Source: an optimization exercise on an open RTL-to-GDS flow (aim: small area and few clock cycles per item). Production flows keep margins and buffers that such runs may drop. The RTL was checked by simulation tests, not by an equivalence proof against the original design. Some runs may be left out. An edit can pass the tests and still lose a function that they never use. Power figures rest on the tool's default switching activity, not on a simulated workload.

==> design.v <==
module RSA_IP (
    IN_P, IN_Q, IN_E,
    S_SEL, L_SEL, E1, E3, E5
);
input  [3:0] IN_P, IN_Q;
input  [7:0] IN_E;
output [2:0] S_SEL;
output [1:0] L_SEL;
output       E1, E3;
output [1:0] E5;
tab_pair u_pair (.x({IN_Q, IN_P}), .y({L_SEL, S_SEL}));
tab_e35  u_e35  (.x(IN_E[6:1]), .y({E5, E3}));
assign E1 = IN_E[1];
endmodule
module tab_e35 (input [5:0] x, output [2:0] y);
  wire new_n10, new_n11, new_n12, new_n13, new_n14, new_n15, new_n16, new_n17, new_n18, new_n19, new_n20, new_n21, new_n22, new_n23, new_n24, new_n25, new_n26, new_n27, new_n28, new_n29, new_n30, new_n31, new_n32, new_n33, new_n34, new_n35, new_n37, new_n38, new_n39, new_n40, new_n41, new_n42, new_n43, new_n44, new_n45, new_n46, new_n47, new_n48, new_n49, new_n51, new_n52, new_n53, new_n54, new_n55, new_n56;
  assign new_n10 = ~x[0] & ~x[4];
  assign new_n11 = ~x[2] & ~new_n10;
  assign new_n12 = x[0] & x[4];
  assign new_n13 = x[2] & ~new_n12;
  assign new_n14 = ~new_n11 & ~new_n13;
  assign new_n15 = x[1] & ~new_n12;
  assign new_n16 = ~new_n14 & ~new_n15;
  assign new_n17 = x[2] & new_n10;
  assign new_n18 = x[1] & ~new_n11;
  assign new_n19 = ~new_n17 & new_n18;
  assign new_n20 = ~new_n16 & ~new_n19;
  assign new_n21 = x[5] & new_n20;
  assign new_n22 = x[1] & ~new_n14;
  assign new_n23 = ~x[2] & new_n12;
  assign new_n24 = ~new_n11 & ~new_n12;
  assign new_n25 = ~new_n23 & ~new_n24;
  assign new_n26 = ~new_n10 & ~new_n25;
  assign new_n27 = ~x[1] & ~new_n26;
  assign new_n28 = ~new_n22 & ~new_n27;
  assign new_n29 = ~x[5] & new_n28;
  assign new_n30 = ~new_n21 & ~new_n29;
  assign new_n31 = ~x[3] & ~new_n30;
  assign new_n32 = ~x[5] & ~new_n20;
  assign new_n33 = x[3] & ~new_n21;
  assign new_n34 = ~new_n32 & new_n33;
  assign new_n35 = ~new_n28 & new_n34;
  assign y[0] = new_n31 | new_n35;
  assign new_n37 = ~x[3] & x[5];
  assign new_n38 = x[1] & new_n37;
  assign new_n39 = x[3] & ~x[5];
  assign new_n40 = ~x[1] & new_n39;
  assign new_n41 = ~new_n38 & ~new_n40;
  assign new_n42 = ~x[1] & ~new_n37;
  assign new_n43 = ~new_n39 & ~new_n42;
  assign new_n44 = new_n17 & ~new_n43;
  assign new_n45 = ~new_n24 & new_n43;
  assign new_n46 = ~new_n44 & ~new_n45;
  assign new_n47 = new_n41 & ~new_n46;
  assign new_n48 = ~new_n23 & ~new_n41;
  assign new_n49 = new_n46 & new_n48;
  assign y[1] = new_n47 | new_n49;
  assign new_n51 = new_n19 & new_n49;
  assign new_n52 = new_n25 & ~new_n43;
  assign new_n53 = new_n17 & new_n41;
  assign new_n54 = new_n23 & new_n43;
  assign new_n55 = ~new_n53 & ~new_n54;
  assign new_n56 = ~new_n52 & new_n55;
  assign y[2] = new_n51 | ~new_n56;
endmodule
module tab_pair (input [7:0] x, output [4:0] y);
  wire new_n14, new_n15, new_n16, new_n17, new_n18, new_n19, new_n20, new_n21, new_n22, new_n23, new_n24, new_n25, new_n26, new_n27, new_n28, new_n29, new_n30, new_n31, new_n32, new_n34, new_n35, new_n36, new_n37, new_n38, new_n39, new_n40, new_n41, new_n42, new_n43, new_n44, new_n45, new_n46, new_n47, new_n48, new_n49, new_n50, new_n51, new_n52, new_n53, new_n54, new_n56, new_n57, new_n60, new_n61;
  assign new_n14 = x[1] & x[2];
  assign new_n15 = ~x[7] & ~new_n14;
  assign new_n16 = x[5] & new_n15;
  assign new_n17 = x[3] & ~new_n16;
  assign new_n18 = x[5] & x[6];
  assign new_n19 = x[1] & ~new_n18;
  assign new_n20 = x[7] & ~new_n19;
  assign new_n21 = ~x[2] & x[6];
  assign new_n22 = ~x[3] & ~x[7];
  assign new_n23 = x[2] & ~x[6];
  assign new_n24 = new_n22 & ~new_n23;
  assign new_n25 = ~new_n21 & new_n24;
  assign new_n26 = ~x[5] & ~x[6];
  assign new_n27 = ~x[1] & ~x[2];
  assign new_n28 = ~new_n26 & ~new_n27;
  assign new_n29 = x[0] & x[4];
  assign new_n30 = new_n28 & new_n29;
  assign new_n31 = ~new_n25 & new_n30;
  assign new_n32 = ~new_n20 & new_n31;
  assign y[0] = ~new_n17 & new_n32;
  assign new_n34 = ~x[3] & ~new_n18;
  assign new_n35 = ~x[2] & ~x[3];
  assign new_n36 = x[1] & ~new_n35;
  assign new_n37 = ~new_n34 & ~new_n36;
  assign new_n38 = new_n15 & ~new_n37;
  assign new_n39 = ~x[2] & ~x[5];
  assign new_n40 = ~x[1] & ~x[6];
  assign new_n41 = ~new_n39 & ~new_n40;
  assign new_n42 = ~new_n15 & new_n41;
  assign new_n43 = ~new_n34 & new_n42;
  assign new_n44 = ~x[6] & ~x[7];
  assign new_n45 = ~x[4] & ~new_n44;
  assign new_n46 = ~x[0] & ~new_n35;
  assign new_n47 = new_n28 & ~new_n46;
  assign new_n48 = ~new_n45 & new_n47;
  assign new_n49 = ~new_n43 & new_n48;
  assign new_n50 = ~new_n38 & new_n49;
  assign new_n51 = x[3] & x[7];
  assign new_n52 = x[2] & ~new_n51;
  assign new_n53 = ~new_n44 & new_n52;
  assign new_n54 = new_n50 & new_n53;
  assign y[4] = ~new_n22 & new_n49;
  assign new_n56 = ~x[7] & new_n21;
  assign new_n57 = y[4] & new_n56;
  assign y[1] = new_n54 | new_n57;
  assign y[2] = new_n50 & new_n51;
  assign new_n60 = ~x[3] & ~x[6];
  assign new_n61 = x[7] & new_n60;
  assign y[3] = new_n50 & ~new_n61;
endmodule
module RSA_TOP (
    clk, rst_n, in_valid,
    in_p, in_q, in_e, in_c,
    out_valid, out_m
);
input clk, rst_n, in_valid;
input [3:0] in_p, in_q;
input [7:0] in_e, in_c;
output out_valid;
output [7:0] out_m;
function [4:0] add4;
	input [3:0] a, b;
	input ci;
	integer i;
	reg cy;
	begin
		cy = ci;
		for (i = 0; i < 4; i = i + 1) begin
			add4[i] = a[i] ^ b[i] ^ cy;
			cy = (a[i] & b[i]) | (cy & (a[i] ^ b[i]));
		end
		add4[4] = cy;
	end
endfunction
reg  [2:0] cnt;
always @(posedge clk, negedge rst_n) begin
	if (!rst_n)
		cnt <= 3'd0;
	else
		cnt <= {in_valid & (cnt[2] ^ (cnt[1] & cnt[0])),
		        in_valid & (cnt[1] ^ cnt[0]),
		        in_valid & ~cnt[0]};
end
wire       first = ~(cnt[2] | cnt[1] | cnt[0]);
wire [2:0] k_s;
wire [1:0] k_l;
wire       k_e1, k_e3;
wire [1:0] k_e5;
RSA_IP U0 (.IN_P(in_p), .IN_Q(in_q), .IN_E(in_e),
           .S_SEL(k_s), .L_SEL(k_l), .E1(k_e1), .E3(k_e3), .E5(k_e5));
reg  [8:0] key_r;
wire [8:0] key = first ? {k_s, k_l, k_e1, k_e3, k_e5} : key_r;
always @(posedge clk) key_r <= key;
wire [2:0] s_sel = key[8:6];
wire [1:0] l_sel = key[5:4];
wire       e1    = key[3];
wire       e3    = key[2];
wire [1:0] e5    = key[1:0];
wire [7:0] c  = in_c;
wire [4:0] sq = add4(c[7:4], c[3:0], 1'b0);
wire [4:0] q  = add4(sq[3:0], 4'd0, sq[4]);       
wire [4:0] t7 = add4(c[3:0], {c[6:4], 1'b0}, 1'b0);
wire [4:0] t7x = {t7[4] | c[7], t7[3:0]};         
wire [1:0] r3;
wire [2:0] y5, y7;
wire [3:0] r11, r13, y11, y13;
tab_q3    u_q3    (.x(q[3:0]), .y(r3));
tab_q5    u_q5    (.x({e1, q[3:0]}), .y(y5));
tab_y7    u_y7    (.x({e3, t7x}), .y(y7));
tab_r1113 u_r1113 (.x(c), .y({r13, r11}));
tab_p11   u_p11   (.x({e5, r11}), .y(y11));
tab_p13   u_p13   (.x({e1, e3, r13}), .y(y13));
reg [3:0] ys, yl, sv;
always @(*) begin
	case (s_sel)
		3'd0:    begin ys = {3'd0, c[0]}; sv = 4'd2;  end
		3'd1:    begin ys = {2'd0, r3};   sv = 4'd3;  end
		3'd2:    begin ys = {1'd0, y5};   sv = 4'd5;  end
		3'd3:    begin ys = {1'd0, y7};   sv = 4'd7;  end
		default: begin ys = y11;          sv = 4'd11; end
	endcase
	case (l_sel)
		2'd0:    yl = {1'd0, y5};
		2'd1:    yl = {1'd0, y7};
		2'd2:    yl = y11;
		default: yl = y13;
	endcase
end
wire [3:0] ylm;                                   
tab_ymod u_ymod (.x({s_sel, yl}), .y(ylm));
wire [4:0] df = add4(ys, ~ylm, 1'b1);             
wire [4:0] da = add4(df[3:0], sv, 1'b0);
wire [3:0] s  = df[4] ? df[3:0] : da[3:0];        
wire [7:0] lg;                                    
tab_lg u_lg (.x({s_sel, l_sel, s}), .y(lg));
wire [4:0] lo = add4(lg[3:0], yl, 1'b0);
wire [3:0] hi;
assign hi[0] = lg[4] ^ lo[4];
assign hi[1] = lg[5] ^ (lg[4] & lo[4]);
assign hi[2] = lg[6] ^ (lg[5] & lg[4] & lo[4]);
assign hi[3] = lg[7] ^ (lg[6] & lg[5] & lg[4] & lo[4]);
wire [7:0] m  = {hi, lo[3:0]};
assign out_valid = in_valid & rst_n;
assign out_m     = out_valid ? m : 8'd0;
endmodule
module tab_q3 (input [3:0] x, output [1:0] y);
  wire new_n7, new_n8, new_n9, new_n10, new_n11, new_n12, new_n13, new_n14, new_n15, new_n16, new_n17, new_n19;
  assign new_n7 = ~x[1] & ~x[3];
  assign new_n8 = x[2] & new_n7;
  assign new_n9 = x[1] & x[3];
  assign new_n10 = ~x[2] & new_n9;
  assign new_n11 = ~new_n8 & ~new_n10;
  assign new_n12 = ~x[0] & ~new_n11;
  assign new_n13 = x[0] & new_n11;
  assign new_n14 = x[2] & ~new_n9;
  assign new_n15 = ~new_n7 & ~new_n10;
  assign new_n16 = ~new_n14 & new_n15;
  assign new_n17 = new_n13 & ~new_n16;
  assign y[0] = new_n12 | new_n17;
  assign new_n19 = ~x[0] & ~new_n16;
  assign y[1] = ~new_n13 & ~new_n19;
endmodule
module tab_q5 (input [4:0] x, output [2:0] y);
  wire new_n9, new_n10, new_n11, new_n12, new_n13, new_n14, new_n15, new_n16, new_n17, new_n18, new_n19, new_n20, new_n21, new_n22, new_n23, new_n25, new_n27, new_n28;
  assign new_n9 = x[0] & ~x[2];
  assign new_n10 = ~x[1] & x[3];
  assign new_n11 = ~new_n9 & new_n10;
  assign new_n12 = ~x[0] & x[2];
  assign new_n13 = ~x[4] & ~new_n12;
  assign new_n14 = x[4] & new_n12;
  assign new_n15 = ~new_n13 & ~new_n14;
  assign new_n16 = new_n11 & ~new_n15;
  assign new_n17 = x[1] & ~x[3];
  assign new_n18 = x[4] & new_n17;
  assign new_n19 = new_n9 & ~new_n10;
  assign new_n20 = ~new_n18 & new_n19;
  assign new_n21 = ~new_n9 & new_n17;
  assign new_n22 = ~new_n13 & new_n21;
  assign new_n23 = ~new_n20 & ~new_n22;
  assign y[0] = new_n16 | ~new_n23;
  assign new_n25 = ~new_n12 & new_n17;
  assign y[1] = new_n11 | new_n25;
  assign new_n27 = ~new_n10 & ~new_n12;
  assign new_n28 = ~new_n11 & ~new_n17;
  assign y[2] = ~new_n27 & new_n28;
endmodule
module tab_y7 (input [5:0] x, output [2:0] y);
  wire new_n10, new_n11, new_n12, new_n13, new_n14, new_n15, new_n16, new_n17, new_n18, new_n19, new_n20, new_n21, new_n22, new_n24, new_n25, new_n26, new_n27, new_n28, new_n29, new_n31, new_n32;
  assign new_n10 = x[0] & x[3];
  assign new_n11 = ~x[0] & ~x[3];
  assign new_n12 = ~new_n10 & ~new_n11;
  assign new_n13 = ~x[1] & ~x[4];
  assign new_n14 = x[2] & ~new_n13;
  assign new_n15 = new_n12 & new_n14;
  assign new_n16 = x[1] & x[4];
  assign new_n17 = ~new_n13 & ~new_n16;
  assign new_n18 = ~new_n10 & ~new_n15;
  assign new_n19 = new_n17 & new_n18;
  assign new_n20 = ~new_n13 & ~new_n19;
  assign new_n21 = x[2] & new_n20;
  assign new_n22 = ~new_n12 & ~new_n21;
  assign y[0] = ~new_n15 & ~new_n22;
  assign new_n24 = ~new_n17 & ~new_n18;
  assign new_n25 = ~new_n19 & ~new_n24;
  assign new_n26 = ~x[5] & new_n25;
  assign new_n27 = ~x[2] & ~new_n20;
  assign new_n28 = ~new_n21 & ~new_n27;
  assign new_n29 = x[5] & ~new_n28;
  assign y[1] = ~new_n26 & ~new_n29;
  assign new_n31 = ~x[5] & ~new_n28;
  assign new_n32 = x[5] & new_n25;
  assign y[2] = ~new_n31 & ~new_n32;
endmodule
module tab_r1113 (input [7:0] x, output [7:0] y);
  wire new_n17, new_n18, new_n19, new_n20, new_n21, new_n22, new_n23, new_n24, new_n25, new_n26, new_n27, new_n28, new_n29, new_n30, new_n31, new_n32, new_n33, new_n34, new_n35, new_n36, new_n37, new_n38, new_n39, new_n40, new_n41, new_n42, new_n43, new_n44, new_n45, new_n46, new_n47, new_n48, new_n49, new_n50, new_n51, new_n52, new_n53, new_n54, new_n55, new_n56, new_n57, new_n58, new_n59, new_n60, new_n61, new_n62, new_n63, new_n64, new_n65, new_n66, new_n67, new_n68, new_n69, new_n70, new_n71, new_n73, new_n74, new_n75, new_n76, new_n77, new_n78, new_n79, new_n80, new_n81, new_n83, new_n84, new_n85, new_n86, new_n87, new_n88, new_n89, new_n91, new_n92, new_n93, new_n94, new_n95, new_n97, new_n98, new_n99, new_n100, new_n101, new_n102, new_n103, new_n104, new_n105, new_n106, new_n107, new_n108, new_n109, new_n110, new_n111, new_n112, new_n113, new_n114, new_n115, new_n116, new_n117, new_n118, new_n119, new_n120, new_n121, new_n122, new_n123, new_n124, new_n125, new_n126, new_n127, new_n128, new_n129, new_n130, new_n131, new_n132, new_n133, new_n134, new_n135, new_n136, new_n137, new_n139, new_n140, new_n141, new_n142, new_n143, new_n144, new_n145, new_n146, new_n147, new_n148, new_n149, new_n150, new_n151, new_n152, new_n153, new_n155, new_n156, new_n157, new_n158, new_n159, new_n160, new_n161, new_n162, new_n163, new_n164, new_n165, new_n166, new_n167, new_n168, new_n169, new_n170, new_n171, new_n173, new_n174, new_n175, new_n176, new_n177, new_n178, new_n179, new_n180, new_n181, new_n182, new_n183, new_n184;
  assign new_n17 = x[1] & ~x[5];
  assign new_n18 = x[0] & ~x[6];
  assign new_n19 = new_n17 & new_n18;
  assign new_n20 = x[3] & ~new_n19;
  assign new_n21 = x[1] & ~x[6];
  assign new_n22 = ~x[1] & x[6];
  assign new_n23 = ~x[0] & x[5];
  assign new_n24 = ~new_n22 & ~new_n23;
  assign new_n25 = ~new_n21 & ~new_n24;
  assign new_n26 = new_n20 & ~new_n25;
  assign new_n27 = x[7] & new_n26;
  assign new_n28 = x[0] & ~x[5];
  assign new_n29 = new_n22 & ~new_n28;
  assign new_n30 = x[3] & new_n29;
  assign new_n31 = x[2] & ~new_n30;
  assign new_n32 = ~new_n27 & new_n31;
  assign new_n33 = new_n21 & ~new_n23;
  assign new_n34 = x[4] & ~new_n33;
  assign new_n35 = ~new_n25 & ~new_n34;
  assign new_n36 = ~x[7] & ~new_n20;
  assign new_n37 = new_n35 & new_n36;
  assign new_n38 = ~new_n32 & ~new_n37;
  assign new_n39 = ~x[4] & ~new_n38;
  assign new_n40 = x[3] & new_n39;
  assign new_n41 = x[2] & new_n35;
  assign new_n42 = ~x[3] & ~new_n41;
  assign new_n43 = ~new_n39 & new_n42;
  assign new_n44 = ~new_n40 & ~new_n43;
  assign new_n45 = ~new_n23 & ~new_n28;
  assign new_n46 = ~new_n44 & new_n45;
  assign new_n47 = x[1] & ~x[4];
  assign new_n48 = ~new_n29 & ~new_n47;
  assign new_n49 = x[2] & new_n48;
  assign new_n50 = new_n42 & new_n49;
  assign new_n51 = x[3] & new_n41;
  assign new_n52 = new_n28 & new_n35;
  assign new_n53 = new_n48 & ~new_n52;
  assign new_n54 = ~x[2] & ~x[3];
  assign new_n55 = x[3] & new_n23;
  assign new_n56 = ~new_n54 & ~new_n55;
  assign new_n57 = ~new_n53 & ~new_n56;
  assign new_n58 = ~new_n51 & ~new_n57;
  assign new_n59 = ~new_n50 & new_n58;
  assign new_n60 = ~x[2] & x[3];
  assign new_n61 = ~new_n35 & new_n60;
  assign new_n62 = new_n38 & ~new_n61;
  assign new_n63 = ~x[0] & x[4];
  assign new_n64 = ~new_n62 & new_n63;
  assign new_n65 = ~new_n59 & new_n64;
  assign new_n66 = new_n44 & ~new_n45;
  assign new_n67 = ~new_n65 & new_n66;
  assign new_n68 = ~new_n46 & ~new_n67;
  assign new_n69 = ~x[4] & ~x[5];
  assign new_n70 = ~x[6] & new_n69;
  assign new_n71 = x[7] & ~new_n70;
  assign y[0] = ~new_n68 & ~new_n71;
  assign new_n73 = ~new_n23 & ~new_n46;
  assign new_n74 = ~x[4] & ~new_n40;
  assign new_n75 = ~new_n21 & ~new_n22;
  assign new_n76 = new_n74 & new_n75;
  assign new_n77 = ~new_n74 & ~new_n75;
  assign new_n78 = ~new_n76 & ~new_n77;
  assign new_n79 = new_n73 & ~new_n78;
  assign new_n80 = ~new_n73 & new_n78;
  assign new_n81 = ~new_n71 & ~new_n80;
  assign y[1] = ~new_n79 & new_n81;
  assign new_n83 = ~x[4] & ~x[7];
  assign new_n84 = new_n59 & ~new_n83;
  assign new_n85 = ~new_n41 & ~new_n61;
  assign new_n86 = ~new_n71 & new_n85;
  assign new_n87 = new_n84 & new_n86;
  assign new_n88 = ~new_n26 & new_n83;
  assign new_n89 = ~new_n85 & new_n88;
  assign y[2] = new_n87 | new_n89;
  assign new_n91 = x[4] & ~x[7];
  assign new_n92 = ~new_n62 & ~new_n91;
  assign new_n93 = ~new_n70 & ~new_n83;
  assign new_n94 = new_n62 & new_n93;
  assign new_n95 = ~new_n92 & ~new_n94;
  assign y[3] = ~new_n84 & new_n95;
  assign new_n97 = x[3] & x[5];
  assign new_n98 = ~x[3] & ~x[5];
  assign new_n99 = ~new_n97 & ~new_n98;
  assign new_n100 = ~new_n17 & new_n99;
  assign new_n101 = ~x[2] & new_n100;
  assign new_n102 = x[2] & ~new_n99;
  assign new_n103 = ~x[0] & x[6];
  assign new_n104 = x[3] & ~new_n103;
  assign new_n105 = ~x[1] & x[2];
  assign new_n106 = ~new_n18 & new_n105;
  assign new_n107 = ~new_n104 & new_n106;
  assign new_n108 = new_n102 & ~new_n107;
  assign new_n109 = ~x[1] & x[5];
  assign new_n110 = ~new_n60 & ~new_n109;
  assign new_n111 = ~new_n97 & new_n103;
  assign new_n112 = ~new_n110 & new_n111;
  assign new_n113 = ~new_n108 & ~new_n112;
  assign new_n114 = ~new_n101 & new_n113;
  assign new_n115 = ~x[7] & ~new_n114;
  assign new_n116 = x[3] & new_n17;
  assign new_n117 = ~new_n32 & new_n116;
  assign new_n118 = ~x[7] & ~new_n103;
  assign new_n119 = new_n54 & ~new_n118;
  assign new_n120 = ~x[1] & new_n119;
  assign new_n121 = ~x[7] & new_n18;
  assign new_n122 = ~new_n109 & new_n121;
  assign new_n123 = x[2] & new_n100;
  assign new_n124 = ~new_n122 & new_n123;
  assign new_n125 = ~new_n120 & ~new_n124;
  assign new_n126 = ~new_n117 & new_n125;
  assign new_n127 = ~new_n115 & ~new_n126;
  assign new_n128 = ~x[4] & ~new_n127;
  assign new_n129 = ~new_n98 & ~new_n101;
  assign new_n130 = ~new_n18 & ~new_n103;
  assign new_n131 = ~new_n129 & new_n130;
  assign new_n132 = ~new_n112 & ~new_n130;
  assign new_n133 = new_n129 & new_n132;
  assign new_n134 = ~new_n131 & ~new_n133;
  assign new_n135 = ~new_n128 & new_n134;
  assign new_n136 = new_n128 & ~new_n134;
  assign new_n137 = ~new_n71 & ~new_n136;
  assign y[4] = ~new_n135 & new_n137;
  assign new_n139 = ~new_n127 & new_n134;
  assign new_n140 = x[4] & ~new_n139;
  assign new_n141 = ~x[7] & ~new_n140;
  assign new_n142 = ~new_n103 & ~new_n139;
  assign new_n143 = ~new_n18 & ~new_n142;
  assign new_n144 = ~new_n17 & ~new_n109;
  assign new_n145 = new_n143 & ~new_n144;
  assign new_n146 = ~new_n120 & new_n143;
  assign new_n147 = new_n144 & ~new_n146;
  assign new_n148 = ~new_n145 & ~new_n147;
  assign new_n149 = new_n141 & ~new_n148;
  assign new_n150 = ~new_n141 & new_n148;
  assign new_n151 = x[0] & new_n119;
  assign new_n152 = ~new_n71 & ~new_n151;
  assign new_n153 = ~new_n150 & new_n152;
  assign y[5] = ~new_n149 & new_n153;
  assign new_n155 = x[3] & y[2];
  assign new_n156 = ~new_n93 & new_n127;
  assign new_n157 = ~new_n97 & ~new_n102;
  assign new_n158 = ~new_n71 & ~new_n157;
  assign new_n159 = ~new_n115 & new_n158;
  assign new_n160 = ~new_n156 & ~new_n159;
  assign new_n161 = ~new_n155 & ~new_n160;
  assign new_n162 = ~y[5] & new_n161;
  assign new_n163 = ~x[2] & ~new_n109;
  assign new_n164 = ~new_n17 & new_n103;
  assign new_n165 = new_n163 & ~new_n164;
  assign new_n166 = x[5] & new_n33;
  assign new_n167 = new_n103 & new_n105;
  assign new_n168 = ~x[4] & ~new_n167;
  assign new_n169 = ~new_n166 & new_n168;
  assign new_n170 = ~new_n165 & new_n169;
  assign new_n171 = new_n115 & ~new_n170;
  assign y[7] = new_n156 | new_n171;
  assign new_n173 = x[7] & new_n87;
  assign new_n174 = ~new_n115 & ~new_n173;
  assign new_n175 = ~y[7] & ~new_n174;
  assign new_n176 = x[1] & ~new_n100;
  assign new_n177 = ~new_n18 & ~new_n176;
  assign new_n178 = new_n163 & ~new_n177;
  assign new_n179 = ~new_n103 & new_n116;
  assign new_n180 = ~new_n107 & ~new_n179;
  assign new_n181 = ~new_n178 & new_n180;
  assign new_n182 = new_n91 & ~new_n181;
  assign new_n183 = ~new_n127 & new_n182;
  assign new_n184 = ~new_n175 & ~new_n183;
  assign y[6] = new_n162 | ~new_n184;
endmodule
module tab_p11 (input [5:0] x, output [3:0] y);
  wire new_n11, new_n12, new_n13, new_n14, new_n15, new_n16, new_n17, new_n18, new_n19, new_n20, new_n21, new_n22, new_n23, new_n24, new_n25, new_n26, new_n27, new_n28, new_n29, new_n31, new_n32, new_n33, new_n34, new_n35, new_n36, new_n37, new_n38, new_n40, new_n41, new_n42, new_n43, new_n44, new_n45, new_n46, new_n47, new_n48, new_n49, new_n51, new_n52, new_n53;
  assign new_n11 = ~x[0] & ~x[2];
  assign new_n12 = x[2] & ~x[4];
  assign new_n13 = x[0] & ~new_n12;
  assign new_n14 = ~x[0] & new_n12;
  assign new_n15 = ~new_n13 & ~new_n14;
  assign new_n16 = x[2] & ~new_n15;
  assign new_n17 = ~new_n11 & ~new_n16;
  assign new_n18 = ~x[5] & ~new_n17;
  assign new_n19 = ~x[3] & x[4];
  assign new_n20 = ~x[1] & ~x[4];
  assign new_n21 = ~new_n19 & ~new_n20;
  assign new_n22 = ~x[2] & new_n21;
  assign new_n23 = ~x[1] & ~x[3];
  assign new_n24 = ~new_n11 & new_n23;
  assign new_n25 = x[5] & ~new_n24;
  assign new_n26 = ~new_n22 & new_n25;
  assign new_n27 = ~x[1] & ~x[2];
  assign new_n28 = x[3] & ~new_n27;
  assign new_n29 = ~new_n26 & ~new_n28;
  assign y[0] = ~new_n18 & new_n29;
  assign new_n31 = x[5] & ~new_n15;
  assign new_n32 = ~x[2] & new_n23;
  assign new_n33 = x[5] & ~new_n32;
  assign new_n34 = x[1] & x[2];
  assign new_n35 = ~new_n21 & ~new_n34;
  assign new_n36 = ~new_n33 & new_n35;
  assign new_n37 = ~new_n31 & ~new_n36;
  assign new_n38 = ~new_n11 & new_n28;
  assign y[1] = new_n37 & ~new_n38;
  assign new_n40 = ~new_n28 & ~new_n32;
  assign new_n41 = ~x[0] & ~x[1];
  assign new_n42 = x[0] & x[1];
  assign new_n43 = ~new_n41 & ~new_n42;
  assign new_n44 = ~x[5] & new_n43;
  assign new_n45 = ~x[4] & ~new_n43;
  assign new_n46 = ~new_n44 & ~new_n45;
  assign new_n47 = x[2] & ~new_n46;
  assign new_n48 = ~x[2] & new_n46;
  assign new_n49 = ~new_n47 & ~new_n48;
  assign y[2] = new_n40 & ~new_n49;
  assign new_n51 = new_n11 & new_n28;
  assign new_n52 = ~new_n37 & new_n40;
  assign new_n53 = new_n49 & new_n52;
  assign y[3] = new_n51 | new_n53;
endmodule
module tab_p13 (input [5:0] x, output [3:0] y);
  wire new_n11, new_n12, new_n13, new_n14, new_n15, new_n16, new_n17, new_n18, new_n19, new_n21, new_n22, new_n23, new_n24, new_n25, new_n26, new_n27, new_n28, new_n29, new_n30, new_n31, new_n32, new_n33, new_n34, new_n35, new_n37, new_n38, new_n39, new_n40, new_n41, new_n42, new_n43, new_n45, new_n46, new_n47, new_n48, new_n49, new_n50, new_n51;
  assign new_n11 = x[1] & x[3];
  assign new_n12 = x[0] & x[2];
  assign new_n13 = ~new_n11 & ~new_n12;
  assign new_n14 = x[5] & ~new_n13;
  assign new_n15 = ~x[1] & ~x[3];
  assign new_n16 = x[5] & ~new_n15;
  assign new_n17 = ~x[0] & ~new_n16;
  assign new_n18 = x[2] & x[3];
  assign new_n19 = ~new_n17 & ~new_n18;
  assign y[0] = ~new_n14 & new_n19;
  assign new_n21 = x[0] & ~x[2];
  assign new_n22 = ~x[2] & ~x[4];
  assign new_n23 = ~x[0] & x[2];
  assign new_n24 = x[4] & new_n23;
  assign new_n25 = x[0] & ~x[3];
  assign new_n26 = ~x[0] & x[3];
  assign new_n27 = ~new_n25 & ~new_n26;
  assign new_n28 = ~new_n24 & new_n27;
  assign new_n29 = ~new_n22 & new_n28;
  assign new_n30 = new_n21 & new_n29;
  assign new_n31 = x[1] & new_n22;
  assign new_n32 = x[1] & ~new_n21;
  assign new_n33 = ~new_n24 & ~new_n32;
  assign new_n34 = ~x[3] & ~new_n33;
  assign new_n35 = ~new_n31 & ~new_n34;
  assign y[1] = new_n30 | ~new_n35;
  assign new_n37 = x[1] & x[4];
  assign new_n38 = ~new_n28 & ~new_n37;
  assign new_n39 = ~new_n29 & ~new_n38;
  assign new_n40 = y[0] & new_n39;
  assign new_n41 = x[1] & ~new_n22;
  assign new_n42 = ~new_n28 & ~new_n41;
  assign new_n43 = ~y[0] & new_n42;
  assign y[3] = new_n40 | new_n43;
  assign new_n45 = ~new_n26 & ~new_n37;
  assign new_n46 = ~x[2] & ~new_n45;
  assign new_n47 = x[2] & ~x[3];
  assign new_n48 = ~new_n37 & new_n47;
  assign new_n49 = ~new_n46 & ~new_n48;
  assign new_n50 = ~y[3] & ~new_n49;
  assign new_n51 = new_n18 & y[3];
  assign y[2] = new_n50 | new_n51;
endmodule
module tab_ymod (input [6:0] x, output [3:0] y);
  wire new_n12, new_n13, new_n14, new_n15, new_n16, new_n18, new_n19, new_n20, new_n21, new_n22, new_n23, new_n24, new_n25, new_n26, new_n27, new_n28, new_n29, new_n30, new_n31, new_n32, new_n33, new_n34, new_n35, new_n36, new_n37, new_n38, new_n39, new_n40, new_n41, new_n42, new_n43, new_n44, new_n45, new_n46, new_n47, new_n48, new_n49, new_n50, new_n51, new_n53, new_n54, new_n55, new_n56, new_n57, new_n58, new_n59, new_n60, new_n61, new_n62, new_n63, new_n65, new_n66;
  assign new_n12 = ~x[4] & ~x[5];
  assign new_n13 = x[6] & new_n12;
  assign new_n14 = ~x[2] & x[3];
  assign new_n15 = x[0] & x[1];
  assign new_n16 = new_n14 & ~new_n15;
  assign y[3] = new_n13 & new_n16;
  assign new_n18 = x[3] & ~y[3];
  assign new_n19 = x[0] & new_n18;
  assign new_n20 = x[4] & ~new_n15;
  assign new_n21 = ~x[0] & ~x[1];
  assign new_n22 = ~new_n20 & ~new_n21;
  assign new_n23 = x[5] & ~new_n22;
  assign new_n24 = x[2] & ~new_n23;
  assign new_n25 = ~x[5] & ~new_n20;
  assign new_n26 = ~x[6] & ~new_n25;
  assign new_n27 = ~new_n24 & new_n26;
  assign new_n28 = ~new_n13 & ~new_n27;
  assign new_n29 = ~new_n19 & ~new_n28;
  assign new_n30 = ~x[1] & new_n18;
  assign new_n31 = x[4] & x[5];
  assign new_n32 = ~new_n12 & ~new_n31;
  assign new_n33 = new_n30 & ~new_n32;
  assign new_n34 = ~x[0] & ~new_n33;
  assign new_n35 = new_n29 & ~new_n34;
  assign new_n36 = ~x[1] & ~x[5];
  assign new_n37 = x[1] & ~x[4];
  assign new_n38 = ~new_n36 & ~new_n37;
  assign new_n39 = new_n14 & new_n38;
  assign new_n40 = x[2] & ~x[3];
  assign new_n41 = ~new_n12 & new_n40;
  assign new_n42 = ~new_n38 & new_n41;
  assign new_n43 = ~new_n39 & ~new_n42;
  assign new_n44 = ~x[5] & new_n40;
  assign new_n45 = ~x[2] & ~x[4];
  assign new_n46 = ~new_n44 & ~new_n45;
  assign new_n47 = x[0] & ~new_n46;
  assign new_n48 = new_n43 & ~new_n47;
  assign new_n49 = x[0] & ~new_n43;
  assign new_n50 = ~x[6] & ~new_n49;
  assign new_n51 = ~new_n48 & new_n50;
  assign y[0] = new_n35 | new_n51;
  assign new_n53 = ~x[2] & ~new_n32;
  assign new_n54 = new_n18 & ~new_n53;
  assign new_n55 = x[1] & ~new_n54;
  assign new_n56 = new_n30 & new_n32;
  assign new_n57 = ~new_n55 & ~new_n56;
  assign new_n58 = new_n29 & ~new_n57;
  assign new_n59 = ~new_n20 & new_n49;
  assign new_n60 = x[4] & new_n21;
  assign new_n61 = x[3] & ~new_n60;
  assign new_n62 = x[2] & ~new_n61;
  assign new_n63 = ~new_n59 & ~new_n62;
  assign y[2] = ~new_n28 & ~new_n63;
  assign new_n65 = ~x[6] & new_n49;
  assign new_n66 = ~y[2] & new_n65;
  assign y[1] = new_n58 | new_n66;
endmodule
module tab_lg (input [8:0] x, output [7:0] y);
  wire new_n18, new_n19, new_n20, new_n21, new_n22, new_n23, new_n24, new_n25, new_n26, new_n27, new_n28, new_n29, new_n30, new_n31, new_n32, new_n33, new_n34, new_n35, new_n36, new_n37, new_n38, new_n39, new_n40, new_n41, new_n42, new_n43, new_n44, new_n45, new_n46, new_n47, new_n48, new_n49, new_n50, new_n51, new_n52, new_n53, new_n54, new_n55, new_n56, new_n57, new_n58, new_n59, new_n60, new_n61, new_n62, new_n63, new_n64, new_n65, new_n66, new_n67, new_n68, new_n69, new_n70, new_n71, new_n72, new_n73, new_n74, new_n76, new_n77, new_n78, new_n79, new_n80, new_n81, new_n82, new_n83, new_n84, new_n85, new_n86, new_n87, new_n88, new_n89, new_n90, new_n91, new_n92, new_n93, new_n94, new_n95, new_n96, new_n97, new_n98, new_n99, new_n100, new_n101, new_n102, new_n103, new_n104, new_n106, new_n107, new_n108, new_n109, new_n110, new_n111, new_n113, new_n114, new_n115, new_n116, new_n117, new_n118, new_n119, new_n120, new_n121, new_n122, new_n124, new_n125, new_n126, new_n127, new_n129, new_n130, new_n131, new_n132, new_n133, new_n134, new_n135, new_n136, new_n138, new_n139, new_n140, new_n142, new_n143, new_n144, new_n145, new_n146;
  assign new_n18 = x[0] & ~x[1];
  assign new_n19 = ~x[0] & x[1];
  assign new_n20 = ~new_n18 & ~new_n19;
  assign new_n21 = ~x[0] & x[2];
  assign new_n22 = x[0] & ~x[6];
  assign new_n23 = ~new_n21 & ~new_n22;
  assign new_n24 = new_n20 & new_n23;
  assign new_n25 = x[0] & x[7];
  assign new_n26 = x[1] & ~x[6];
  assign new_n27 = ~x[8] & new_n26;
  assign new_n28 = ~new_n25 & new_n27;
  assign new_n29 = ~new_n24 & ~new_n28;
  assign new_n30 = ~x[0] & ~x[7];
  assign new_n31 = ~new_n25 & ~new_n30;
  assign new_n32 = x[4] & ~new_n26;
  assign new_n33 = ~new_n31 & new_n32;
  assign new_n34 = new_n29 & ~new_n33;
  assign new_n35 = x[5] & ~new_n34;
  assign new_n36 = x[4] & new_n30;
  assign new_n37 = ~x[3] & ~x[8];
  assign new_n38 = x[4] & ~x[6];
  assign new_n39 = x[7] & ~new_n38;
  assign new_n40 = ~x[5] & new_n39;
  assign new_n41 = new_n37 & ~new_n40;
  assign new_n42 = ~new_n36 & ~new_n41;
  assign new_n43 = x[1] & ~x[7];
  assign new_n44 = ~x[4] & x[6];
  assign new_n45 = new_n43 & ~new_n44;
  assign new_n46 = ~new_n20 & ~new_n45;
  assign new_n47 = ~x[5] & ~new_n46;
  assign new_n48 = ~x[2] & x[6];
  assign new_n49 = ~x[4] & new_n48;
  assign new_n50 = ~new_n43 & new_n49;
  assign new_n51 = x[7] & new_n44;
  assign new_n52 = x[2] & ~new_n51;
  assign new_n53 = ~new_n50 & ~new_n52;
  assign new_n54 = ~new_n47 & new_n53;
  assign new_n55 = ~new_n42 & new_n54;
  assign new_n56 = x[8] & new_n38;
  assign new_n57 = ~new_n51 & ~new_n56;
  assign new_n58 = x[5] & ~new_n57;
  assign new_n59 = x[7] & x[8];
  assign new_n60 = ~x[3] & ~new_n59;
  assign new_n61 = new_n58 & new_n60;
  assign new_n62 = x[7] & ~new_n22;
  assign new_n63 = ~new_n48 & new_n62;
  assign new_n64 = x[0] & ~x[2];
  assign new_n65 = ~x[7] & new_n48;
  assign new_n66 = ~new_n64 & ~new_n65;
  assign new_n67 = ~new_n63 & new_n66;
  assign new_n68 = new_n37 & ~new_n67;
  assign new_n69 = ~new_n61 & ~new_n68;
  assign new_n70 = x[5] & ~new_n69;
  assign new_n71 = ~x[1] & ~x[7];
  assign new_n72 = x[4] & ~new_n71;
  assign new_n73 = new_n70 & new_n72;
  assign new_n74 = ~new_n55 & ~new_n73;
  assign y[0] = ~new_n35 & ~new_n74;
  assign new_n76 = ~x[0] & ~x[8];
  assign new_n77 = x[0] & x[8];
  assign new_n78 = ~new_n76 & ~new_n77;
  assign new_n79 = x[1] & ~new_n78;
  assign new_n80 = x[2] & ~new_n22;
  assign new_n81 = ~new_n44 & new_n80;
  assign new_n82 = new_n25 & new_n38;
  assign new_n83 = ~new_n49 & ~new_n82;
  assign new_n84 = ~new_n81 & new_n83;
  assign new_n85 = ~new_n76 & ~new_n84;
  assign new_n86 = ~new_n79 & ~new_n85;
  assign new_n87 = x[1] & ~new_n84;
  assign new_n88 = ~new_n86 & ~new_n87;
  assign new_n89 = new_n70 & new_n88;
  assign new_n90 = ~new_n21 & ~new_n64;
  assign new_n91 = new_n61 & ~new_n90;
  assign new_n92 = ~new_n89 & ~new_n91;
  assign new_n93 = ~x[2] & ~new_n38;
  assign new_n94 = x[1] & ~new_n93;
  assign new_n95 = new_n92 & ~new_n94;
  assign new_n96 = ~new_n92 & new_n94;
  assign new_n97 = ~new_n95 & ~new_n96;
  assign new_n98 = x[3] & x[8];
  assign new_n99 = x[1] & x[7];
  assign new_n100 = ~x[2] & ~new_n99;
  assign new_n101 = ~new_n98 & new_n100;
  assign new_n102 = ~x[6] & new_n55;
  assign new_n103 = ~new_n70 & ~new_n102;
  assign new_n104 = ~new_n101 & ~new_n103;
  assign y[5] = ~new_n97 & new_n104;
  assign new_n106 = x[5] & ~y[5];
  assign new_n107 = ~new_n74 & ~new_n106;
  assign new_n108 = x[4] & new_n107;
  assign new_n109 = new_n31 & new_n108;
  assign new_n110 = new_n64 & new_n71;
  assign new_n111 = new_n58 & new_n110;
  assign y[7] = new_n92 & new_n111;
  assign new_n113 = ~new_n109 & ~y[7];
  assign new_n114 = ~new_n31 & ~new_n38;
  assign new_n115 = x[4] & ~new_n62;
  assign new_n116 = ~new_n39 & ~new_n115;
  assign new_n117 = ~new_n114 & ~new_n116;
  assign new_n118 = new_n29 & ~new_n40;
  assign new_n119 = ~new_n69 & new_n118;
  assign new_n120 = x[4] & new_n119;
  assign new_n121 = new_n89 & ~new_n120;
  assign new_n122 = new_n119 & ~new_n121;
  assign y[3] = ~new_n107 & new_n122;
  assign new_n124 = ~new_n117 & y[3];
  assign new_n125 = new_n92 & ~new_n124;
  assign new_n126 = ~new_n113 & new_n125;
  assign new_n127 = new_n113 & ~new_n125;
  assign y[1] = new_n126 | new_n127;
  assign new_n129 = ~x[5] & new_n55;
  assign new_n130 = ~new_n120 & ~new_n129;
  assign new_n131 = ~new_n89 & ~new_n130;
  assign new_n132 = ~new_n121 & ~new_n131;
  assign new_n133 = ~y[5] & new_n132;
  assign new_n134 = x[4] & new_n132;
  assign new_n135 = x[0] & y[5];
  assign new_n136 = ~new_n134 & new_n135;
  assign y[2] = ~new_n133 & ~new_n136;
  assign new_n138 = ~x[5] & new_n120;
  assign new_n139 = ~new_n108 & ~new_n138;
  assign new_n140 = ~y[1] & ~new_n139;
  assign y[4] = new_n89 | new_n140;
  assign new_n142 = ~y[0] & ~new_n88;
  assign new_n143 = y[1] & new_n142;
  assign new_n144 = ~new_n42 & ~new_n143;
  assign new_n145 = new_n70 & ~new_n144;
  assign new_n146 = new_n69 & y[0];
  assign y[6] = new_n145 | new_n146;
endmodule
==> flow/run.sh <==
#!/bin/bash
# Layout flow: the standard ORFS flow (standard.sh), with these changes:
#  - synthesis maps with an area-oriented ABC script (flow/abc_area.script)
#    instead of ORFS's delay-oriented one; everything else in synthesis,
#    including the register mapping and naming, is the standard synthesis;
#  - yosys's full/half-adder extraction is skipped (ADDER_MAP_FILE empty), so
#    ABC maps all of the logic;
#  - port buffers use sky130_fd_sc_hd__buf_1.
# ORFS's scripts are copied unchanged into ./scripts_local except for
# abc_area.script. Each tool's output goes to the ORFS logs under orfs/logs;
# make's own output goes to ./flow_make.log.
set -euo pipefail
W=$(pwd)
rm -rf "$W/scripts_local"
cp -r "$FLOW_HOME/scripts" "$W/scripts_local"
chmod -R u+w "$W/scripts_local"
cp "$W/flow/abc_area.script" "$W/scripts_local/abc_area.script"
bash "$W/standard.sh" "SCRIPTS_DIR=$W/scripts_local" "ADDER_MAP_FILE=" \
  "BUFFER_PORTS_ARGS=-buffer_cell sky130_fd_sc_hd__buf_1" finish > "$W/flow_make.log" 2>&1
==> flow/abc_area.script <==
strash
ifraig
dch -f
amap -F 300 -A 300 -E 0
topo
==> standard.sh <==
#!/bin/bash
# synth_recipe.tcl (not shown) runs the flow's synth.tcl, then flattens the netlist and writes it again
# the make line also repeats each setting of config.mk as NAME=value (left out here)
make -C /OpenROAD-flow-scripts/flow DESIGN_CONFIG=/design/flow/config.mk WORK_HOME=/design/flow/orfs CLKGATE_MAP_FILE= SYNTH_SCRIPT=/design/flow/synth_recipe.tcl "${@:-finish}"
==> config.mk <==
export PLATFORM = sky130hd
export DESIGN_NAME = RSA_TOP
export DESIGN_NICKNAME = RSA_TOP
export VERILOG_FILES = /design/flow/design.v
export SDC_FILE = /design/flow/constraint.sdc
export NUM_CORES = 4
export LEC_CHECK = 0
export ABC_AREA = 1
export CAP_MARGIN = 20
export CORE_MARGIN = 2
export CORE_UTILIZATION = 75
export CTS_BUF_LIST = sky130_fd_sc_hd__clkbuf_4
export SLEW_MARGIN = 20
==> constraint.sdc <==
create_clock -name core_clock -period 90.0 [get_ports {clk}]
set_input_delay 18.0000 -clock core_clock [delete_from_list [all_inputs] [get_ports {clk}]]
set_output_delay 18.0000 -clock core_clock [all_outputs]
set_load 0.01 [all_outputs]
run_1/pins.png
Bar = 20 um. Pins as bars across the die edge, other pins in grey.
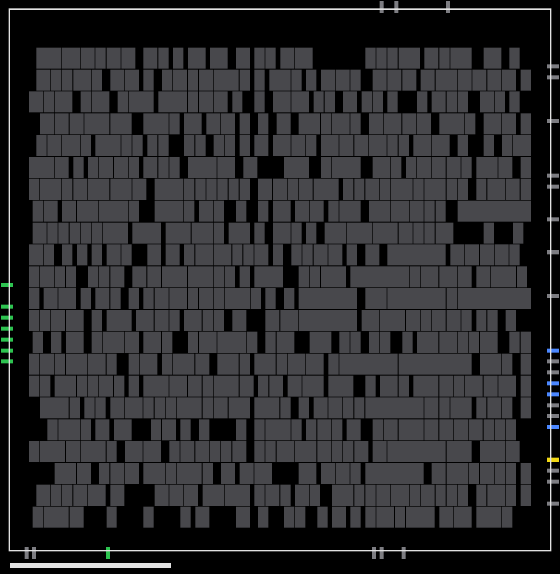
port	colour	pins	direction	edge
in_p	blue	4	input	right
clk	yellow	1	input	right
in_c	green	8	input	7 left, 1 bottom
die height: 67.20 um
port buffer count: 33
width of the chip: 67.20 um

run_1/zoom.png
Region (24, 24) to (44, 44) um. Cells in grey, sequential cells in the stronger grey; small squares are vias.
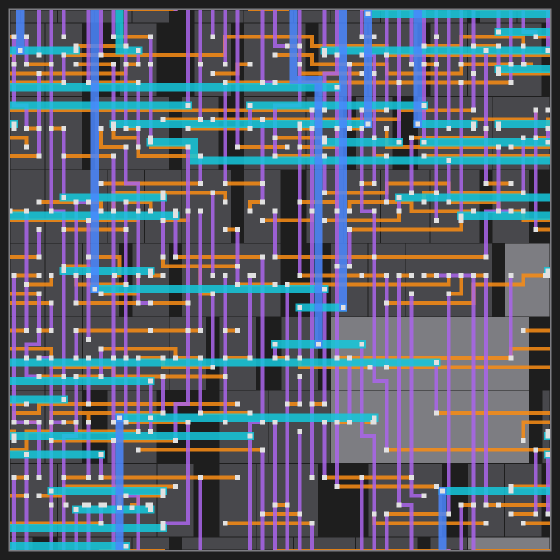
layer	colour
met3	cyan
met2	purple
met1	orange
met4	blue
most frequent	nand2_1 (14), clkinv_1 (10)
cells with their middle in the window	56
sequential cells in the window	2
netlist names of flops here include	key_r (2)

==> results.py, run 1 <==
metrics = {
    "outcome": {
        "result_of_the_run": "timing/DRC/antenna clean",
    },
    "cts": {
        "cts_tree": "done",
        "ctsRootBufferMaster": "sky130_fd_sc_hd__clkbuf_4",
        "clk_pin_slew_worst_setup_hold_paths_ps": 80,
        "cts_sinks": 12,
        "clk_path_buf_depth": 2,
    },
    "layout": {
        "post_layout_nonfiller_instances": 632,
        "final_cell_area_um2": 3213,
        "mostFrequentLayoutCells": "sky130_fd_sc_hd__nand2_1 (109), sky130_fd_sc_hd__clkinv_1 (87), sky130_fd_sc_hd__a21oi_1 (82)",
        "post_route_cells_drive_above_1_share": 0.006849,
        "antenna_cells_inserted": 0,
        "finalNetCount": 612,
    },
    "pwr": {
        "comb_power_share": 0.893,
        "p_sw_w": 0.00005962,
        "pwr-share-seq": 0.068,
        "power_per_cell_area_nw_per_um2": 29.11,
        "p_int_w": 0.00003391,
        "fin_total_pwr_w": 0.00009353,
    },
    "grt": {
        "maximum_number_of_pins_on_one_net_before_global_route_repair": 16,
        "global_route.overflow_total": 0,
        "global_route_wire_length_before_repair_mm": 15.84,
        "antenna_found_initial": 0,
    },
    "floorplan": {
        "site_row_count": 22,
        "fp.coreArea_um2": 3744,
        "initial_utilization": 0.8001,
    },
    "worst_hold_path": {
        "hold_class": "flip-flop to flip-flop",
        "instance_count_along_the_most_critical_hold_path": 1,
    },
    "drt": {
        "route.detailed.drc": 0,
        "wl_per_cell_um": 15.49,
        "finalWirelength_mm": 9.788,
        "vias_per_cell": 7.252,
    },
    "sta": {
        "timing_worst_slew_pin_value_ps": 1114,
        "worst_slew_margin_rel": 0.2497,
        "layout_worst_path_cycle_share": 0.5558,
        "fin_skew_ps": 8.086,
    },
    "worst_setup_path": {
        "worstPathRequired_ps": 72000,
        "critical_path.max_fanout": 8,
        "critical-path-top-cell-by-count": "sky130_fd_sc_hd__clkinv_1",
        "cp-end-kind": "output pin",
    },
    "yosys": {
        "synthArstFlopShare": 0.2500,
        "ys_top_cells_by_count": "sky130_fd_sc_hd__nand2_1 (109), sky130_fd_sc_hd__clkinv_1 (86), sky130_fd_sc_hd__a21oi_1 (82)",
        "ys_top_cells_by_area": "sky130_fd_sc_hd__a21oi_1 (14%), sky130_fd_sc_hd__nand2_1 (14%), sky130_fd_sc_hd__clkinv_1 (11%)",
        "most_frequent_cell_after_synthesis": "sky130_fd_sc_hd__nand2_1",
        "synth-edff-count": 0,
        "synth_area_um2": 2995,
        "synth-seq-cells": 12,
        "synth_top_area_cell": "sky130_fd_sc_hd__a21oi_1",
    },
    "job": {
        "drv.max_cap_violation_count": 0,
    },
    "placed_design": {
        "gpl.final_weighted_congestion": 1.075,
        "place.detailed.instances": 628,
    },
}
Testbench counts for the RTL of run 1, summed over its fixed seeds: cycles 2,560, items 2,560.
run_1/final_congestion.png
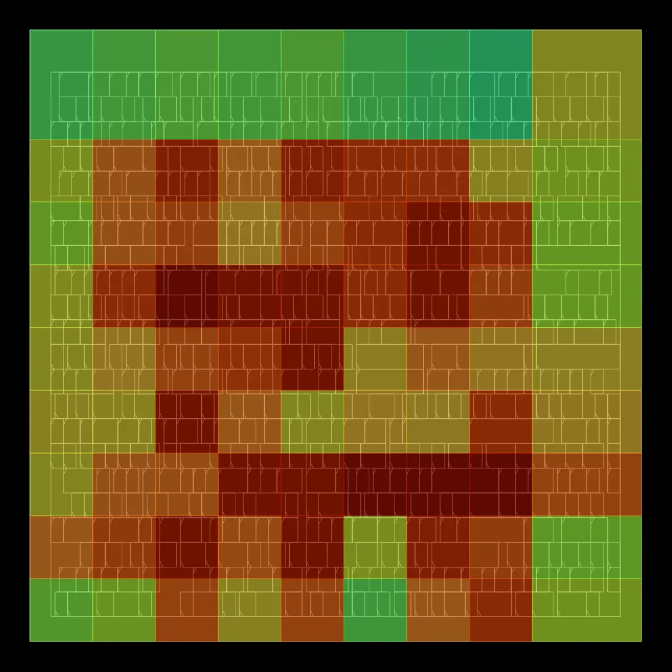
met1 track utilization from global routing: 0.5248
Most Crowded Layer GR: met2
M2 GR Usage: 0.7203

-- run 1: worst max path at each step --
stage | slack, ps | end | from | cells after the start
floorplan | 43870 | out_m[6] | in_c[6] | 66
detailed placement | 40900 | out_m[7] | in_c[0] | 65
global placement | 41400 | out_m[6] | in_c[0] | 65
CTS | 40850 | out_m[7] | in_c[0] | 65
global route | 38900 | out_m[7] | in_c[0] | 67
finish | 39980 | out_m[6] | in_c[0] | 65
-- run 1: power by group through the flow --
| stage | registers, W | clock network [W] | logic [W] |
|---|---|---|---|
| after floorplan | 0.00000639 | 0 | 0.0000622 |
| after global placement | 0.00000643 | 0 | 0.0000754 |
| after detailed placement | 0.00000646 | 0 | 0.0000786 |
| after CTS | 0.00000635 | 0.00000357 | 0.0000791 |
| after global routing | 0.00000644 | 0.00000390 | 0.0000918 |
| final | 0.00000637 | 0.00000365 | 0.0000835 |
-- run 1: layout make-up --
type                       count  area [um^2]
timing repair buffer          34        131.4
multi-input combinational    448         2417
inverter                      86        322.8
fill                         258        530.5
tap                           48        60.06
clock inverter                 1        3.754
sequential                    12        255.2
clock buffer                   3        22.52
-- run 1: kinds of logic (layout without fill, tap and decap cells) --
group / count (synthesis) / count (layout) / share of synthesized area
compound gates: 254 / 254 / 0.5292
xor+xnor: 4 / 4 / 0.01170
buf+inv: 86 / 124 / 0.1078
flops: 12 / 12 / 0.08521
simple gates: 190 / 190 / 0.2661
-- run 1: worst max-delay path: cells and delay by family --
family,cells,cell delay [ps]
and+or+nand+nor,14,2190
xor gates and xnor gates,1,90
buffers and inverters,13,2870
AOI/OAI and AO/OA,37,8870
-- run 1: metal layers --
metal	global-route usage	up-vias	wire length, um
li1	-	2119	-
met1	0.5248	1928	3643
met2	0.7203	441	4248
met3	0.09333	95	1441
met4	0.2449	0	454
met5	0	-	0
-- run 1: metrics by stage --
stage / hold WS (ps) / worst slack, ps
2_1_floorplan: 463.4 / 43870
3_3_place_gp: 491.1 / 41400
3_5_place_dp: 487.1 / 40900
4_1_cts: 503.3 / 40850
5_1_grt: 518.9 / 38900
6_report: 507.7 / 39980
-- run 1: sequential cells by signal, indices dropped and copies added, names as in the netlist --
register and count:
key_r 9, cnt 3
run_1/final_ir_drop.png
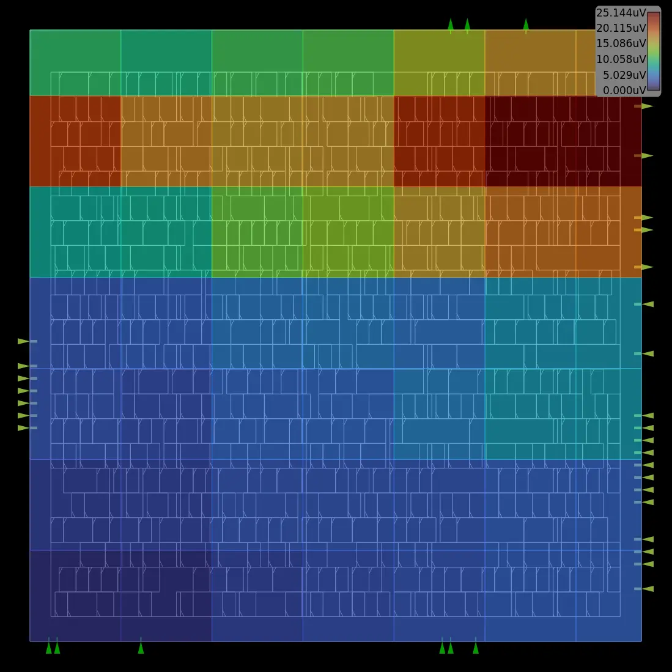

--- run 2 (changed files replaced; the others as in run 1) ---
==> design.v <==
module RSA_IP (
    IN_P, IN_Q, IN_E,
    S_SEL, L_SEL, E1, E3, E5
);
input  [3:0] IN_P, IN_Q;
input  [7:0] IN_E;
output [2:0] S_SEL;
output [1:0] L_SEL;
output       E1, E3;
output [1:0] E5;
tab_pair u_pair (.x({IN_Q, IN_P}), .y({L_SEL, S_SEL}));
tab_e35  u_e35  (.x(IN_E[6:1]), .y({E5, E3}));
assign E1 = IN_E[1];
endmodule
module tab_e35 (input [5:0] x, output [2:0] y);
  wire new_n10, new_n11, new_n12, new_n13, new_n14, new_n15, new_n16, new_n17, new_n18, new_n19, new_n20, new_n21, new_n22, new_n23, new_n24, new_n25, new_n26, new_n27, new_n28, new_n29, new_n30, new_n31, new_n32, new_n33, new_n34, new_n35, new_n37, new_n38, new_n39, new_n40, new_n41, new_n42, new_n43, new_n44, new_n45, new_n46, new_n47, new_n48, new_n49, new_n51, new_n52, new_n53, new_n54, new_n55, new_n56;
  assign new_n10 = ~x[0] & ~x[4];
  assign new_n11 = ~x[2] & ~new_n10;
  assign new_n12 = x[0] & x[4];
  assign new_n13 = x[2] & ~new_n12;
  assign new_n14 = ~new_n11 & ~new_n13;
  assign new_n15 = x[1] & ~new_n12;
  assign new_n16 = ~new_n14 & ~new_n15;
  assign new_n17 = x[2] & new_n10;
  assign new_n18 = x[1] & ~new_n11;
  assign new_n19 = ~new_n17 & new_n18;
  assign new_n20 = ~new_n16 & ~new_n19;
  assign new_n21 = x[5] & new_n20;
  assign new_n22 = x[1] & ~new_n14;
  assign new_n23 = ~x[2] & new_n12;
  assign new_n24 = ~new_n11 & ~new_n12;
  assign new_n25 = ~new_n23 & ~new_n24;
  assign new_n26 = ~new_n10 & ~new_n25;
  assign new_n27 = ~x[1] & ~new_n26;
  assign new_n28 = ~new_n22 & ~new_n27;
  assign new_n29 = ~x[5] & new_n28;
  assign new_n30 = ~new_n21 & ~new_n29;
  assign new_n31 = ~x[3] & ~new_n30;
  assign new_n32 = ~x[5] & ~new_n20;
  assign new_n33 = x[3] & ~new_n21;
  assign new_n34 = ~new_n32 & new_n33;
  assign new_n35 = ~new_n28 & new_n34;
  assign y[0] = new_n31 | new_n35;
  assign new_n37 = ~x[3] & x[5];
  assign new_n38 = x[1] & new_n37;
  assign new_n39 = x[3] & ~x[5];
  assign new_n40 = ~x[1] & new_n39;
  assign new_n41 = ~new_n38 & ~new_n40;
  assign new_n42 = ~x[1] & ~new_n37;
  assign new_n43 = ~new_n39 & ~new_n42;
  assign new_n44 = new_n17 & ~new_n43;
  assign new_n45 = ~new_n24 & new_n43;
  assign new_n46 = ~new_n44 & ~new_n45;
  assign new_n47 = new_n41 & ~new_n46;
  assign new_n48 = ~new_n23 & ~new_n41;
  assign new_n49 = new_n46 & new_n48;
  assign y[1] = new_n47 | new_n49;
  assign new_n51 = new_n19 & new_n49;
  assign new_n52 = new_n25 & ~new_n43;
  assign new_n53 = new_n17 & new_n41;
  assign new_n54 = new_n23 & new_n43;
  assign new_n55 = ~new_n53 & ~new_n54;
  assign new_n56 = ~new_n52 & new_n55;
  assign y[2] = new_n51 | ~new_n56;
endmodule
module tab_pair (input [7:0] x, output [4:0] y);
  wire new_n14, new_n15, new_n16, new_n17, new_n18, new_n19, new_n20, new_n21, new_n22, new_n23, new_n24, new_n25, new_n26, new_n27, new_n28, new_n29, new_n30, new_n31, new_n32, new_n33, new_n34, new_n35, new_n36, new_n37, new_n38, new_n40, new_n41, new_n42, new_n43, new_n44, new_n45, new_n46, new_n47, new_n48, new_n49, new_n51, new_n52, new_n53, new_n55, new_n56, new_n58;
  assign new_n14 = x[1] & x[2];
  assign new_n15 = ~x[7] & ~new_n14;
  assign new_n16 = x[5] & x[6];
  assign new_n17 = ~x[3] & ~new_n16;
  assign new_n18 = ~x[2] & ~x[5];
  assign new_n19 = ~x[1] & ~x[6];
  assign new_n20 = ~new_n18 & ~new_n19;
  assign new_n21 = ~new_n17 & new_n20;
  assign new_n22 = ~new_n15 & new_n21;
  assign new_n23 = ~x[1] & ~x[2];
  assign new_n24 = ~x[5] & ~x[6];
  assign new_n25 = ~new_n23 & ~new_n24;
  assign new_n26 = ~new_n22 & new_n25;
  assign new_n27 = ~x[2] & ~x[6];
  assign new_n28 = ~x[6] & ~x[7];
  assign new_n29 = x[2] & ~new_n28;
  assign new_n30 = ~new_n27 & ~new_n29;
  assign new_n31 = x[1] & x[7];
  assign new_n32 = ~x[3] & ~new_n31;
  assign new_n33 = ~new_n30 & new_n32;
  assign new_n34 = x[5] & ~x[7];
  assign new_n35 = x[3] & ~new_n34;
  assign new_n36 = x[0] & x[4];
  assign new_n37 = ~new_n35 & new_n36;
  assign new_n38 = ~new_n33 & new_n37;
  assign y[0] = new_n26 & new_n38;
  assign new_n40 = x[5] & x[7];
  assign new_n41 = ~new_n15 & ~new_n40;
  assign new_n42 = ~x[2] & x[3];
  assign new_n43 = ~new_n17 & ~new_n42;
  assign new_n44 = ~new_n41 & ~new_n43;
  assign new_n45 = ~x[2] & ~x[3];
  assign new_n46 = ~x[0] & ~new_n45;
  assign new_n47 = ~x[4] & ~new_n28;
  assign new_n48 = ~new_n46 & ~new_n47;
  assign new_n49 = new_n26 & new_n48;
  assign y[3] = ~new_n44 & new_n49;
  assign new_n51 = x[2] & x[6];
  assign new_n52 = y[3] & new_n51;
  assign new_n53 = ~x[3] & ~x[7];
  assign y[4] = new_n49 & ~new_n53;
  assign new_n55 = ~new_n27 & ~y[3];
  assign new_n56 = y[4] & new_n55;
  assign y[1] = new_n52 | new_n56;
  assign new_n58 = x[3] & x[7];
  assign y[2] = new_n49 & new_n58;
endmodule
module RSA_TOP (
    clk, rst_n, in_valid,
    in_p, in_q, in_e, in_c,
    out_valid, out_m
);
input clk, rst_n, in_valid;
input [3:0] in_p, in_q;
input [7:0] in_e, in_c;
output out_valid;
output [7:0] out_m;
function [4:0] add4;
	input [3:0] a, b;
	input ci;
	integer i;
	reg cy;
	begin
		cy = ci;
		for (i = 0; i < 4; i = i + 1) begin
			add4[i] = a[i] ^ b[i] ^ cy;
			cy = (a[i] & b[i]) | (cy & (a[i] ^ b[i]));
		end
		add4[4] = cy;
	end
endfunction
reg  [2:0] cnt;
always @(posedge clk, negedge rst_n) begin
	if (!rst_n)
		cnt <= 3'd0;
	else
		cnt <= {in_valid & (cnt[2] ^ (cnt[1] & cnt[0])),
		        in_valid & (cnt[1] ^ cnt[0]),
		        in_valid & ~cnt[0]};
end
wire       first = ~(cnt[2] | cnt[1] | cnt[0]);
wire [2:0] k_s;
wire [1:0] k_l;
wire       k_e1, k_e3;
wire [1:0] k_e5;
RSA_IP U0 (.IN_P(in_p), .IN_Q(in_q), .IN_E(in_e),
           .S_SEL(k_s), .L_SEL(k_l), .E1(k_e1), .E3(k_e3), .E5(k_e5));
reg  [8:0] key_r;
wire [8:0] key = first ? {k_s, k_l, k_e1, k_e3, k_e5} : key_r;
always @(posedge clk) key_r <= key;
wire [2:0] s_sel = key[8:6];
wire [1:0] l_sel = key[5:4];
wire       e1    = key[3];
wire       e3    = key[2];
wire [1:0] e5    = key[1:0];
wire [7:0] c  = in_c;
wire [4:0] sq = add4(c[7:4], c[3:0], 1'b0);
wire [4:0] q  = add4(sq[3:0], 4'd0, sq[4]);       
wire [4:0] t7 = add4(c[3:0], {c[6:4], 1'b0}, 1'b0);
wire [4:0] t7x = {t7[4] | c[7], t7[3:0]};         
wire [1:0] r3;
wire [2:0] y5, y7;
wire [3:0] r11, r13, y11, y13;
tab_q3    u_q3    (.x(q[3:0]), .y(r3));
tab_q5    u_q5    (.x({e1, q[3:0]}), .y(y5));
tab_y7    u_y7    (.x({e3, t7x}), .y(y7));
tab_r1113 u_r1113 (.x(c), .y({r13, r11}));
tab_p11   u_p11   (.x({e5, r11}), .y(y11));
tab_p13   u_p13   (.x({e1, e3, r13}), .y(y13));
reg [3:0] ys, yl, sv;
always @(*) begin
	case (s_sel)
		3'd0:    begin ys = {3'd0, c[0]}; sv = 4'd2;  end
		3'd1:    begin ys = {2'd0, r3};   sv = 4'd3;  end
		3'd2:    begin ys = {1'd0, y5};   sv = 4'd5;  end
		3'd3:    begin ys = {1'd0, y7};   sv = 4'd7;  end
		default: begin ys = y11;          sv = 4'd11; end
	endcase
	case (l_sel)
		2'd0:    yl = {1'd0, y5};
		2'd1:    yl = {1'd0, y7};
		2'd2:    yl = y11;
		default: yl = y13;
	endcase
end
wire [3:0] ylm;                                   
tab_ymod u_ymod (.x({s_sel, yl}), .y(ylm));
wire [4:0] df = add4(ys, ~ylm, 1'b1);             
wire [4:0] da = add4(df[3:0], sv, 1'b0);
wire [3:0] s  = df[4] ? df[3:0] : da[3:0];        
wire [7:0] lg;                                    
tab_lg u_lg (.x({s_sel, l_sel, s}), .y(lg));
wire [4:0] lo = add4(lg[3:0], yl, 1'b0);
wire [3:0] hi;
assign hi[0] = lg[4] ^ lo[4];
assign hi[1] = lg[5] ^ (lg[4] & lo[4]);
assign hi[2] = lg[6] ^ (lg[5] & lg[4] & lo[4]);
assign hi[3] = lg[7] ^ (lg[6] & lg[5] & lg[4] & lo[4]);
wire [7:0] m  = {hi, lo[3:0]};
assign out_valid = in_valid & rst_n;
assign out_m     = out_valid ? m : 8'd0;
endmodule
module tab_q3 (input [3:0] x, output [1:0] y);
  wire new_n7, new_n8, new_n9, new_n10, new_n11, new_n12, new_n13, new_n14, new_n15, new_n16, new_n17, new_n19;
  assign new_n7 = ~x[1] & ~x[3];
  assign new_n8 = x[2] & new_n7;
  assign new_n9 = x[1] & x[3];
  assign new_n10 = ~x[2] & new_n9;
  assign new_n11 = ~new_n8 & ~new_n10;
  assign new_n12 = ~x[0] & ~new_n11;
  assign new_n13 = x[0] & new_n11;
  assign new_n14 = x[2] & ~new_n9;
  assign new_n15 = ~new_n7 & ~new_n10;
  assign new_n16 = ~new_n14 & new_n15;
  assign new_n17 = new_n13 & ~new_n16;
  assign y[0] = new_n12 | new_n17;
  assign new_n19 = ~x[0] & ~new_n16;
  assign y[1] = ~new_n13 & ~new_n19;
endmodule
module tab_q5 (input [4:0] x, output [2:0] y);
  wire new_n9, new_n10, new_n11, new_n12, new_n13, new_n14, new_n15, new_n16, new_n17, new_n18, new_n19, new_n20, new_n21, new_n22, new_n23, new_n25, new_n27, new_n28;
  assign new_n9 = x[0] & ~x[2];
  assign new_n10 = ~x[1] & x[3];
  assign new_n11 = ~new_n9 & new_n10;
  assign new_n12 = ~x[0] & x[2];
  assign new_n13 = ~x[4] & ~new_n12;
  assign new_n14 = x[4] & new_n12;
  assign new_n15 = ~new_n13 & ~new_n14;
  assign new_n16 = new_n11 & ~new_n15;
  assign new_n17 = x[1] & ~x[3];
  assign new_n18 = x[4] & new_n17;
  assign new_n19 = new_n9 & ~new_n10;
  assign new_n20 = ~new_n18 & new_n19;
  assign new_n21 = ~new_n9 & new_n17;
  assign new_n22 = ~new_n13 & new_n21;
  assign new_n23 = ~new_n20 & ~new_n22;
  assign y[0] = new_n16 | ~new_n23;
  assign new_n25 = ~new_n12 & new_n17;
  assign y[1] = new_n11 | new_n25;
  assign new_n27 = ~new_n10 & ~new_n12;
  assign new_n28 = ~new_n11 & ~new_n17;
  assign y[2] = ~new_n27 & new_n28;
endmodule
module tab_y7 (input [5:0] x, output [2:0] y);
  wire new_n10, new_n11, new_n12, new_n13, new_n14, new_n15, new_n16, new_n17, new_n18, new_n19, new_n20, new_n21, new_n22, new_n24, new_n25, new_n26, new_n27, new_n28, new_n29, new_n31, new_n32;
  assign new_n10 = x[0] & x[3];
  assign new_n11 = ~x[0] & ~x[3];
  assign new_n12 = ~new_n10 & ~new_n11;
  assign new_n13 = ~x[1] & ~x[4];
  assign new_n14 = x[2] & ~new_n13;
  assign new_n15 = new_n12 & new_n14;
  assign new_n16 = x[1] & x[4];
  assign new_n17 = ~new_n13 & ~new_n16;
  assign new_n18 = ~new_n10 & ~new_n15;
  assign new_n19 = new_n17 & new_n18;
  assign new_n20 = ~new_n13 & ~new_n19;
  assign new_n21 = x[2] & new_n20;
  assign new_n22 = ~new_n12 & ~new_n21;
  assign y[0] = ~new_n15 & ~new_n22;
  assign new_n24 = ~new_n17 & ~new_n18;
  assign new_n25 = ~new_n19 & ~new_n24;
  assign new_n26 = ~x[5] & new_n25;
  assign new_n27 = ~x[2] & ~new_n20;
  assign new_n28 = ~new_n21 & ~new_n27;
  assign new_n29 = x[5] & ~new_n28;
  assign y[1] = ~new_n26 & ~new_n29;
  assign new_n31 = ~x[5] & ~new_n28;
  assign new_n32 = x[5] & new_n25;
  assign y[2] = ~new_n31 & ~new_n32;
endmodule
module tab_r1113 (input [7:0] x, output [7:0] y);
  wire new_n17, new_n18, new_n19, new_n20, new_n21, new_n22, new_n23, new_n24, new_n25, new_n26, new_n27, new_n28, new_n29, new_n30, new_n31, new_n32, new_n33, new_n34, new_n35, new_n36, new_n37, new_n38, new_n39, new_n40, new_n41, new_n42, new_n43, new_n44, new_n45, new_n46, new_n47, new_n48, new_n49, new_n50, new_n51, new_n52, new_n53, new_n54, new_n55, new_n56, new_n57, new_n58, new_n59, new_n60, new_n61, new_n62, new_n63, new_n64, new_n65, new_n66, new_n67, new_n68, new_n69, new_n70, new_n72, new_n73, new_n74, new_n75, new_n76, new_n77, new_n78, new_n79, new_n80, new_n81, new_n82, new_n83, new_n84, new_n85, new_n86, new_n87, new_n88, new_n89, new_n90, new_n91, new_n92, new_n93, new_n94, new_n95, new_n96, new_n97, new_n98, new_n99, new_n100, new_n101, new_n102, new_n103, new_n104, new_n105, new_n106, new_n107, new_n109, new_n110, new_n111, new_n112, new_n113, new_n114, new_n115, new_n116, new_n117, new_n118, new_n119, new_n121, new_n122, new_n123, new_n124, new_n125, new_n126, new_n127, new_n128, new_n130, new_n131, new_n132, new_n133, new_n135, new_n136, new_n137, new_n138, new_n139, new_n140, new_n141, new_n142, new_n143, new_n144, new_n145, new_n146, new_n147, new_n148, new_n149, new_n150, new_n151, new_n152, new_n153, new_n154, new_n155, new_n157, new_n158, new_n159, new_n160, new_n161, new_n162, new_n163, new_n164, new_n165, new_n166, new_n167, new_n168, new_n170, new_n171, new_n172, new_n173, new_n174;
  assign new_n17 = ~x[2] & ~x[3];
  assign new_n18 = x[1] & ~x[5];
  assign new_n19 = ~x[1] & x[5];
  assign new_n20 = ~new_n18 & ~new_n19;
  assign new_n21 = ~x[7] & ~new_n20;
  assign new_n22 = ~x[0] & x[6];
  assign new_n23 = x[0] & ~x[6];
  assign new_n24 = ~new_n22 & ~new_n23;
  assign new_n25 = ~new_n21 & new_n24;
  assign new_n26 = new_n17 & ~new_n25;
  assign new_n27 = ~x[4] & ~x[6];
  assign new_n28 = ~x[5] & new_n27;
  assign new_n29 = x[7] & ~new_n28;
  assign new_n30 = ~x[1] & ~x[5];
  assign new_n31 = ~x[4] & new_n30;
  assign new_n32 = ~x[7] & ~new_n22;
  assign new_n33 = new_n31 & ~new_n32;
  assign new_n34 = ~new_n29 & new_n33;
  assign new_n35 = ~new_n26 & new_n34;
  assign new_n36 = x[3] & x[5];
  assign new_n37 = ~x[1] & new_n22;
  assign new_n38 = x[5] & new_n37;
  assign new_n39 = ~x[3] & new_n38;
  assign new_n40 = x[2] & ~new_n39;
  assign new_n41 = x[1] & ~new_n22;
  assign new_n42 = ~new_n23 & new_n30;
  assign new_n43 = ~new_n41 & ~new_n42;
  assign new_n44 = x[3] & ~x[5];
  assign new_n45 = ~x[1] & ~new_n44;
  assign new_n46 = x[1] & new_n44;
  assign new_n47 = ~new_n45 & ~new_n46;
  assign new_n48 = ~new_n43 & ~new_n47;
  assign new_n49 = ~new_n22 & new_n48;
  assign new_n50 = ~new_n40 & ~new_n49;
  assign new_n51 = ~x[3] & x[5];
  assign new_n52 = ~new_n44 & ~new_n51;
  assign new_n53 = ~new_n50 & ~new_n52;
  assign new_n54 = ~new_n36 & ~new_n53;
  assign new_n55 = ~x[0] & ~new_n54;
  assign new_n56 = x[4] & x[6];
  assign new_n57 = new_n55 & new_n56;
  assign new_n58 = new_n23 & new_n54;
  assign new_n59 = x[2] & x[3];
  assign new_n60 = ~new_n22 & ~new_n59;
  assign new_n61 = ~new_n36 & new_n60;
  assign new_n62 = ~new_n23 & ~new_n61;
  assign new_n63 = ~x[4] & ~new_n62;
  assign new_n64 = ~new_n58 & ~new_n63;
  assign new_n65 = ~new_n57 & new_n64;
  assign new_n66 = new_n20 & ~new_n31;
  assign new_n67 = new_n65 & ~new_n66;
  assign new_n68 = new_n20 & ~new_n65;
  assign new_n69 = ~x[7] & ~new_n68;
  assign new_n70 = ~new_n67 & new_n69;
  assign y[5] = new_n35 | new_n70;
  assign new_n72 = ~new_n42 & ~new_n51;
  assign new_n73 = ~new_n38 & ~new_n44;
  assign new_n74 = new_n72 & new_n73;
  assign new_n75 = ~new_n50 & ~new_n74;
  assign new_n76 = x[1] & new_n23;
  assign new_n77 = ~new_n37 & ~new_n76;
  assign new_n78 = ~x[5] & ~new_n77;
  assign new_n79 = x[3] & x[4];
  assign new_n80 = x[6] & ~new_n79;
  assign new_n81 = new_n19 & new_n80;
  assign new_n82 = ~x[3] & ~x[4];
  assign new_n83 = ~new_n37 & new_n79;
  assign new_n84 = ~new_n82 & ~new_n83;
  assign new_n85 = ~new_n81 & new_n84;
  assign new_n86 = ~new_n78 & new_n85;
  assign new_n87 = x[7] & ~new_n86;
  assign new_n88 = new_n75 & new_n87;
  assign new_n89 = ~new_n17 & ~new_n59;
  assign new_n90 = ~x[7] & ~new_n89;
  assign new_n91 = new_n86 & new_n90;
  assign new_n92 = ~x[4] & ~new_n41;
  assign new_n93 = ~x[0] & x[5];
  assign new_n94 = ~x[6] & ~new_n93;
  assign new_n95 = ~new_n18 & ~new_n94;
  assign new_n96 = new_n92 & new_n95;
  assign new_n97 = ~x[7] & ~new_n96;
  assign new_n98 = x[1] & x[4];
  assign new_n99 = new_n94 & new_n98;
  assign new_n100 = new_n97 & ~new_n99;
  assign new_n101 = new_n89 & ~new_n100;
  assign new_n102 = ~new_n86 & new_n100;
  assign new_n103 = ~new_n101 & ~new_n102;
  assign new_n104 = ~new_n91 & new_n103;
  assign new_n105 = ~new_n88 & new_n104;
  assign new_n106 = new_n22 & new_n105;
  assign new_n107 = y[5] & new_n106;
  assign y[3] = ~new_n29 & new_n105;
  assign new_n109 = x[2] & ~new_n100;
  assign new_n110 = ~x[4] & new_n97;
  assign new_n111 = ~new_n109 & ~new_n110;
  assign new_n112 = ~y[3] & ~new_n111;
  assign new_n113 = ~x[0] & ~new_n52;
  assign new_n114 = x[0] & new_n52;
  assign new_n115 = ~new_n113 & ~new_n114;
  assign new_n116 = new_n112 & ~new_n115;
  assign new_n117 = ~new_n112 & new_n115;
  assign new_n118 = ~new_n116 & ~new_n117;
  assign new_n119 = ~new_n29 & ~new_n118;
  assign y[0] = ~new_n107 & new_n119;
  assign new_n121 = ~new_n113 & ~new_n117;
  assign new_n122 = ~new_n27 & ~new_n56;
  assign new_n123 = ~new_n47 & new_n122;
  assign new_n124 = new_n47 & ~new_n122;
  assign new_n125 = ~new_n123 & ~new_n124;
  assign new_n126 = ~new_n121 & new_n125;
  assign new_n127 = new_n121 & ~new_n125;
  assign new_n128 = ~new_n126 & ~new_n127;
  assign y[1] = ~new_n29 & ~new_n128;
  assign new_n130 = ~x[2] & ~new_n29;
  assign new_n131 = ~new_n102 & ~new_n130;
  assign new_n132 = new_n102 & new_n130;
  assign new_n133 = ~new_n131 & ~new_n132;
  assign y[2] = ~new_n105 & new_n133;
  assign new_n135 = y[5] & new_n89;
  assign new_n136 = x[7] & y[2];
  assign new_n137 = ~new_n34 & ~new_n136;
  assign new_n138 = ~x[4] & ~new_n52;
  assign new_n139 = ~new_n25 & new_n138;
  assign new_n140 = x[2] & ~new_n29;
  assign new_n141 = ~new_n139 & new_n140;
  assign new_n142 = new_n138 & new_n141;
  assign new_n143 = new_n137 & ~new_n142;
  assign new_n144 = ~new_n135 & ~new_n143;
  assign new_n145 = new_n137 & new_n138;
  assign new_n146 = new_n135 & new_n145;
  assign new_n147 = ~new_n144 & ~new_n146;
  assign new_n148 = x[0] & new_n54;
  assign new_n149 = ~new_n55 & ~new_n148;
  assign new_n150 = new_n122 & ~new_n149;
  assign new_n151 = ~new_n122 & new_n149;
  assign new_n152 = ~new_n150 & ~new_n151;
  assign new_n153 = ~new_n29 & new_n152;
  assign new_n154 = new_n147 & new_n153;
  assign new_n155 = ~new_n147 & ~new_n152;
  assign y[4] = new_n154 | new_n155;
  assign new_n157 = new_n76 & new_n85;
  assign new_n158 = new_n51 & new_n92;
  assign new_n159 = ~new_n34 & ~new_n158;
  assign new_n160 = ~new_n157 & new_n159;
  assign new_n161 = x[4] & ~new_n38;
  assign new_n162 = ~new_n48 & new_n161;
  assign new_n163 = new_n141 & ~new_n162;
  assign new_n164 = new_n160 & new_n163;
  assign new_n165 = new_n72 & new_n162;
  assign new_n166 = new_n160 & ~new_n165;
  assign new_n167 = ~new_n75 & new_n130;
  assign new_n168 = ~new_n166 & new_n167;
  assign y[6] = new_n164 | new_n168;
  assign new_n170 = ~x[4] & y[6];
  assign new_n171 = ~x[2] & new_n52;
  assign new_n172 = ~x[7] & ~new_n171;
  assign new_n173 = ~new_n75 & new_n172;
  assign new_n174 = ~new_n170 & new_n173;
  assign y[7] = ~new_n147 | new_n174;
endmodule
module tab_p11 (input [5:0] x, output [3:0] y);
  wire new_n11, new_n12, new_n13, new_n14, new_n15, new_n16, new_n17, new_n18, new_n19, new_n20, new_n21, new_n22, new_n23, new_n24, new_n25, new_n26, new_n27, new_n28, new_n29, new_n31, new_n32, new_n33, new_n34, new_n35, new_n36, new_n37, new_n38, new_n39, new_n41, new_n42, new_n43, new_n44, new_n45, new_n46, new_n47, new_n48, new_n49, new_n51, new_n52;
  assign new_n11 = x[1] & x[3];
  assign new_n12 = ~x[2] & ~new_n11;
  assign new_n13 = ~x[1] & ~x[4];
  assign new_n14 = ~x[3] & x[4];
  assign new_n15 = ~new_n13 & ~new_n14;
  assign new_n16 = new_n12 & new_n15;
  assign new_n17 = ~x[1] & ~x[3];
  assign new_n18 = ~x[0] & ~x[2];
  assign new_n19 = new_n17 & ~new_n18;
  assign new_n20 = x[5] & ~new_n19;
  assign new_n21 = ~new_n16 & new_n20;
  assign new_n22 = x[2] & ~x[3];
  assign new_n23 = x[0] & x[4];
  assign new_n24 = ~x[0] & ~x[4];
  assign new_n25 = ~new_n23 & ~new_n24;
  assign new_n26 = new_n22 & new_n25;
  assign new_n27 = x[0] & new_n12;
  assign new_n28 = ~x[5] & ~new_n27;
  assign new_n29 = ~new_n26 & new_n28;
  assign y[0] = ~new_n21 & ~new_n29;
  assign new_n31 = new_n12 & ~new_n17;
  assign new_n32 = ~new_n22 & ~new_n31;
  assign new_n33 = ~x[5] & ~new_n32;
  assign new_n34 = ~new_n18 & ~new_n33;
  assign new_n35 = ~new_n17 & ~new_n34;
  assign new_n36 = x[5] & new_n26;
  assign new_n37 = ~new_n35 & ~new_n36;
  assign new_n38 = ~x[2] & ~x[5];
  assign new_n39 = ~new_n15 & new_n38;
  assign y[1] = ~new_n37 & ~new_n39;
  assign new_n41 = x[0] & ~x[1];
  assign new_n42 = ~x[0] & x[1];
  assign new_n43 = ~new_n41 & ~new_n42;
  assign new_n44 = x[4] & new_n43;
  assign new_n45 = x[5] & ~new_n43;
  assign new_n46 = ~new_n44 & ~new_n45;
  assign new_n47 = ~new_n22 & ~new_n46;
  assign new_n48 = ~new_n31 & new_n46;
  assign new_n49 = ~new_n47 & ~new_n48;
  assign y[2] = ~new_n32 & ~new_n49;
  assign new_n51 = new_n11 & y[1];
  assign new_n52 = ~y[1] & new_n49;
  assign y[3] = new_n51 | new_n52;
endmodule
module tab_p13 (input [5:0] x, output [3:0] y);
  wire new_n11, new_n12, new_n13, new_n14, new_n15, new_n16, new_n17, new_n18, new_n19, new_n21, new_n22, new_n23, new_n24, new_n25, new_n26, new_n27, new_n28, new_n29, new_n30, new_n32, new_n33, new_n34, new_n35, new_n36, new_n37, new_n38, new_n39, new_n40, new_n41, new_n42, new_n43, new_n44, new_n45, new_n46, new_n47, new_n49, new_n50;
  assign new_n11 = ~x[1] & ~x[3];
  assign new_n12 = x[5] & ~new_n11;
  assign new_n13 = ~x[0] & ~new_n12;
  assign new_n14 = x[2] & x[3];
  assign new_n15 = x[0] & x[2];
  assign new_n16 = x[1] & x[3];
  assign new_n17 = ~new_n15 & ~new_n16;
  assign new_n18 = x[5] & ~new_n17;
  assign new_n19 = ~new_n14 & ~new_n18;
  assign y[0] = ~new_n13 & new_n19;
  assign new_n21 = x[2] & ~x[3];
  assign new_n22 = ~x[0] & ~x[3];
  assign new_n23 = ~x[2] & ~x[4];
  assign new_n24 = ~new_n22 & ~new_n23;
  assign new_n25 = ~new_n21 & new_n24;
  assign new_n26 = x[1] & ~new_n25;
  assign new_n27 = x[0] & x[3];
  assign new_n28 = ~new_n21 & ~new_n27;
  assign new_n29 = x[4] & ~new_n15;
  assign new_n30 = ~new_n28 & new_n29;
  assign y[1] = new_n26 | new_n30;
  assign new_n32 = x[1] & x[4];
  assign new_n33 = new_n21 & ~new_n32;
  assign new_n34 = ~x[0] & x[3];
  assign new_n35 = ~new_n32 & ~new_n34;
  assign new_n36 = ~x[2] & ~new_n35;
  assign new_n37 = ~new_n33 & ~new_n36;
  assign new_n38 = ~new_n22 & ~new_n27;
  assign new_n39 = x[4] & new_n21;
  assign new_n40 = ~new_n38 & ~new_n39;
  assign new_n41 = new_n32 & ~new_n40;
  assign new_n42 = new_n23 & ~new_n38;
  assign new_n43 = ~new_n41 & ~new_n42;
  assign new_n44 = y[0] & ~new_n43;
  assign new_n45 = x[1] & ~new_n23;
  assign new_n46 = ~new_n40 & ~new_n45;
  assign new_n47 = ~y[0] & new_n46;
  assign y[3] = new_n44 | new_n47;
  assign new_n49 = ~new_n37 & ~y[3];
  assign new_n50 = new_n37 & new_n47;
  assign y[2] = new_n49 | new_n50;
endmodule
module tab_ymod (input [6:0] x, output [3:0] y);
  wire new_n12, new_n13, new_n14, new_n15, new_n16, new_n18, new_n19, new_n20, new_n21, new_n22, new_n23, new_n24, new_n25, new_n26, new_n27, new_n28, new_n29, new_n30, new_n31, new_n32, new_n33, new_n34, new_n35, new_n36, new_n37, new_n38, new_n39, new_n40, new_n41, new_n42, new_n43, new_n44, new_n45, new_n46, new_n47, new_n48, new_n49, new_n50, new_n51, new_n53, new_n54, new_n55, new_n56, new_n57, new_n58, new_n59, new_n60, new_n61, new_n62, new_n63, new_n65, new_n66;
  assign new_n12 = ~x[4] & ~x[5];
  assign new_n13 = x[6] & new_n12;
  assign new_n14 = ~x[2] & x[3];
  assign new_n15 = x[0] & x[1];
  assign new_n16 = new_n14 & ~new_n15;
  assign y[3] = new_n13 & new_n16;
  assign new_n18 = x[3] & ~y[3];
  assign new_n19 = x[0] & new_n18;
  assign new_n20 = x[4] & ~new_n15;
  assign new_n21 = ~x[0] & ~x[1];
  assign new_n22 = ~new_n20 & ~new_n21;
  assign new_n23 = x[5] & ~new_n22;
  assign new_n24 = x[2] & ~new_n23;
  assign new_n25 = ~x[5] & ~new_n20;
  assign new_n26 = ~x[6] & ~new_n25;
  assign new_n27 = ~new_n24 & new_n26;
  assign new_n28 = ~new_n13 & ~new_n27;
  assign new_n29 = ~new_n19 & ~new_n28;
  assign new_n30 = ~x[1] & new_n18;
  assign new_n31 = x[4] & x[5];
  assign new_n32 = ~new_n12 & ~new_n31;
  assign new_n33 = new_n30 & ~new_n32;
  assign new_n34 = ~x[0] & ~new_n33;
  assign new_n35 = new_n29 & ~new_n34;
  assign new_n36 = ~x[1] & ~x[5];
  assign new_n37 = x[1] & ~x[4];
  assign new_n38 = ~new_n36 & ~new_n37;
  assign new_n39 = new_n14 & new_n38;
  assign new_n40 = x[2] & ~x[3];
  assign new_n41 = ~new_n12 & new_n40;
  assign new_n42 = ~new_n38 & new_n41;
  assign new_n43 = ~new_n39 & ~new_n42;
  assign new_n44 = ~x[5] & new_n40;
  assign new_n45 = ~x[2] & ~x[4];
  assign new_n46 = ~new_n44 & ~new_n45;
  assign new_n47 = x[0] & ~new_n46;
  assign new_n48 = new_n43 & ~new_n47;
  assign new_n49 = x[0] & ~new_n43;
  assign new_n50 = ~x[6] & ~new_n49;
  assign new_n51 = ~new_n48 & new_n50;
  assign y[0] = new_n35 | new_n51;
  assign new_n53 = ~x[2] & ~new_n32;
  assign new_n54 = new_n18 & ~new_n53;
  assign new_n55 = x[1] & ~new_n54;
  assign new_n56 = new_n30 & new_n32;
  assign new_n57 = ~new_n55 & ~new_n56;
  assign new_n58 = new_n29 & ~new_n57;
  assign new_n59 = ~new_n20 & new_n49;
  assign new_n60 = x[4] & new_n21;
  assign new_n61 = x[3] & ~new_n60;
  assign new_n62 = x[2] & ~new_n61;
  assign new_n63 = ~new_n59 & ~new_n62;
  assign y[2] = ~new_n28 & ~new_n63;
  assign new_n65 = ~x[6] & new_n49;
  assign new_n66 = ~y[2] & new_n65;
  assign y[1] = new_n58 | new_n66;
endmodule
module tab_lg (input [8:0] x, output [7:0] y);
  wire new_n18, new_n19, new_n20, new_n21, new_n22, new_n23, new_n24, new_n25, new_n26, new_n27, new_n28, new_n29, new_n30, new_n31, new_n32, new_n33, new_n34, new_n35, new_n36, new_n37, new_n38, new_n39, new_n40, new_n41, new_n42, new_n43, new_n44, new_n45, new_n46, new_n47, new_n48, new_n49, new_n50, new_n51, new_n52, new_n53, new_n54, new_n55, new_n56, new_n57, new_n58, new_n59, new_n60, new_n61, new_n62, new_n63, new_n64, new_n65, new_n66, new_n67, new_n68, new_n69, new_n70, new_n71, new_n72, new_n73, new_n74, new_n76, new_n77, new_n78, new_n79, new_n80, new_n81, new_n82, new_n83, new_n84, new_n85, new_n86, new_n87, new_n88, new_n89, new_n90, new_n91, new_n92, new_n93, new_n94, new_n95, new_n96, new_n97, new_n98, new_n99, new_n100, new_n101, new_n102, new_n103, new_n104, new_n106, new_n107, new_n108, new_n109, new_n110, new_n111, new_n113, new_n114, new_n115, new_n116, new_n117, new_n118, new_n119, new_n120, new_n121, new_n122, new_n124, new_n125, new_n126, new_n127, new_n129, new_n130, new_n131, new_n132, new_n133, new_n134, new_n135, new_n136, new_n138, new_n139, new_n140, new_n142, new_n143, new_n144, new_n145, new_n146;
  assign new_n18 = x[0] & ~x[1];
  assign new_n19 = ~x[0] & x[1];
  assign new_n20 = ~new_n18 & ~new_n19;
  assign new_n21 = ~x[0] & x[2];
  assign new_n22 = x[0] & ~x[6];
  assign new_n23 = ~new_n21 & ~new_n22;
  assign new_n24 = new_n20 & new_n23;
  assign new_n25 = x[0] & x[7];
  assign new_n26 = x[1] & ~x[6];
  assign new_n27 = ~x[8] & new_n26;
  assign new_n28 = ~new_n25 & new_n27;
  assign new_n29 = ~new_n24 & ~new_n28;
  assign new_n30 = ~x[0] & ~x[7];
  assign new_n31 = ~new_n25 & ~new_n30;
  assign new_n32 = x[4] & ~new_n26;
  assign new_n33 = ~new_n31 & new_n32;
  assign new_n34 = new_n29 & ~new_n33;
  assign new_n35 = x[5] & ~new_n34;
  assign new_n36 = x[4] & new_n30;
  assign new_n37 = ~x[3] & ~x[8];
  assign new_n38 = x[4] & ~x[6];
  assign new_n39 = x[7] & ~new_n38;
  assign new_n40 = ~x[5] & new_n39;
  assign new_n41 = new_n37 & ~new_n40;
  assign new_n42 = ~new_n36 & ~new_n41;
  assign new_n43 = x[1] & ~x[7];
  assign new_n44 = ~x[4] & x[6];
  assign new_n45 = new_n43 & ~new_n44;
  assign new_n46 = ~new_n20 & ~new_n45;
  assign new_n47 = ~x[5] & ~new_n46;
  assign new_n48 = ~x[2] & x[6];
  assign new_n49 = ~x[4] & new_n48;
  assign new_n50 = ~new_n43 & new_n49;
  assign new_n51 = x[7] & new_n44;
  assign new_n52 = x[2] & ~new_n51;
  assign new_n53 = ~new_n50 & ~new_n52;
  assign new_n54 = ~new_n47 & new_n53;
  assign new_n55 = ~new_n42 & new_n54;
  assign new_n56 = x[8] & new_n38;
  assign new_n57 = ~new_n51 & ~new_n56;
  assign new_n58 = x[5] & ~new_n57;
  assign new_n59 = x[7] & x[8];
  assign new_n60 = ~x[3] & ~new_n59;
  assign new_n61 = new_n58 & new_n60;
  assign new_n62 = x[7] & ~new_n22;
  assign new_n63 = ~new_n48 & new_n62;
  assign new_n64 = x[0] & ~x[2];
  assign new_n65 = ~x[7] & new_n48;
  assign new_n66 = ~new_n64 & ~new_n65;
  assign new_n67 = ~new_n63 & new_n66;
  assign new_n68 = new_n37 & ~new_n67;
  assign new_n69 = ~new_n61 & ~new_n68;
  assign new_n70 = x[5] & ~new_n69;
  assign new_n71 = ~x[1] & ~x[7];
  assign new_n72 = x[4] & ~new_n71;
  assign new_n73 = new_n70 & new_n72;
  assign new_n74 = ~new_n55 & ~new_n73;
  assign y[0] = ~new_n35 & ~new_n74;
  assign new_n76 = ~x[0] & ~x[8];
  assign new_n77 = x[0] & x[8];
  assign new_n78 = ~new_n76 & ~new_n77;
  assign new_n79 = x[1] & ~new_n78;
  assign new_n80 = x[2] & ~new_n22;
  assign new_n81 = ~new_n44 & new_n80;
  assign new_n82 = new_n25 & new_n38;
  assign new_n83 = ~new_n49 & ~new_n82;
  assign new_n84 = ~new_n81 & new_n83;
  assign new_n85 = ~new_n76 & ~new_n84;
  assign new_n86 = ~new_n79 & ~new_n85;
  assign new_n87 = x[1] & ~new_n84;
  assign new_n88 = ~new_n86 & ~new_n87;
  assign new_n89 = new_n70 & new_n88;
  assign new_n90 = ~new_n21 & ~new_n64;
  assign new_n91 = new_n61 & ~new_n90;
  assign new_n92 = ~new_n89 & ~new_n91;
  assign new_n93 = ~x[2] & ~new_n38;
  assign new_n94 = x[1] & ~new_n93;
  assign new_n95 = new_n92 & ~new_n94;
  assign new_n96 = ~new_n92 & new_n94;
  assign new_n97 = ~new_n95 & ~new_n96;
  assign new_n98 = x[3] & x[8];
  assign new_n99 = x[1] & x[7];
  assign new_n100 = ~x[2] & ~new_n99;
  assign new_n101 = ~new_n98 & new_n100;
  assign new_n102 = ~x[6] & new_n55;
  assign new_n103 = ~new_n70 & ~new_n102;
  assign new_n104 = ~new_n101 & ~new_n103;
  assign y[5] = ~new_n97 & new_n104;
  assign new_n106 = x[5] & ~y[5];
  assign new_n107 = ~new_n74 & ~new_n106;
  assign new_n108 = x[4] & new_n107;
  assign new_n109 = new_n31 & new_n108;
  assign new_n110 = new_n64 & new_n71;
  assign new_n111 = new_n58 & new_n110;
  assign y[7] = new_n92 & new_n111;
  assign new_n113 = ~new_n109 & ~y[7];
  assign new_n114 = ~new_n31 & ~new_n38;
  assign new_n115 = x[4] & ~new_n62;
  assign new_n116 = ~new_n39 & ~new_n115;
  assign new_n117 = ~new_n114 & ~new_n116;
  assign new_n118 = new_n29 & ~new_n40;
  assign new_n119 = ~new_n69 & new_n118;
  assign new_n120 = x[4] & new_n119;
  assign new_n121 = new_n89 & ~new_n120;
  assign new_n122 = new_n119 & ~new_n121;
  assign y[3] = ~new_n107 & new_n122;
  assign new_n124 = ~new_n117 & y[3];
  assign new_n125 = new_n92 & ~new_n124;
  assign new_n126 = ~new_n113 & new_n125;
  assign new_n127 = new_n113 & ~new_n125;
  assign y[1] = new_n126 | new_n127;
  assign new_n129 = ~x[5] & new_n55;
  assign new_n130 = ~new_n120 & ~new_n129;
  assign new_n131 = ~new_n89 & ~new_n130;
  assign new_n132 = ~new_n121 & ~new_n131;
  assign new_n133 = ~y[5] & new_n132;
  assign new_n134 = x[4] & new_n132;
  assign new_n135 = x[0] & y[5];
  assign new_n136 = ~new_n134 & new_n135;
  assign y[2] = ~new_n133 & ~new_n136;
  assign new_n138 = ~x[5] & new_n120;
  assign new_n139 = ~new_n108 & ~new_n138;
  assign new_n140 = ~y[1] & ~new_n139;
  assign y[4] = new_n89 | new_n140;
  assign new_n142 = ~y[0] & ~new_n88;
  assign new_n143 = y[1] & new_n142;
  assign new_n144 = ~new_n42 & ~new_n143;
  assign new_n145 = new_n70 & ~new_n144;
  assign new_n146 = new_n69 & y[0];
  assign y[6] = new_n145 | new_n146;
endmodule
==> flow/abc_area.script <==
strash
ifraig
dch -f
amap
strash
ifraig
dch -f
amap -F 300 -A 300 -E 0
topo
run_2/final_ir_drop.png
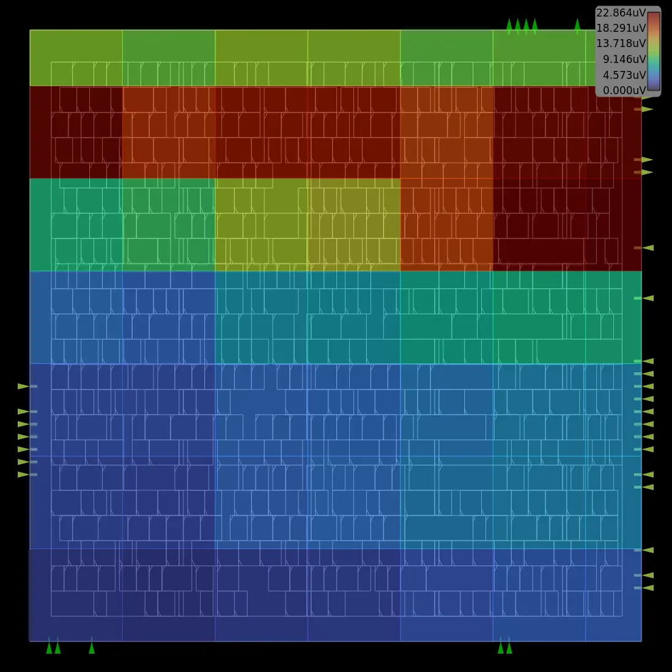
power density over cell area: 29.83 nW/um^2
Internal: 0.00003430 W

run_2/zoom.png
Region (23, 23) to (43, 43) um. Cells in grey, sequential cells in the stronger grey; small squares are vias.
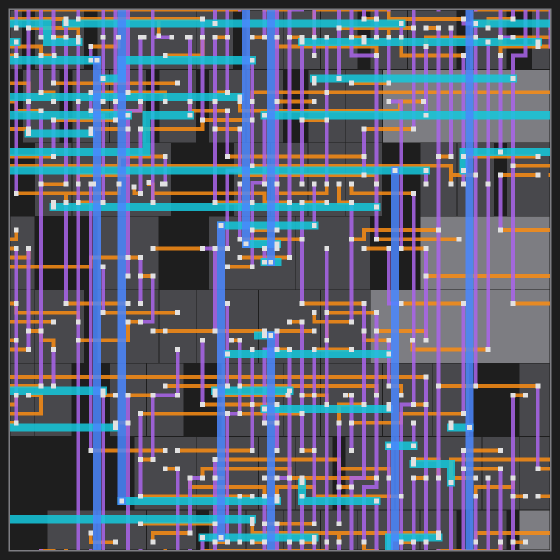
layer	colour
met2	purple
met1	orange
met4	blue
met3	cyan
netlist names of flops here include	key_r (3)
sequential cells in the window	3
most frequent	nand2_1 (17), clkinv_1 (13), nor2_1 (10)
cells with their middle in the window	68

==> results.py, run 2 <==
metrics = {
    "cts": {
        "cts_inserted_buffers": 3,
        "worstSkewPairLatency_ps": 270,
        "cts_tree": "done",
        "cts_hold_buf": 0,
        "cts_resized": 0,
        "clk_pin_slew_worst_setup_hold_paths_ps": 80,
        "htree_levels": 1,
        "clk_path_buf_depth": 2,
        "cts_setup_buffers": 0,
        "ctsRootBufferMaster": "sky130_fd_sc_hd__clkbuf_4",
        "cts_sinks": 12,
    },
    "grt": {
        "grt_pass1_vias": 3568,
        "maximum_number_of_pins_on_one_net_before_global_route_repair": 15,
        "global_route.overflow_total": 0,
        "global_route_wire_length_before_repair_mm": 14.82,
        "groute.usage.overall": 0.4132,
        "antenna_found_initial": 0,
    },
    "worst_hold_path": {
        "hp-start": "cnt[2]",
        "hold_class": "flip-flop to flip-flop",
        "instance_count_along_the_most_critical_hold_path": 1,
        "timing.hold.worst_endpoint": "cnt[2]",
    },
    "sta": {
        "finalMaxSlewViolations": 0,
        "final-hold-violation-count": 0,
        "timing_worst_slew_pin_value_ps": 910.2,
        "timing.final.crit_period_ps": 49480,
        "max_freq_ghz": 0.02021,
        "setup_viol": 0,
        "fin_skew_ps": 5.054,
        "worst_slew_margin_rel": 0.3775,
        "rsz0062_at_grt": "no",
        "timing.setup.tns_ps": 0,
        "layout_worst_path_cycle_share": 0.5498,
    },
    "drt": {
        "vias": 4242,
        "drt.antenna.violating_nets": 0,
        "finalWirelength_mm": 9.109,
        "violation_count_after_the_first_detailed_routing_iteration": 560,
        "route.detailed.drc": 0,
        "wl_per_cell_um": 14.96,
        "dr.pass1.iters": 6,
        "vias_per_cell": 6.966,
    },
    "worst_setup_path": {
        "worstReg2RegEnd": "key_r[7]",
        "rr_worst_depth": 5,
        "critPathArrivalTime_ps": 31480,
        "type_of_the_worst_setup_path": "primary input to output pin",
        "worst-r2r-setup-slack_ps": 87430,
        "cp-end-kind": "output pin",
        "setup.worst_path.start": "in_c[0]",
        "rr_startpoint": "cnt[0]",
        "critical_path.max_fanout": 10,
        "critPathSlowestCell": "sky130_fd_sc_hd__a311oi_1",
        "delay_contributed_by_the_slowest_stage_of_the_critical_path_ps": 670,
        "worstPathRequired_ps": 72000,
        "kind_of_start_point_of_the_critical_path": "primary input",
    },
    "layout": {
        "areaGrowthSynthToFinish_pct": 8.066,
        "regMostFlops": "key_r",
        "largest_reg_flops": 9,
        "mostFrequentLayoutCells": "sky130_fd_sc_hd__nand2_1 (95), sky130_fd_sc_hd__clkinv_1 (76), sky130_fd_sc_hd__a21oi_1 (65)",
        "finalNetCount": 589,
        "layout_commonest_cell": "sky130_fd_sc_hd__nand2_1",
        "post-route-util": 0.8453,
        "top_flop_regs": "key_r (9), cnt (3)",
        "post_route_cells_drive_above_1_share": 0.01070,
        "antenna_cells_inserted": 0,
    },
    "yosys": {
        "yosysWarnings": 1,
        "synth-seq-cells": 12,
        "synthesis.instances": 521,
        "synthArstFlopShare": 0.2500,
        "synth_sequential_area_ratio": 0.08846,
        "synth_top_area_cell": "sky130_fd_sc_hd__nand2_1",
        "most_frequent_cell_after_synthesis": "sky130_fd_sc_hd__nand2_1",
        "net_count_synth": 548,
        "synth_ff_type": "sky130_fd_sc_hd__dfxtp_1",
        "synthDominantCellAreaShare": 0.1236,
        "ys_top_cells_by_count": "sky130_fd_sc_hd__nand2_1 (95), sky130_fd_sc_hd__clkinv_1 (75), sky130_fd_sc_hd__a21oi_1 (65)",
        "synth_area_um2": 2885,
        "synth-edff-count": 0,
        "synthesized_area_divided_by_synthesized_cell_count_um2": 5.538,
        "ys_top_cells_by_area": "sky130_fd_sc_hd__nand2_1 (12%), sky130_fd_sc_hd__a21oi_1 (11%), sky130_fd_sc_hd__clkinv_1 (9.8%)",
        "synth.lib_cells_used.distinct": 36,
    },
    "pwr": {
        "worst_ir_drop_vdd_v": 0.00003059,
        "p_leak_nw": 1.134,
    },
    "floorplan": {
        "chipHeight_um": 66.03,
        "die_w_um": 66.03,
        "total_die_area_um2": 4359,
        "pin_count": 36,
        "site_row_count": 22,
        "initial_utilization": 0.7822,
        "fp.coreArea_um2": 3689,
    },
    "outcome": {
        "result_of_the_run": "timing/DRC/antenna clean",
    },
    "placed_design": {
        "io_buffers": 33,
        "dp.final_hpwl_mm": 7.041,
        "gpl.final_weighted_congestion": 1.015,
    },
    "job": {
        "drv.max_cap_violation_count": 0,
    },
}
Testbench counts for the RTL of run 2, summed over its fixed seeds: cycles 2,560, items 2,560.
[run 2: cell types whose count changed after synthesis, sizes merged, moves of 6 or more]
cell,delta
clkinv,-11
nor2,+11
nand3,-8
a31oi,+6
a21o,+8
a21oi,-17
nand2,-14
o22ai,+11
[run 2: how the worst max path moves through the flow]
stage,end,cells after the start,slack [ps]
floorplan,out_m[7],64,44110
global placement,out_m[7],66,41590
detailed placement,out_m[7],69,41160
CTS,out_m[7],69,41090
global route,out_m[7],69,39380
finish,out_m[7],69,40520
[run 2: per-stage QoR]
step                      area, um^2  hold WS (ps)  worst slack, ps  instances    power, W
after CTS                       3118         505.5            41090        609  0.00008950
after detailed placement        3092         495.5            41160        605  0.00008584
after global placement          3092         484.6            41590        605  0.00008279
after global routing            3118         541.6            39380        609   0.0001015
final                           3118         505.4            40520        609  0.00009302
after floorplan                 2885         463.4            44110        521  0.00006895
[run 2: cell type report]
class	instances	area (um^2)
clock buffers	3	22.52
clock inverters	1	3.754
fillers	254	570.5
inverters	75	281.5
multi-input cells	434	2349
flip-flops and latches	12	255.2
well taps	48	60.06
repair buffers	36	146.4
[run 2: logic make-up (layout without fill, tap and decap cells)]
group                     Yosys count  after routing  synth area share
buffers and inverters              75            115           0.09757
xor gates and xnor gates            1              1          0.003036
DFF                                12             12           0.08846
and+or+nand+nor                   178            178            0.2532
AOI/OAI and AO/OA                 255            255            0.5577
[run 2: power by group]
part	internal [W]	switching, W
clock network	0.00000160	0.00000176
registers	0.00000622	0.000000333
logic	0.0000265	0.0000566
total	0.0000343	0.0000587
[run 2: worst max-delay path, delay by kind of cell]
kind	cells	cell delay (ps)
buffers and inverters	14	2900
AOI/OAI and AO/OA	35	7970
and+or+nand+nor	20	2590
[run 2: per-layer routing]
metal,GRT usage,wire length (um)
met1,0.5246,3551
met2,0.6932,4020
met3,0.05622,1187
met4,0.1811,349
met5,0,0
run_2/port_nets.png
Bar = 20 um.
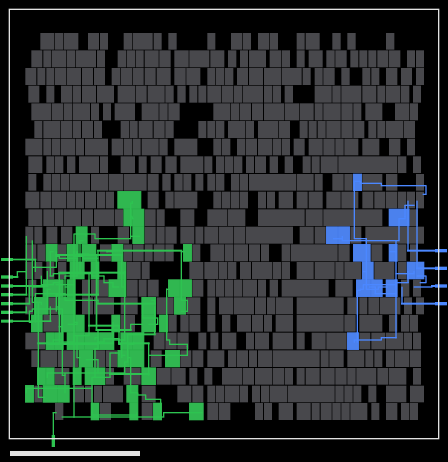

--- run 3: outline of the changes from run 2 ---
design.v: 721 -> 687 lines; modules unchanged: 6
  tab_pair: edited, 49 -> 45 lines
  tab_q5: edited, 24 -> 23 lines
  tab_y7: edited, 27 -> 27 lines
  tab_r1113: edited, 162 -> 143 lines
  tab_ymod: edited, 59 -> 56 lines
  tab_lg: edited, 133 -> 126 lines
==> module tab_q5 as of run 3 <==
module tab_q5 (input [4:0] x, output [2:0] y);
  wire new_n9, new_n10, new_n11, new_n12, new_n13, new_n14, new_n15, new_n16, new_n17, new_n18, new_n19, new_n20, new_n21, new_n22, new_n24, new_n25, new_n27;
  assign new_n9 = ~x[0] & x[2];
  assign new_n10 = ~x[4] & ~new_n9;
  assign new_n11 = x[1] & ~x[3];
  assign new_n12 = ~new_n10 & new_n11;
  assign new_n13 = x[0] & ~x[2];
  assign new_n14 = ~x[1] & x[3];
  assign new_n15 = new_n13 & ~new_n14;
  assign new_n16 = ~new_n12 & new_n15;
  assign new_n17 = new_n12 & ~new_n13;
  assign new_n18 = ~new_n13 & new_n14;
  assign new_n19 = x[4] & new_n9;
  assign new_n20 = ~new_n10 & ~new_n19;
  assign new_n21 = new_n18 & ~new_n20;
  assign new_n22 = ~new_n17 & ~new_n21;
  assign y[0] = new_n16 | ~new_n22;
  assign new_n24 = ~new_n11 & ~new_n18;
  assign new_n25 = new_n9 & ~new_n18;
  assign y[1] = ~new_n24 & ~new_n25;
  assign new_n27 = ~new_n9 & ~new_n14;
  assign y[2] = new_n24 & ~new_n27;
endmodule
==> module tab_lg as of run 3 <==
module tab_lg (input [8:0] x, output [7:0] y);
  wire new_n18, new_n19, new_n20, new_n21, new_n22, new_n23, new_n24, new_n25, new_n26, new_n27, new_n28, new_n29, new_n30, new_n31, new_n32, new_n33, new_n34, new_n35, new_n36, new_n37, new_n38, new_n39, new_n40, new_n41, new_n42, new_n43, new_n44, new_n45, new_n46, new_n47, new_n48, new_n49, new_n50, new_n51, new_n52, new_n53, new_n54, new_n55, new_n56, new_n57, new_n58, new_n59, new_n60, new_n61, new_n62, new_n63, new_n64, new_n65, new_n66, new_n67, new_n68, new_n69, new_n70, new_n71, new_n72, new_n73, new_n74, new_n75, new_n76, new_n77, new_n78, new_n79, new_n80, new_n81, new_n82, new_n84, new_n85, new_n86, new_n87, new_n88, new_n89, new_n90, new_n91, new_n92, new_n93, new_n94, new_n95, new_n96, new_n97, new_n98, new_n99, new_n100, new_n101, new_n102, new_n103, new_n104, new_n105, new_n106, new_n107, new_n108, new_n109, new_n110, new_n111, new_n112, new_n113, new_n114, new_n115, new_n116, new_n117, new_n118, new_n119, new_n120, new_n121, new_n122, new_n123, new_n125, new_n126, new_n127, new_n128, new_n129, new_n130, new_n134, new_n136, new_n138, new_n139;
  assign new_n18 = ~x[0] & ~x[2];
  assign new_n19 = x[3] & ~new_n18;
  assign new_n20 = x[4] & ~x[6];
  assign new_n21 = ~x[7] & new_n20;
  assign new_n22 = x[8] & ~new_n21;
  assign new_n23 = x[5] & ~new_n22;
  assign new_n24 = ~x[2] & ~x[3];
  assign new_n25 = x[8] & ~new_n24;
  assign new_n26 = new_n23 & new_n25;
  assign new_n27 = ~new_n19 & new_n26;
  assign new_n28 = ~x[3] & ~x[8];
  assign new_n29 = x[7] & ~new_n20;
  assign new_n30 = new_n28 & ~new_n29;
  assign new_n31 = ~x[1] & ~x[2];
  assign new_n32 = ~x[4] & x[6];
  assign new_n33 = ~new_n31 & ~new_n32;
  assign new_n34 = new_n31 & new_n32;
  assign new_n35 = ~new_n33 & ~new_n34;
  assign new_n36 = new_n30 & ~new_n35;
  assign new_n37 = ~x[3] & new_n23;
  assign new_n38 = ~new_n36 & ~new_n37;
  assign new_n39 = ~x[1] & x[4];
  assign new_n40 = ~new_n32 & ~new_n39;
  assign new_n41 = x[7] & ~new_n40;
  assign new_n42 = ~x[8] & ~new_n41;
  assign new_n43 = ~new_n38 & ~new_n42;
  assign new_n44 = ~x[2] & new_n43;
  assign new_n45 = ~new_n27 & ~new_n44;
  assign new_n46 = x[5] & x[7];
  assign new_n47 = new_n28 & new_n46;
  assign new_n48 = ~x[6] & ~new_n39;
  assign new_n49 = ~x[0] & ~new_n48;
  assign new_n50 = x[0] & ~x[6];
  assign new_n51 = ~x[2] & new_n50;
  assign new_n52 = ~x[1] & new_n32;
  assign new_n53 = ~new_n51 & ~new_n52;
  assign new_n54 = ~new_n49 & new_n53;
  assign new_n55 = new_n47 & ~new_n54;
  assign new_n56 = ~new_n45 & ~new_n55;
  assign new_n57 = x[1] & ~x[6];
  assign new_n58 = new_n56 & new_n57;
  assign new_n59 = new_n45 & new_n55;
  assign new_n60 = ~new_n58 & ~new_n59;
  assign new_n61 = ~x[0] & ~new_n57;
  assign new_n62 = x[1] & ~new_n50;
  assign new_n63 = ~new_n61 & new_n62;
  assign new_n64 = ~new_n38 & ~new_n63;
  assign new_n65 = new_n60 & ~new_n64;
  assign new_n66 = x[1] & ~x[2];
  assign new_n67 = ~x[0] & ~x[4];
  assign new_n68 = x[0] & x[4];
  assign new_n69 = ~new_n67 & ~new_n68;
  assign new_n70 = ~x[6] & new_n69;
  assign new_n71 = x[6] & ~new_n69;
  assign new_n72 = ~new_n70 & ~new_n71;
  assign new_n73 = new_n66 & ~new_n72;
  assign new_n74 = x[2] & ~new_n71;
  assign new_n75 = ~x[1] & ~new_n50;
  assign new_n76 = new_n74 & new_n75;
  assign new_n77 = ~new_n73 & ~new_n76;
  assign new_n78 = ~new_n47 & ~new_n77;
  assign new_n79 = ~x[0] & x[1];
  assign new_n80 = new_n43 & new_n79;
  assign new_n81 = ~new_n27 & new_n77;
  assign new_n82 = ~new_n80 & new_n81;
  assign y[5] = ~new_n78 & ~new_n82;
  assign new_n84 = ~new_n60 & y[5];
  assign new_n85 = ~new_n65 & ~new_n84;
  assign new_n86 = x[5] & new_n85;
  assign new_n87 = x[0] & new_n31;
  assign new_n88 = ~x[6] & ~x[7];
  assign new_n89 = x[1] & new_n18;
  assign new_n90 = ~new_n88 & new_n89;
  assign new_n91 = ~new_n87 & ~new_n90;
  assign new_n92 = ~new_n39 & ~new_n91;
  assign new_n93 = new_n42 & ~new_n92;
  assign new_n94 = x[0] & new_n74;
  assign new_n95 = x[6] & x[7];
  assign new_n96 = ~new_n20 & ~new_n95;
  assign new_n97 = new_n18 & ~new_n96;
  assign new_n98 = ~new_n94 & ~new_n97;
  assign new_n99 = ~new_n93 & new_n98;
  assign new_n100 = ~new_n38 & new_n99;
  assign new_n101 = new_n30 & ~new_n91;
  assign new_n102 = ~x[5] & new_n101;
  assign new_n103 = ~new_n99 & new_n102;
  assign new_n104 = ~new_n100 & ~new_n103;
  assign new_n105 = ~x[6] & ~new_n21;
  assign new_n106 = new_n87 & ~new_n105;
  assign new_n107 = new_n66 & ~new_n69;
  assign new_n108 = new_n61 & new_n74;
  assign new_n109 = ~new_n107 & ~new_n108;
  assign new_n110 = x[7] & ~new_n109;
  assign new_n111 = ~new_n106 & ~new_n110;
  assign new_n112 = ~new_n38 & ~new_n111;
  assign new_n113 = ~new_n102 & ~new_n112;
  assign new_n114 = new_n102 & new_n112;
  assign new_n115 = ~new_n113 & ~new_n114;
  assign new_n116 = ~new_n80 & ~new_n115;
  assign new_n117 = ~y[5] & new_n116;
  assign new_n118 = x[4] & ~new_n117;
  assign new_n119 = new_n104 & new_n118;
  assign new_n120 = ~new_n86 & new_n119;
  assign new_n121 = ~x[4] & new_n117;
  assign new_n122 = ~new_n104 & ~new_n118;
  assign new_n123 = ~new_n121 & new_n122;
  assign y[4] = new_n120 | new_n123;
  assign new_n125 = x[5] & new_n101;
  assign new_n126 = ~y[4] & new_n125;
  assign new_n127 = ~new_n99 & new_n117;
  assign new_n128 = new_n85 & ~new_n127;
  assign new_n129 = new_n102 & ~new_n128;
  assign new_n130 = new_n60 & ~new_n129;
  assign y[0] = new_n126 | ~new_n130;
  assign y[7] = new_n26 & new_n87;
  assign y[1] = ~new_n104 | y[7];
  assign new_n134 = ~new_n86 & y[4];
  assign y[2] = ~new_n116 | new_n134;
  assign new_n136 = new_n34 & ~new_n102;
  assign y[3] = new_n128 & ~new_n136;
  assign new_n138 = ~new_n60 & new_n127;
  assign new_n139 = x[0] & new_n56;
  assign y[6] = new_n138 | new_n139;
endmodule
run_3/port_nets.png
Bar = 20 um.
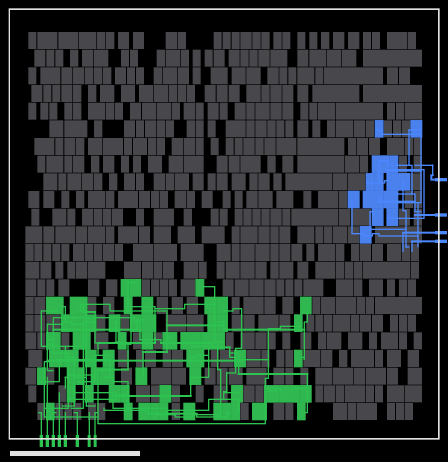
port	colour	direction	edge	end cells	buffers	wire
in_c	green	input	bottom	60	8	649 um
in_p	blue	input	right	13	4	152 um
number of placed I/O pins: 36

==> results.py, run 3 <==
metrics = {
    "outcome": {
        "result_of_the_run": "timing/DRC/antenna clean",
    },
    "floorplan": {
        "fp.coreArea_um2": 3661,
        "site_row_count": 22,
        "initial_utilization": 0.7847,
        "chipHeight_um": 65.89,
        "total_die_area_um2": 4341,
        "die_w_um": 65.89,
    },
    "yosys": {
        "synth_adder_area_share": 0,
        "ys_top_cells_by_area": "sky130_fd_sc_hd__a21oi_1 (14%), sky130_fd_sc_hd__nand2_1 (14%), sky130_fd_sc_hd__clkinv_1 (9.7%)",
        "synth.mux.area_fraction": 0,
        "net_count_synth": 557,
        "synthesized_area_divided_by_synthesized_cell_count_um2": 5.420,
        "most_frequent_cell_after_synthesis": "sky130_fd_sc_hd__nand2_1",
        "synth.lib_cells_used.distinct": 38,
        "ys_top_cells_by_count": "sky130_fd_sc_hd__nand2_1 (106), sky130_fd_sc_hd__a21oi_1 (81), sky130_fd_sc_hd__clkinv_1 (74)",
        "synth-seq-cells": 12,
        "yosysWarnings": 1,
        "synth_xor_area_frac": 0.009146,
        "synthDominantCellAreaShare": 0.1411,
        "synth_ff_type": "sky130_fd_sc_hd__dfxtp_1",
        "synthesized_area_fraction_occupied_by_ao_oa_aoi_and_oai_cells": 0.5209,
        "synth_sequential_area_ratio": 0.08885,
        "synth-edff-count": 0,
        "synthesis.instances": 530,
        "synth_top_family_by_area": "compound AO/OA/AOI/OAI gates",
        "synth_simple_gate_area_share": 0.2844,
    },
    "layout": {
        "top_flop_regs": "key_r (9), cnt (3)",
        "post_route_cells_drive_above_1_share": 0.01053,
        "post-route-util": 0.8483,
        "areaGrowthSynthToFinish_pct": 8.101,
        "final_cell_area_um2": 3105,
        "post_layout_nonfiller_instances": 618,
        "layout_commonest_cell": "sky130_fd_sc_hd__nand2_1",
        "finalNetCount": 598,
        "largest_reg_flops": 9,
        "mostFrequentLayoutCells": "sky130_fd_sc_hd__nand2_1 (106), sky130_fd_sc_hd__a21oi_1 (81), sky130_fd_sc_hd__clkinv_1 (75)",
    },
    "worst_setup_path": {
        "worstPathRequired_ps": 72000,
        "type_of_the_worst_setup_path": "primary input to output pin",
        "cp-end-kind": "output pin",
        "delay_contributed_by_the_slowest_stage_of_the_critical_path_ps": 770,
        "kind_of_start_point_of_the_critical_path": "primary input",
    },
    "sta": {
        "rsz0062_at_grt": "no",
        "finalMaxSlewViolations": 0,
        "fin_skew_ps": 5.558,
        "worst_slew_margin_rel": 0.4163,
        "timing.final.crit_period_ps": 48470,
    },
    "pwr": {
        "switching_share": 0.6449,
        "p_leak_nw": 1.196,
        "power_per_cell_area_nw_per_um2": 33.34,
        "worst_ir_drop_vdd_v": 0.00004050,
        "p_sw_w": 0.00006676,
    },
    "placed_design": {
        "placed_area_um2": 3079,
        "dp.final_hpwl_mm": 6.962,
        "place.detailed.instances": 614,
        "io_buffers": 33,
    },
    "cts": {
        "cts_sinks": 12,
        "ctsRootBufferMaster": "sky130_fd_sc_hd__clkbuf_4",
        "cts_inserted_buffers": 3,
        "clk_path_buf_depth": 2,
        "cts_hold_buf": 0,
        "htree_levels": 1,
        "worstSkewPairLatency_ps": 280,
    },
    "drt": {
        "dr.pass1.iters": 8,
        "vias_per_cell": 6.866,
        "route.detailed.drc": 0,
        "finalWirelength_mm": 9.094,
        "vias": 4243,
        "drt.antenna.violating_nets": 0,
    },
    "grt": {
        "antenna_found_initial": 0,
        "maximum_number_of_pins_on_one_net_before_global_route_repair": 14,
        "grt_pass1_vias": 3616,
        "groute.usage.overall": 0.4229,
    },
    "worst_hold_path": {
        "hold_class": "flip-flop to flip-flop",
    },
}
Testbench counts for the RTL of run 3, summed over its fixed seeds: cycles 2,560, items 2,560.
run_3/final_ir_drop.png
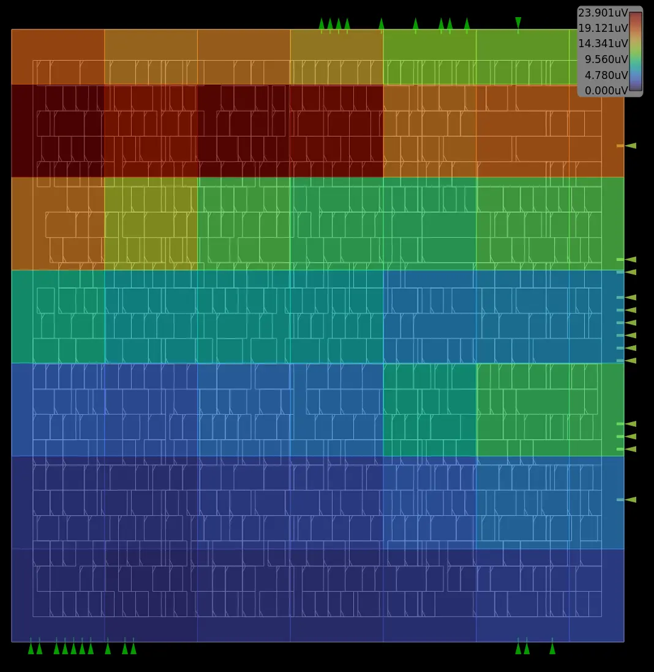
Internal: 0.00003677 W
Power, Total: 0.0001035 W

## run 3: cell count changes after synthesis, moves of 4 or more
cell	change
sky130_fd_sc_hd__a31oi_1	-11
sky130_fd_sc_hd__nor3_1	-4
sky130_fd_sc_hd__a21oi_1	+16
sky130_fd_sc_hd__nand3_1	+7
sky130_fd_sc_hd__o22ai_1	-7
sky130_fd_sc_hd__nand2_1	+11
## run 3: power by group through the flow
stage | logic, W | registers (W) | clock network (W)
CTS | 0.0000898 | 0.00000644 | 0.00000340
global placement | 0.0000849 | 0.00000651 | 0
detailed placement | 0.0000892 | 0.00000656 | 0
finish | 0.0000937 | 0.00000645 | 0.00000342
global route | 0.000104 | 0.00000649 | 0.00000357
floorplan | 0.0000707 | 0.00000647 | 0
## run 3: cell type report
type                       instances  area, um^2
fill                             263       555.5
clock buffer                       3       22.52
multi-input combinational        444        2340
inverter                          74       277.8
tap                               48       60.06
clock inverter                     1       3.754
timing repair buffer              36       146.4
sequential                        12       255.2
## run 3: final timing paths
check	start	to	slack (ps)	cells after the start
max in group asynchronous	rst_n	cnt[0]	72300	1
min	cnt[2]	cnt[2]	520	1
max reg2reg	cnt[1]	key_r[4]	87560	5
min reg2reg	cnt[2]	cnt[2]	520	1
max	in_c[3]	out_m[5]	41530	58
min in group asynchronous	rst_n	cnt[0]	17530	1
## run 3: kinds of logic (layout without fill, tap and decap cells)
family / Yosys count / after routing
buffers and inverters: 74 / 114
and+or+nand+nor: 198 / 198
AOI/OAI and AO/OA: 243 / 243
DFF: 12 / 12
xor gates and xnor gates: 3 / 3
## run 3: stage by stage
step / hold slack, ps / worst slack (ps)
after global routing: 525.2 / 40250
after detailed placement: 499.9 / 42190
after floorplan: 463.4 / 44720
after CTS: 512.9 / 42160
final: 518.6 / 41530
after global placement: 483.0 / 42770
## run 3: worst max-delay path, delay by kind of cell
family          cells  cell delay, ps
xor+xnor            1             160
compound gates     33            8220
simple gates       15            1980
buf+inv             9            2090
## run 3: layer usage
| metal | up-vias | wire length (um) | global-route usage |
|---|---|---|---|
| met3 | 53 | 1112 | 0.07325 |
| met1 | 1836 | 3672 | 0.5544 |
| met5 | - | 0 | 0 |
| met4 | 0 | 276 | 0.1641 |
| li1 | 2032 | - | - |
| met2 | 322 | 4032 | 0.6843 |
run_3/clock_map.png
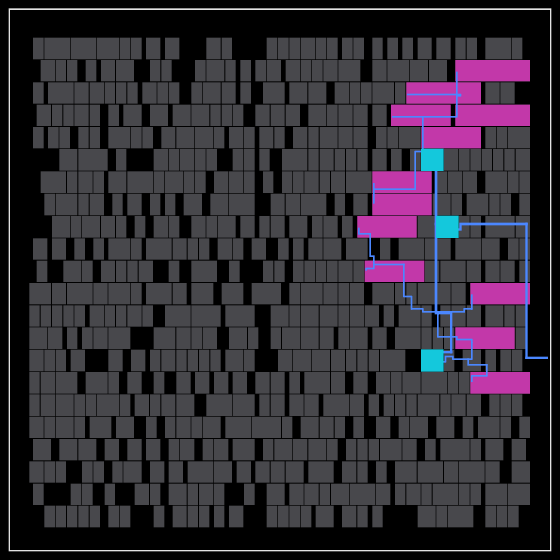

==> run 4: changes to the inputs <==
==> flow/abc_area.script (replaced) <==
strash
dch
amap -F 300 -A 300 -E 0
strash
dch
amap -F 300 -A 300 -E 0
topo
run_4/clock_map.png
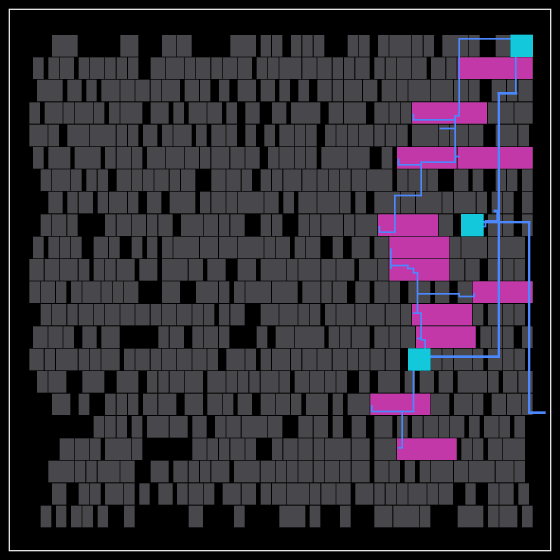
[cells driving clock nets] cyan | count: 3
[flip-flops] magenta | count: 12
[clock wires] blue | length: 184 um
routed clock nets	4
Skew-Pair Late Insertion Delay: 290 ps
maximum clock skew at final layout: 5.156 ps

==> results.py, run 4 <==
metrics = {
    "yosys": {
        "synth_sequential_area_ratio": 0.08987,
        "most_frequent_cell_after_synthesis": "sky130_fd_sc_hd__nand2_1",
        "synthesized_area_divided_by_synthesized_cell_count_um2": 5.349,
        "synth_top_area_cell": "sky130_fd_sc_hd__a21oi_1",
        "synth_simple_gate_area_share": 0.2722,
        "net_count_synth": 558,
        "synth_ff_type": "sky130_fd_sc_hd__dfxtp_1",
        "yosysWarnings": 1,
        "synth-seq-cells": 12,
        "synth_xor_area_frac": 0.003084,
        "synthDominantCellAreaShare": 0.1480,
        "synth.mux.area_fraction": 0,
    },
    "outcome": {
        "result_of_the_run": "timing/DRC/antenna clean",
    },
    "layout": {
        "post_route_cells_drive_above_1_share": 0.01051,
        "final_cell_area_um2": 3073,
        "mostFrequentLayoutCells": "sky130_fd_sc_hd__nand2_1 (105), sky130_fd_sc_hd__a21oi_1 (84), sky130_fd_sc_hd__clkinv_1 (83)",
        "seq_area_um2": 255.2,
        "largest_reg_flops": 9,
        "fillerInstances": 263,
        "top_flop_regs": "key_r (9), cnt (3)",
    },
    "worst_setup_path": {
        "delay_contributed_by_the_slowest_stage_of_the_critical_path_ps": 840,
        "timing.critical_path.max_delay_family": "compound AO/OA/AOI/OAI gates",
        "cp_num_buf_inv": 11,
        "critPathSlowestCell": "sky130_fd_sc_hd__o21ai_0",
    },
    "sta": {
        "max_freq_ghz": 0.02056,
        "worst_slew_margin_rel": 0.2351,
        "finalMaxSlewViolations": 0,
        "setup_viol": 0,
        "rsz0062_at_grt": "no",
        "final-hold-violation-count": 0,
        "timing_worst_slew_pin_value_ps": 1147,
    },
    "grt": {
        "antenna_found_initial": 0,
        "grt_util_met1": 0.5067,
        "gr-max-usage-layer": "met2",
        "maximum_number_of_pins_on_one_net_before_global_route_repair": 13,
        "global_route_wire_length_before_repair_mm": 14.26,
        "global_route.overflow_total": 0,
    },
    "floorplan": {
        "chipHeight_um": 65.54,
        "total_die_area_um2": 4295,
        "fp.coreArea_um2": 3661,
        "initial_utilization": 0.7758,
        "pin_count": 36,
        "site_row_count": 22,
    },
    "drt": {
        "wl_per_cell_um": 14.52,
        "vias_per_cell": 6.805,
        "highest_layer": "met4",
        "violation_count_after_the_first_detailed_routing_iteration": 428,
        "vias": 4212,
        "dr.pass1.iters": 5,
        "routedLengthMet1_mm": 3.629,
        "met2_length_mm": 4.075,
        "finalWirelength_mm": 8.987,
    },
    "cts": {
        "cts_tree": "done",
        "clk_path_buf_depth": 2,
        "cts_inserted_buffers": 3,
        "clk_pin_slew_worst_setup_hold_paths_ps": 80,
        "ctsRootBufferMaster": "sky130_fd_sc_hd__clkbuf_4",
    },
    "pwr": {
        "worst_ir_drop_vdd_v": 0.00003820,
        "p_leak_nw": 1.092,
        "power_per_cell_area_nw_per_um2": 29.36,
    },
    "placed_design": {
        "gpl.final_weighted_congestion": 0.9686,
        "dp.final_hpwl_mm": 6.886,
        "io_buffers": 33,
    },
    "worst_hold_path": {
        "hold_class": "flip-flop to flip-flop",
    },
}
run_4/zoom.png
Region (23, 23) to (43, 43) um. Cells in grey, sequential cells in the stronger grey; small squares are vias.
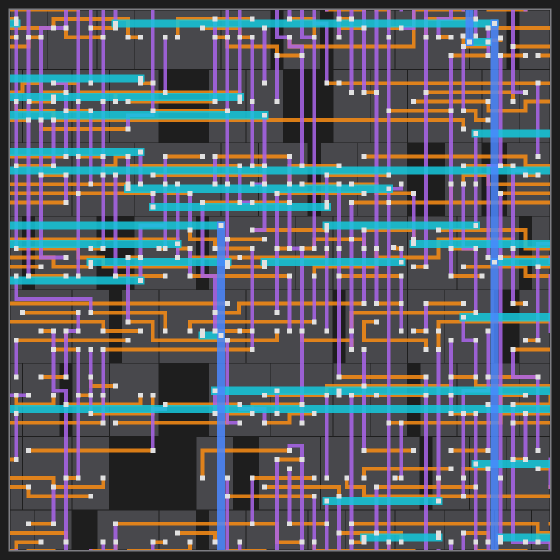
layer	colour
met4	blue
met1	orange
met2	purple
met3	cyan
most frequent	nand2_1 (17), o22ai_1 (11), clkinv_1 (9)
cells with their middle in the window	73
sequential cells in the window	0

[run 4: cell count changes in the layout (fill, tap and decap cells not counted), moves of 4 or more]
cell	previous run	this run
sky130_fd_sc_hd__a21o_1	15	7
sky130_fd_sc_hd__a222oi_1	5	1
sky130_fd_sc_hd__clkinv_1	75	83
sky130_fd_sc_hd__nand3_1	14	20
sky130_fd_sc_hd__o22ai_1	38	44
sky130_fd_sc_hd__a31oi_1	9	14
sky130_fd_sc_hd__nor2_1	53	47
[run 4: stage by stage]
| stage | util | hold WS (ps) | worst slack (ps) | total power, W |
|---|---|---|---|---|
| global route | 0.8394 | 528.5 | 40060 | 0.00009819 |
| detailed placement | 0.8322 | 501.8 | 42010 | 0.00008247 |
| global placement | 0.8322 | 472.9 | 42450 | 0.00007891 |
| floorplan | - | 457.5 | 44470 | 0.00006639 |
| CTS | 0.8394 | 514.7 | 41960 | 0.00008626 |
| finish | 0.8394 | 528.1 | 41360 | 0.00009024 |
[run 4: path summary, 6_finish.rpt]
| check | startpoint | end | slack [ps] | cells after the start |
|---|---|---|---|---|
| max reg2reg | cnt[1] | key_r[6] | 87120 | 5 |
| max | in_c[3] | out_m[7] | 41360 | 63 |
| min in group asynchronous | rst_n | cnt[0] | 17510 | 1 |
| min | cnt[2] | cnt[2] | 530 | 1 |
| min reg2reg | cnt[2] | cnt[2] | 530 | 1 |
| max in group asynchronous | rst_n | cnt[1] | 72310 | 1 |
[run 4: power breakdown]
part | internal [W] | switching, W
registers | 0.00000610 | 0.000000291
clock network | 0.00000162 | 0.00000205
logic | 0.0000245 | 0.0000557
total | 0.0000322 | 0.0000580
[run 4: worst reg2reg max path, stage by stage (launching register included)]
cell and delay (ps):
sky130_fd_sc_hd__dfrtp_1 430, sky130_fd_sc_hd__nor3_1 220, sky130_fd_sc_hd__buf_4 200, sky130_fd_sc_hd__clkinv_1 230, sky130_fd_sc_hd__a32oi_1 900, sky130_fd_sc_hd__clkinv_1 610
[run 4: cell families after synthesis]
family / Yosys count
xor gates and xnor gates: 1
AOI/OAI and AO/OA: 246
and+or+nand+nor: 190
buffers and inverters: 82
DFF: 12
[run 4: cell type report]
type,count,area share
clock buffer,3,0.007329
clock inverter,1,0.001221
inverter,82,0.1002
multi-input combinational,437,0.7410
sequential,12,0.08306
tap,48,0.01954
timing repair buffer,36,0.04764

## static timing again, ports no longer ideal
The flow's constraints put no driver on any port. The routed layouts listed below were extracted and timed again, unchanged, in two steps. Step 1: set_driving_cell puts a clkbuf_16 on clk and a buf_2 on each other input, an assumption about the parent block. Step 2, shift: input delay + t, output delay - t, t = (earliest + latest rising clock arrival at the registers) / 2. This alone moves slack from input paths to output paths. Slacks: no drivers / after step 1 / after step 2; pairs: no drivers / after step 1.
run	shift t [ns]	setup WS [ns]	worst setup path at the end	worst data-port slew with drivers (ns)
run 1	0.313	39.981 / 39.959 / 39.959	input to output	0.03
run 2	0.286	40.516 / 40.494 / 40.494	input to output	0.03
run 3	0.293	41.533 / 41.510 / 41.510	input to output	0.04
run 4	0.310	41.357 / 41.335 / 41.335	input to output	0.04
After both steps every run listed still meets setup and hold. The setup slack of run 3, which loses most, moves by -0.023 ns with the drivers and by -0.023 ns with both steps.
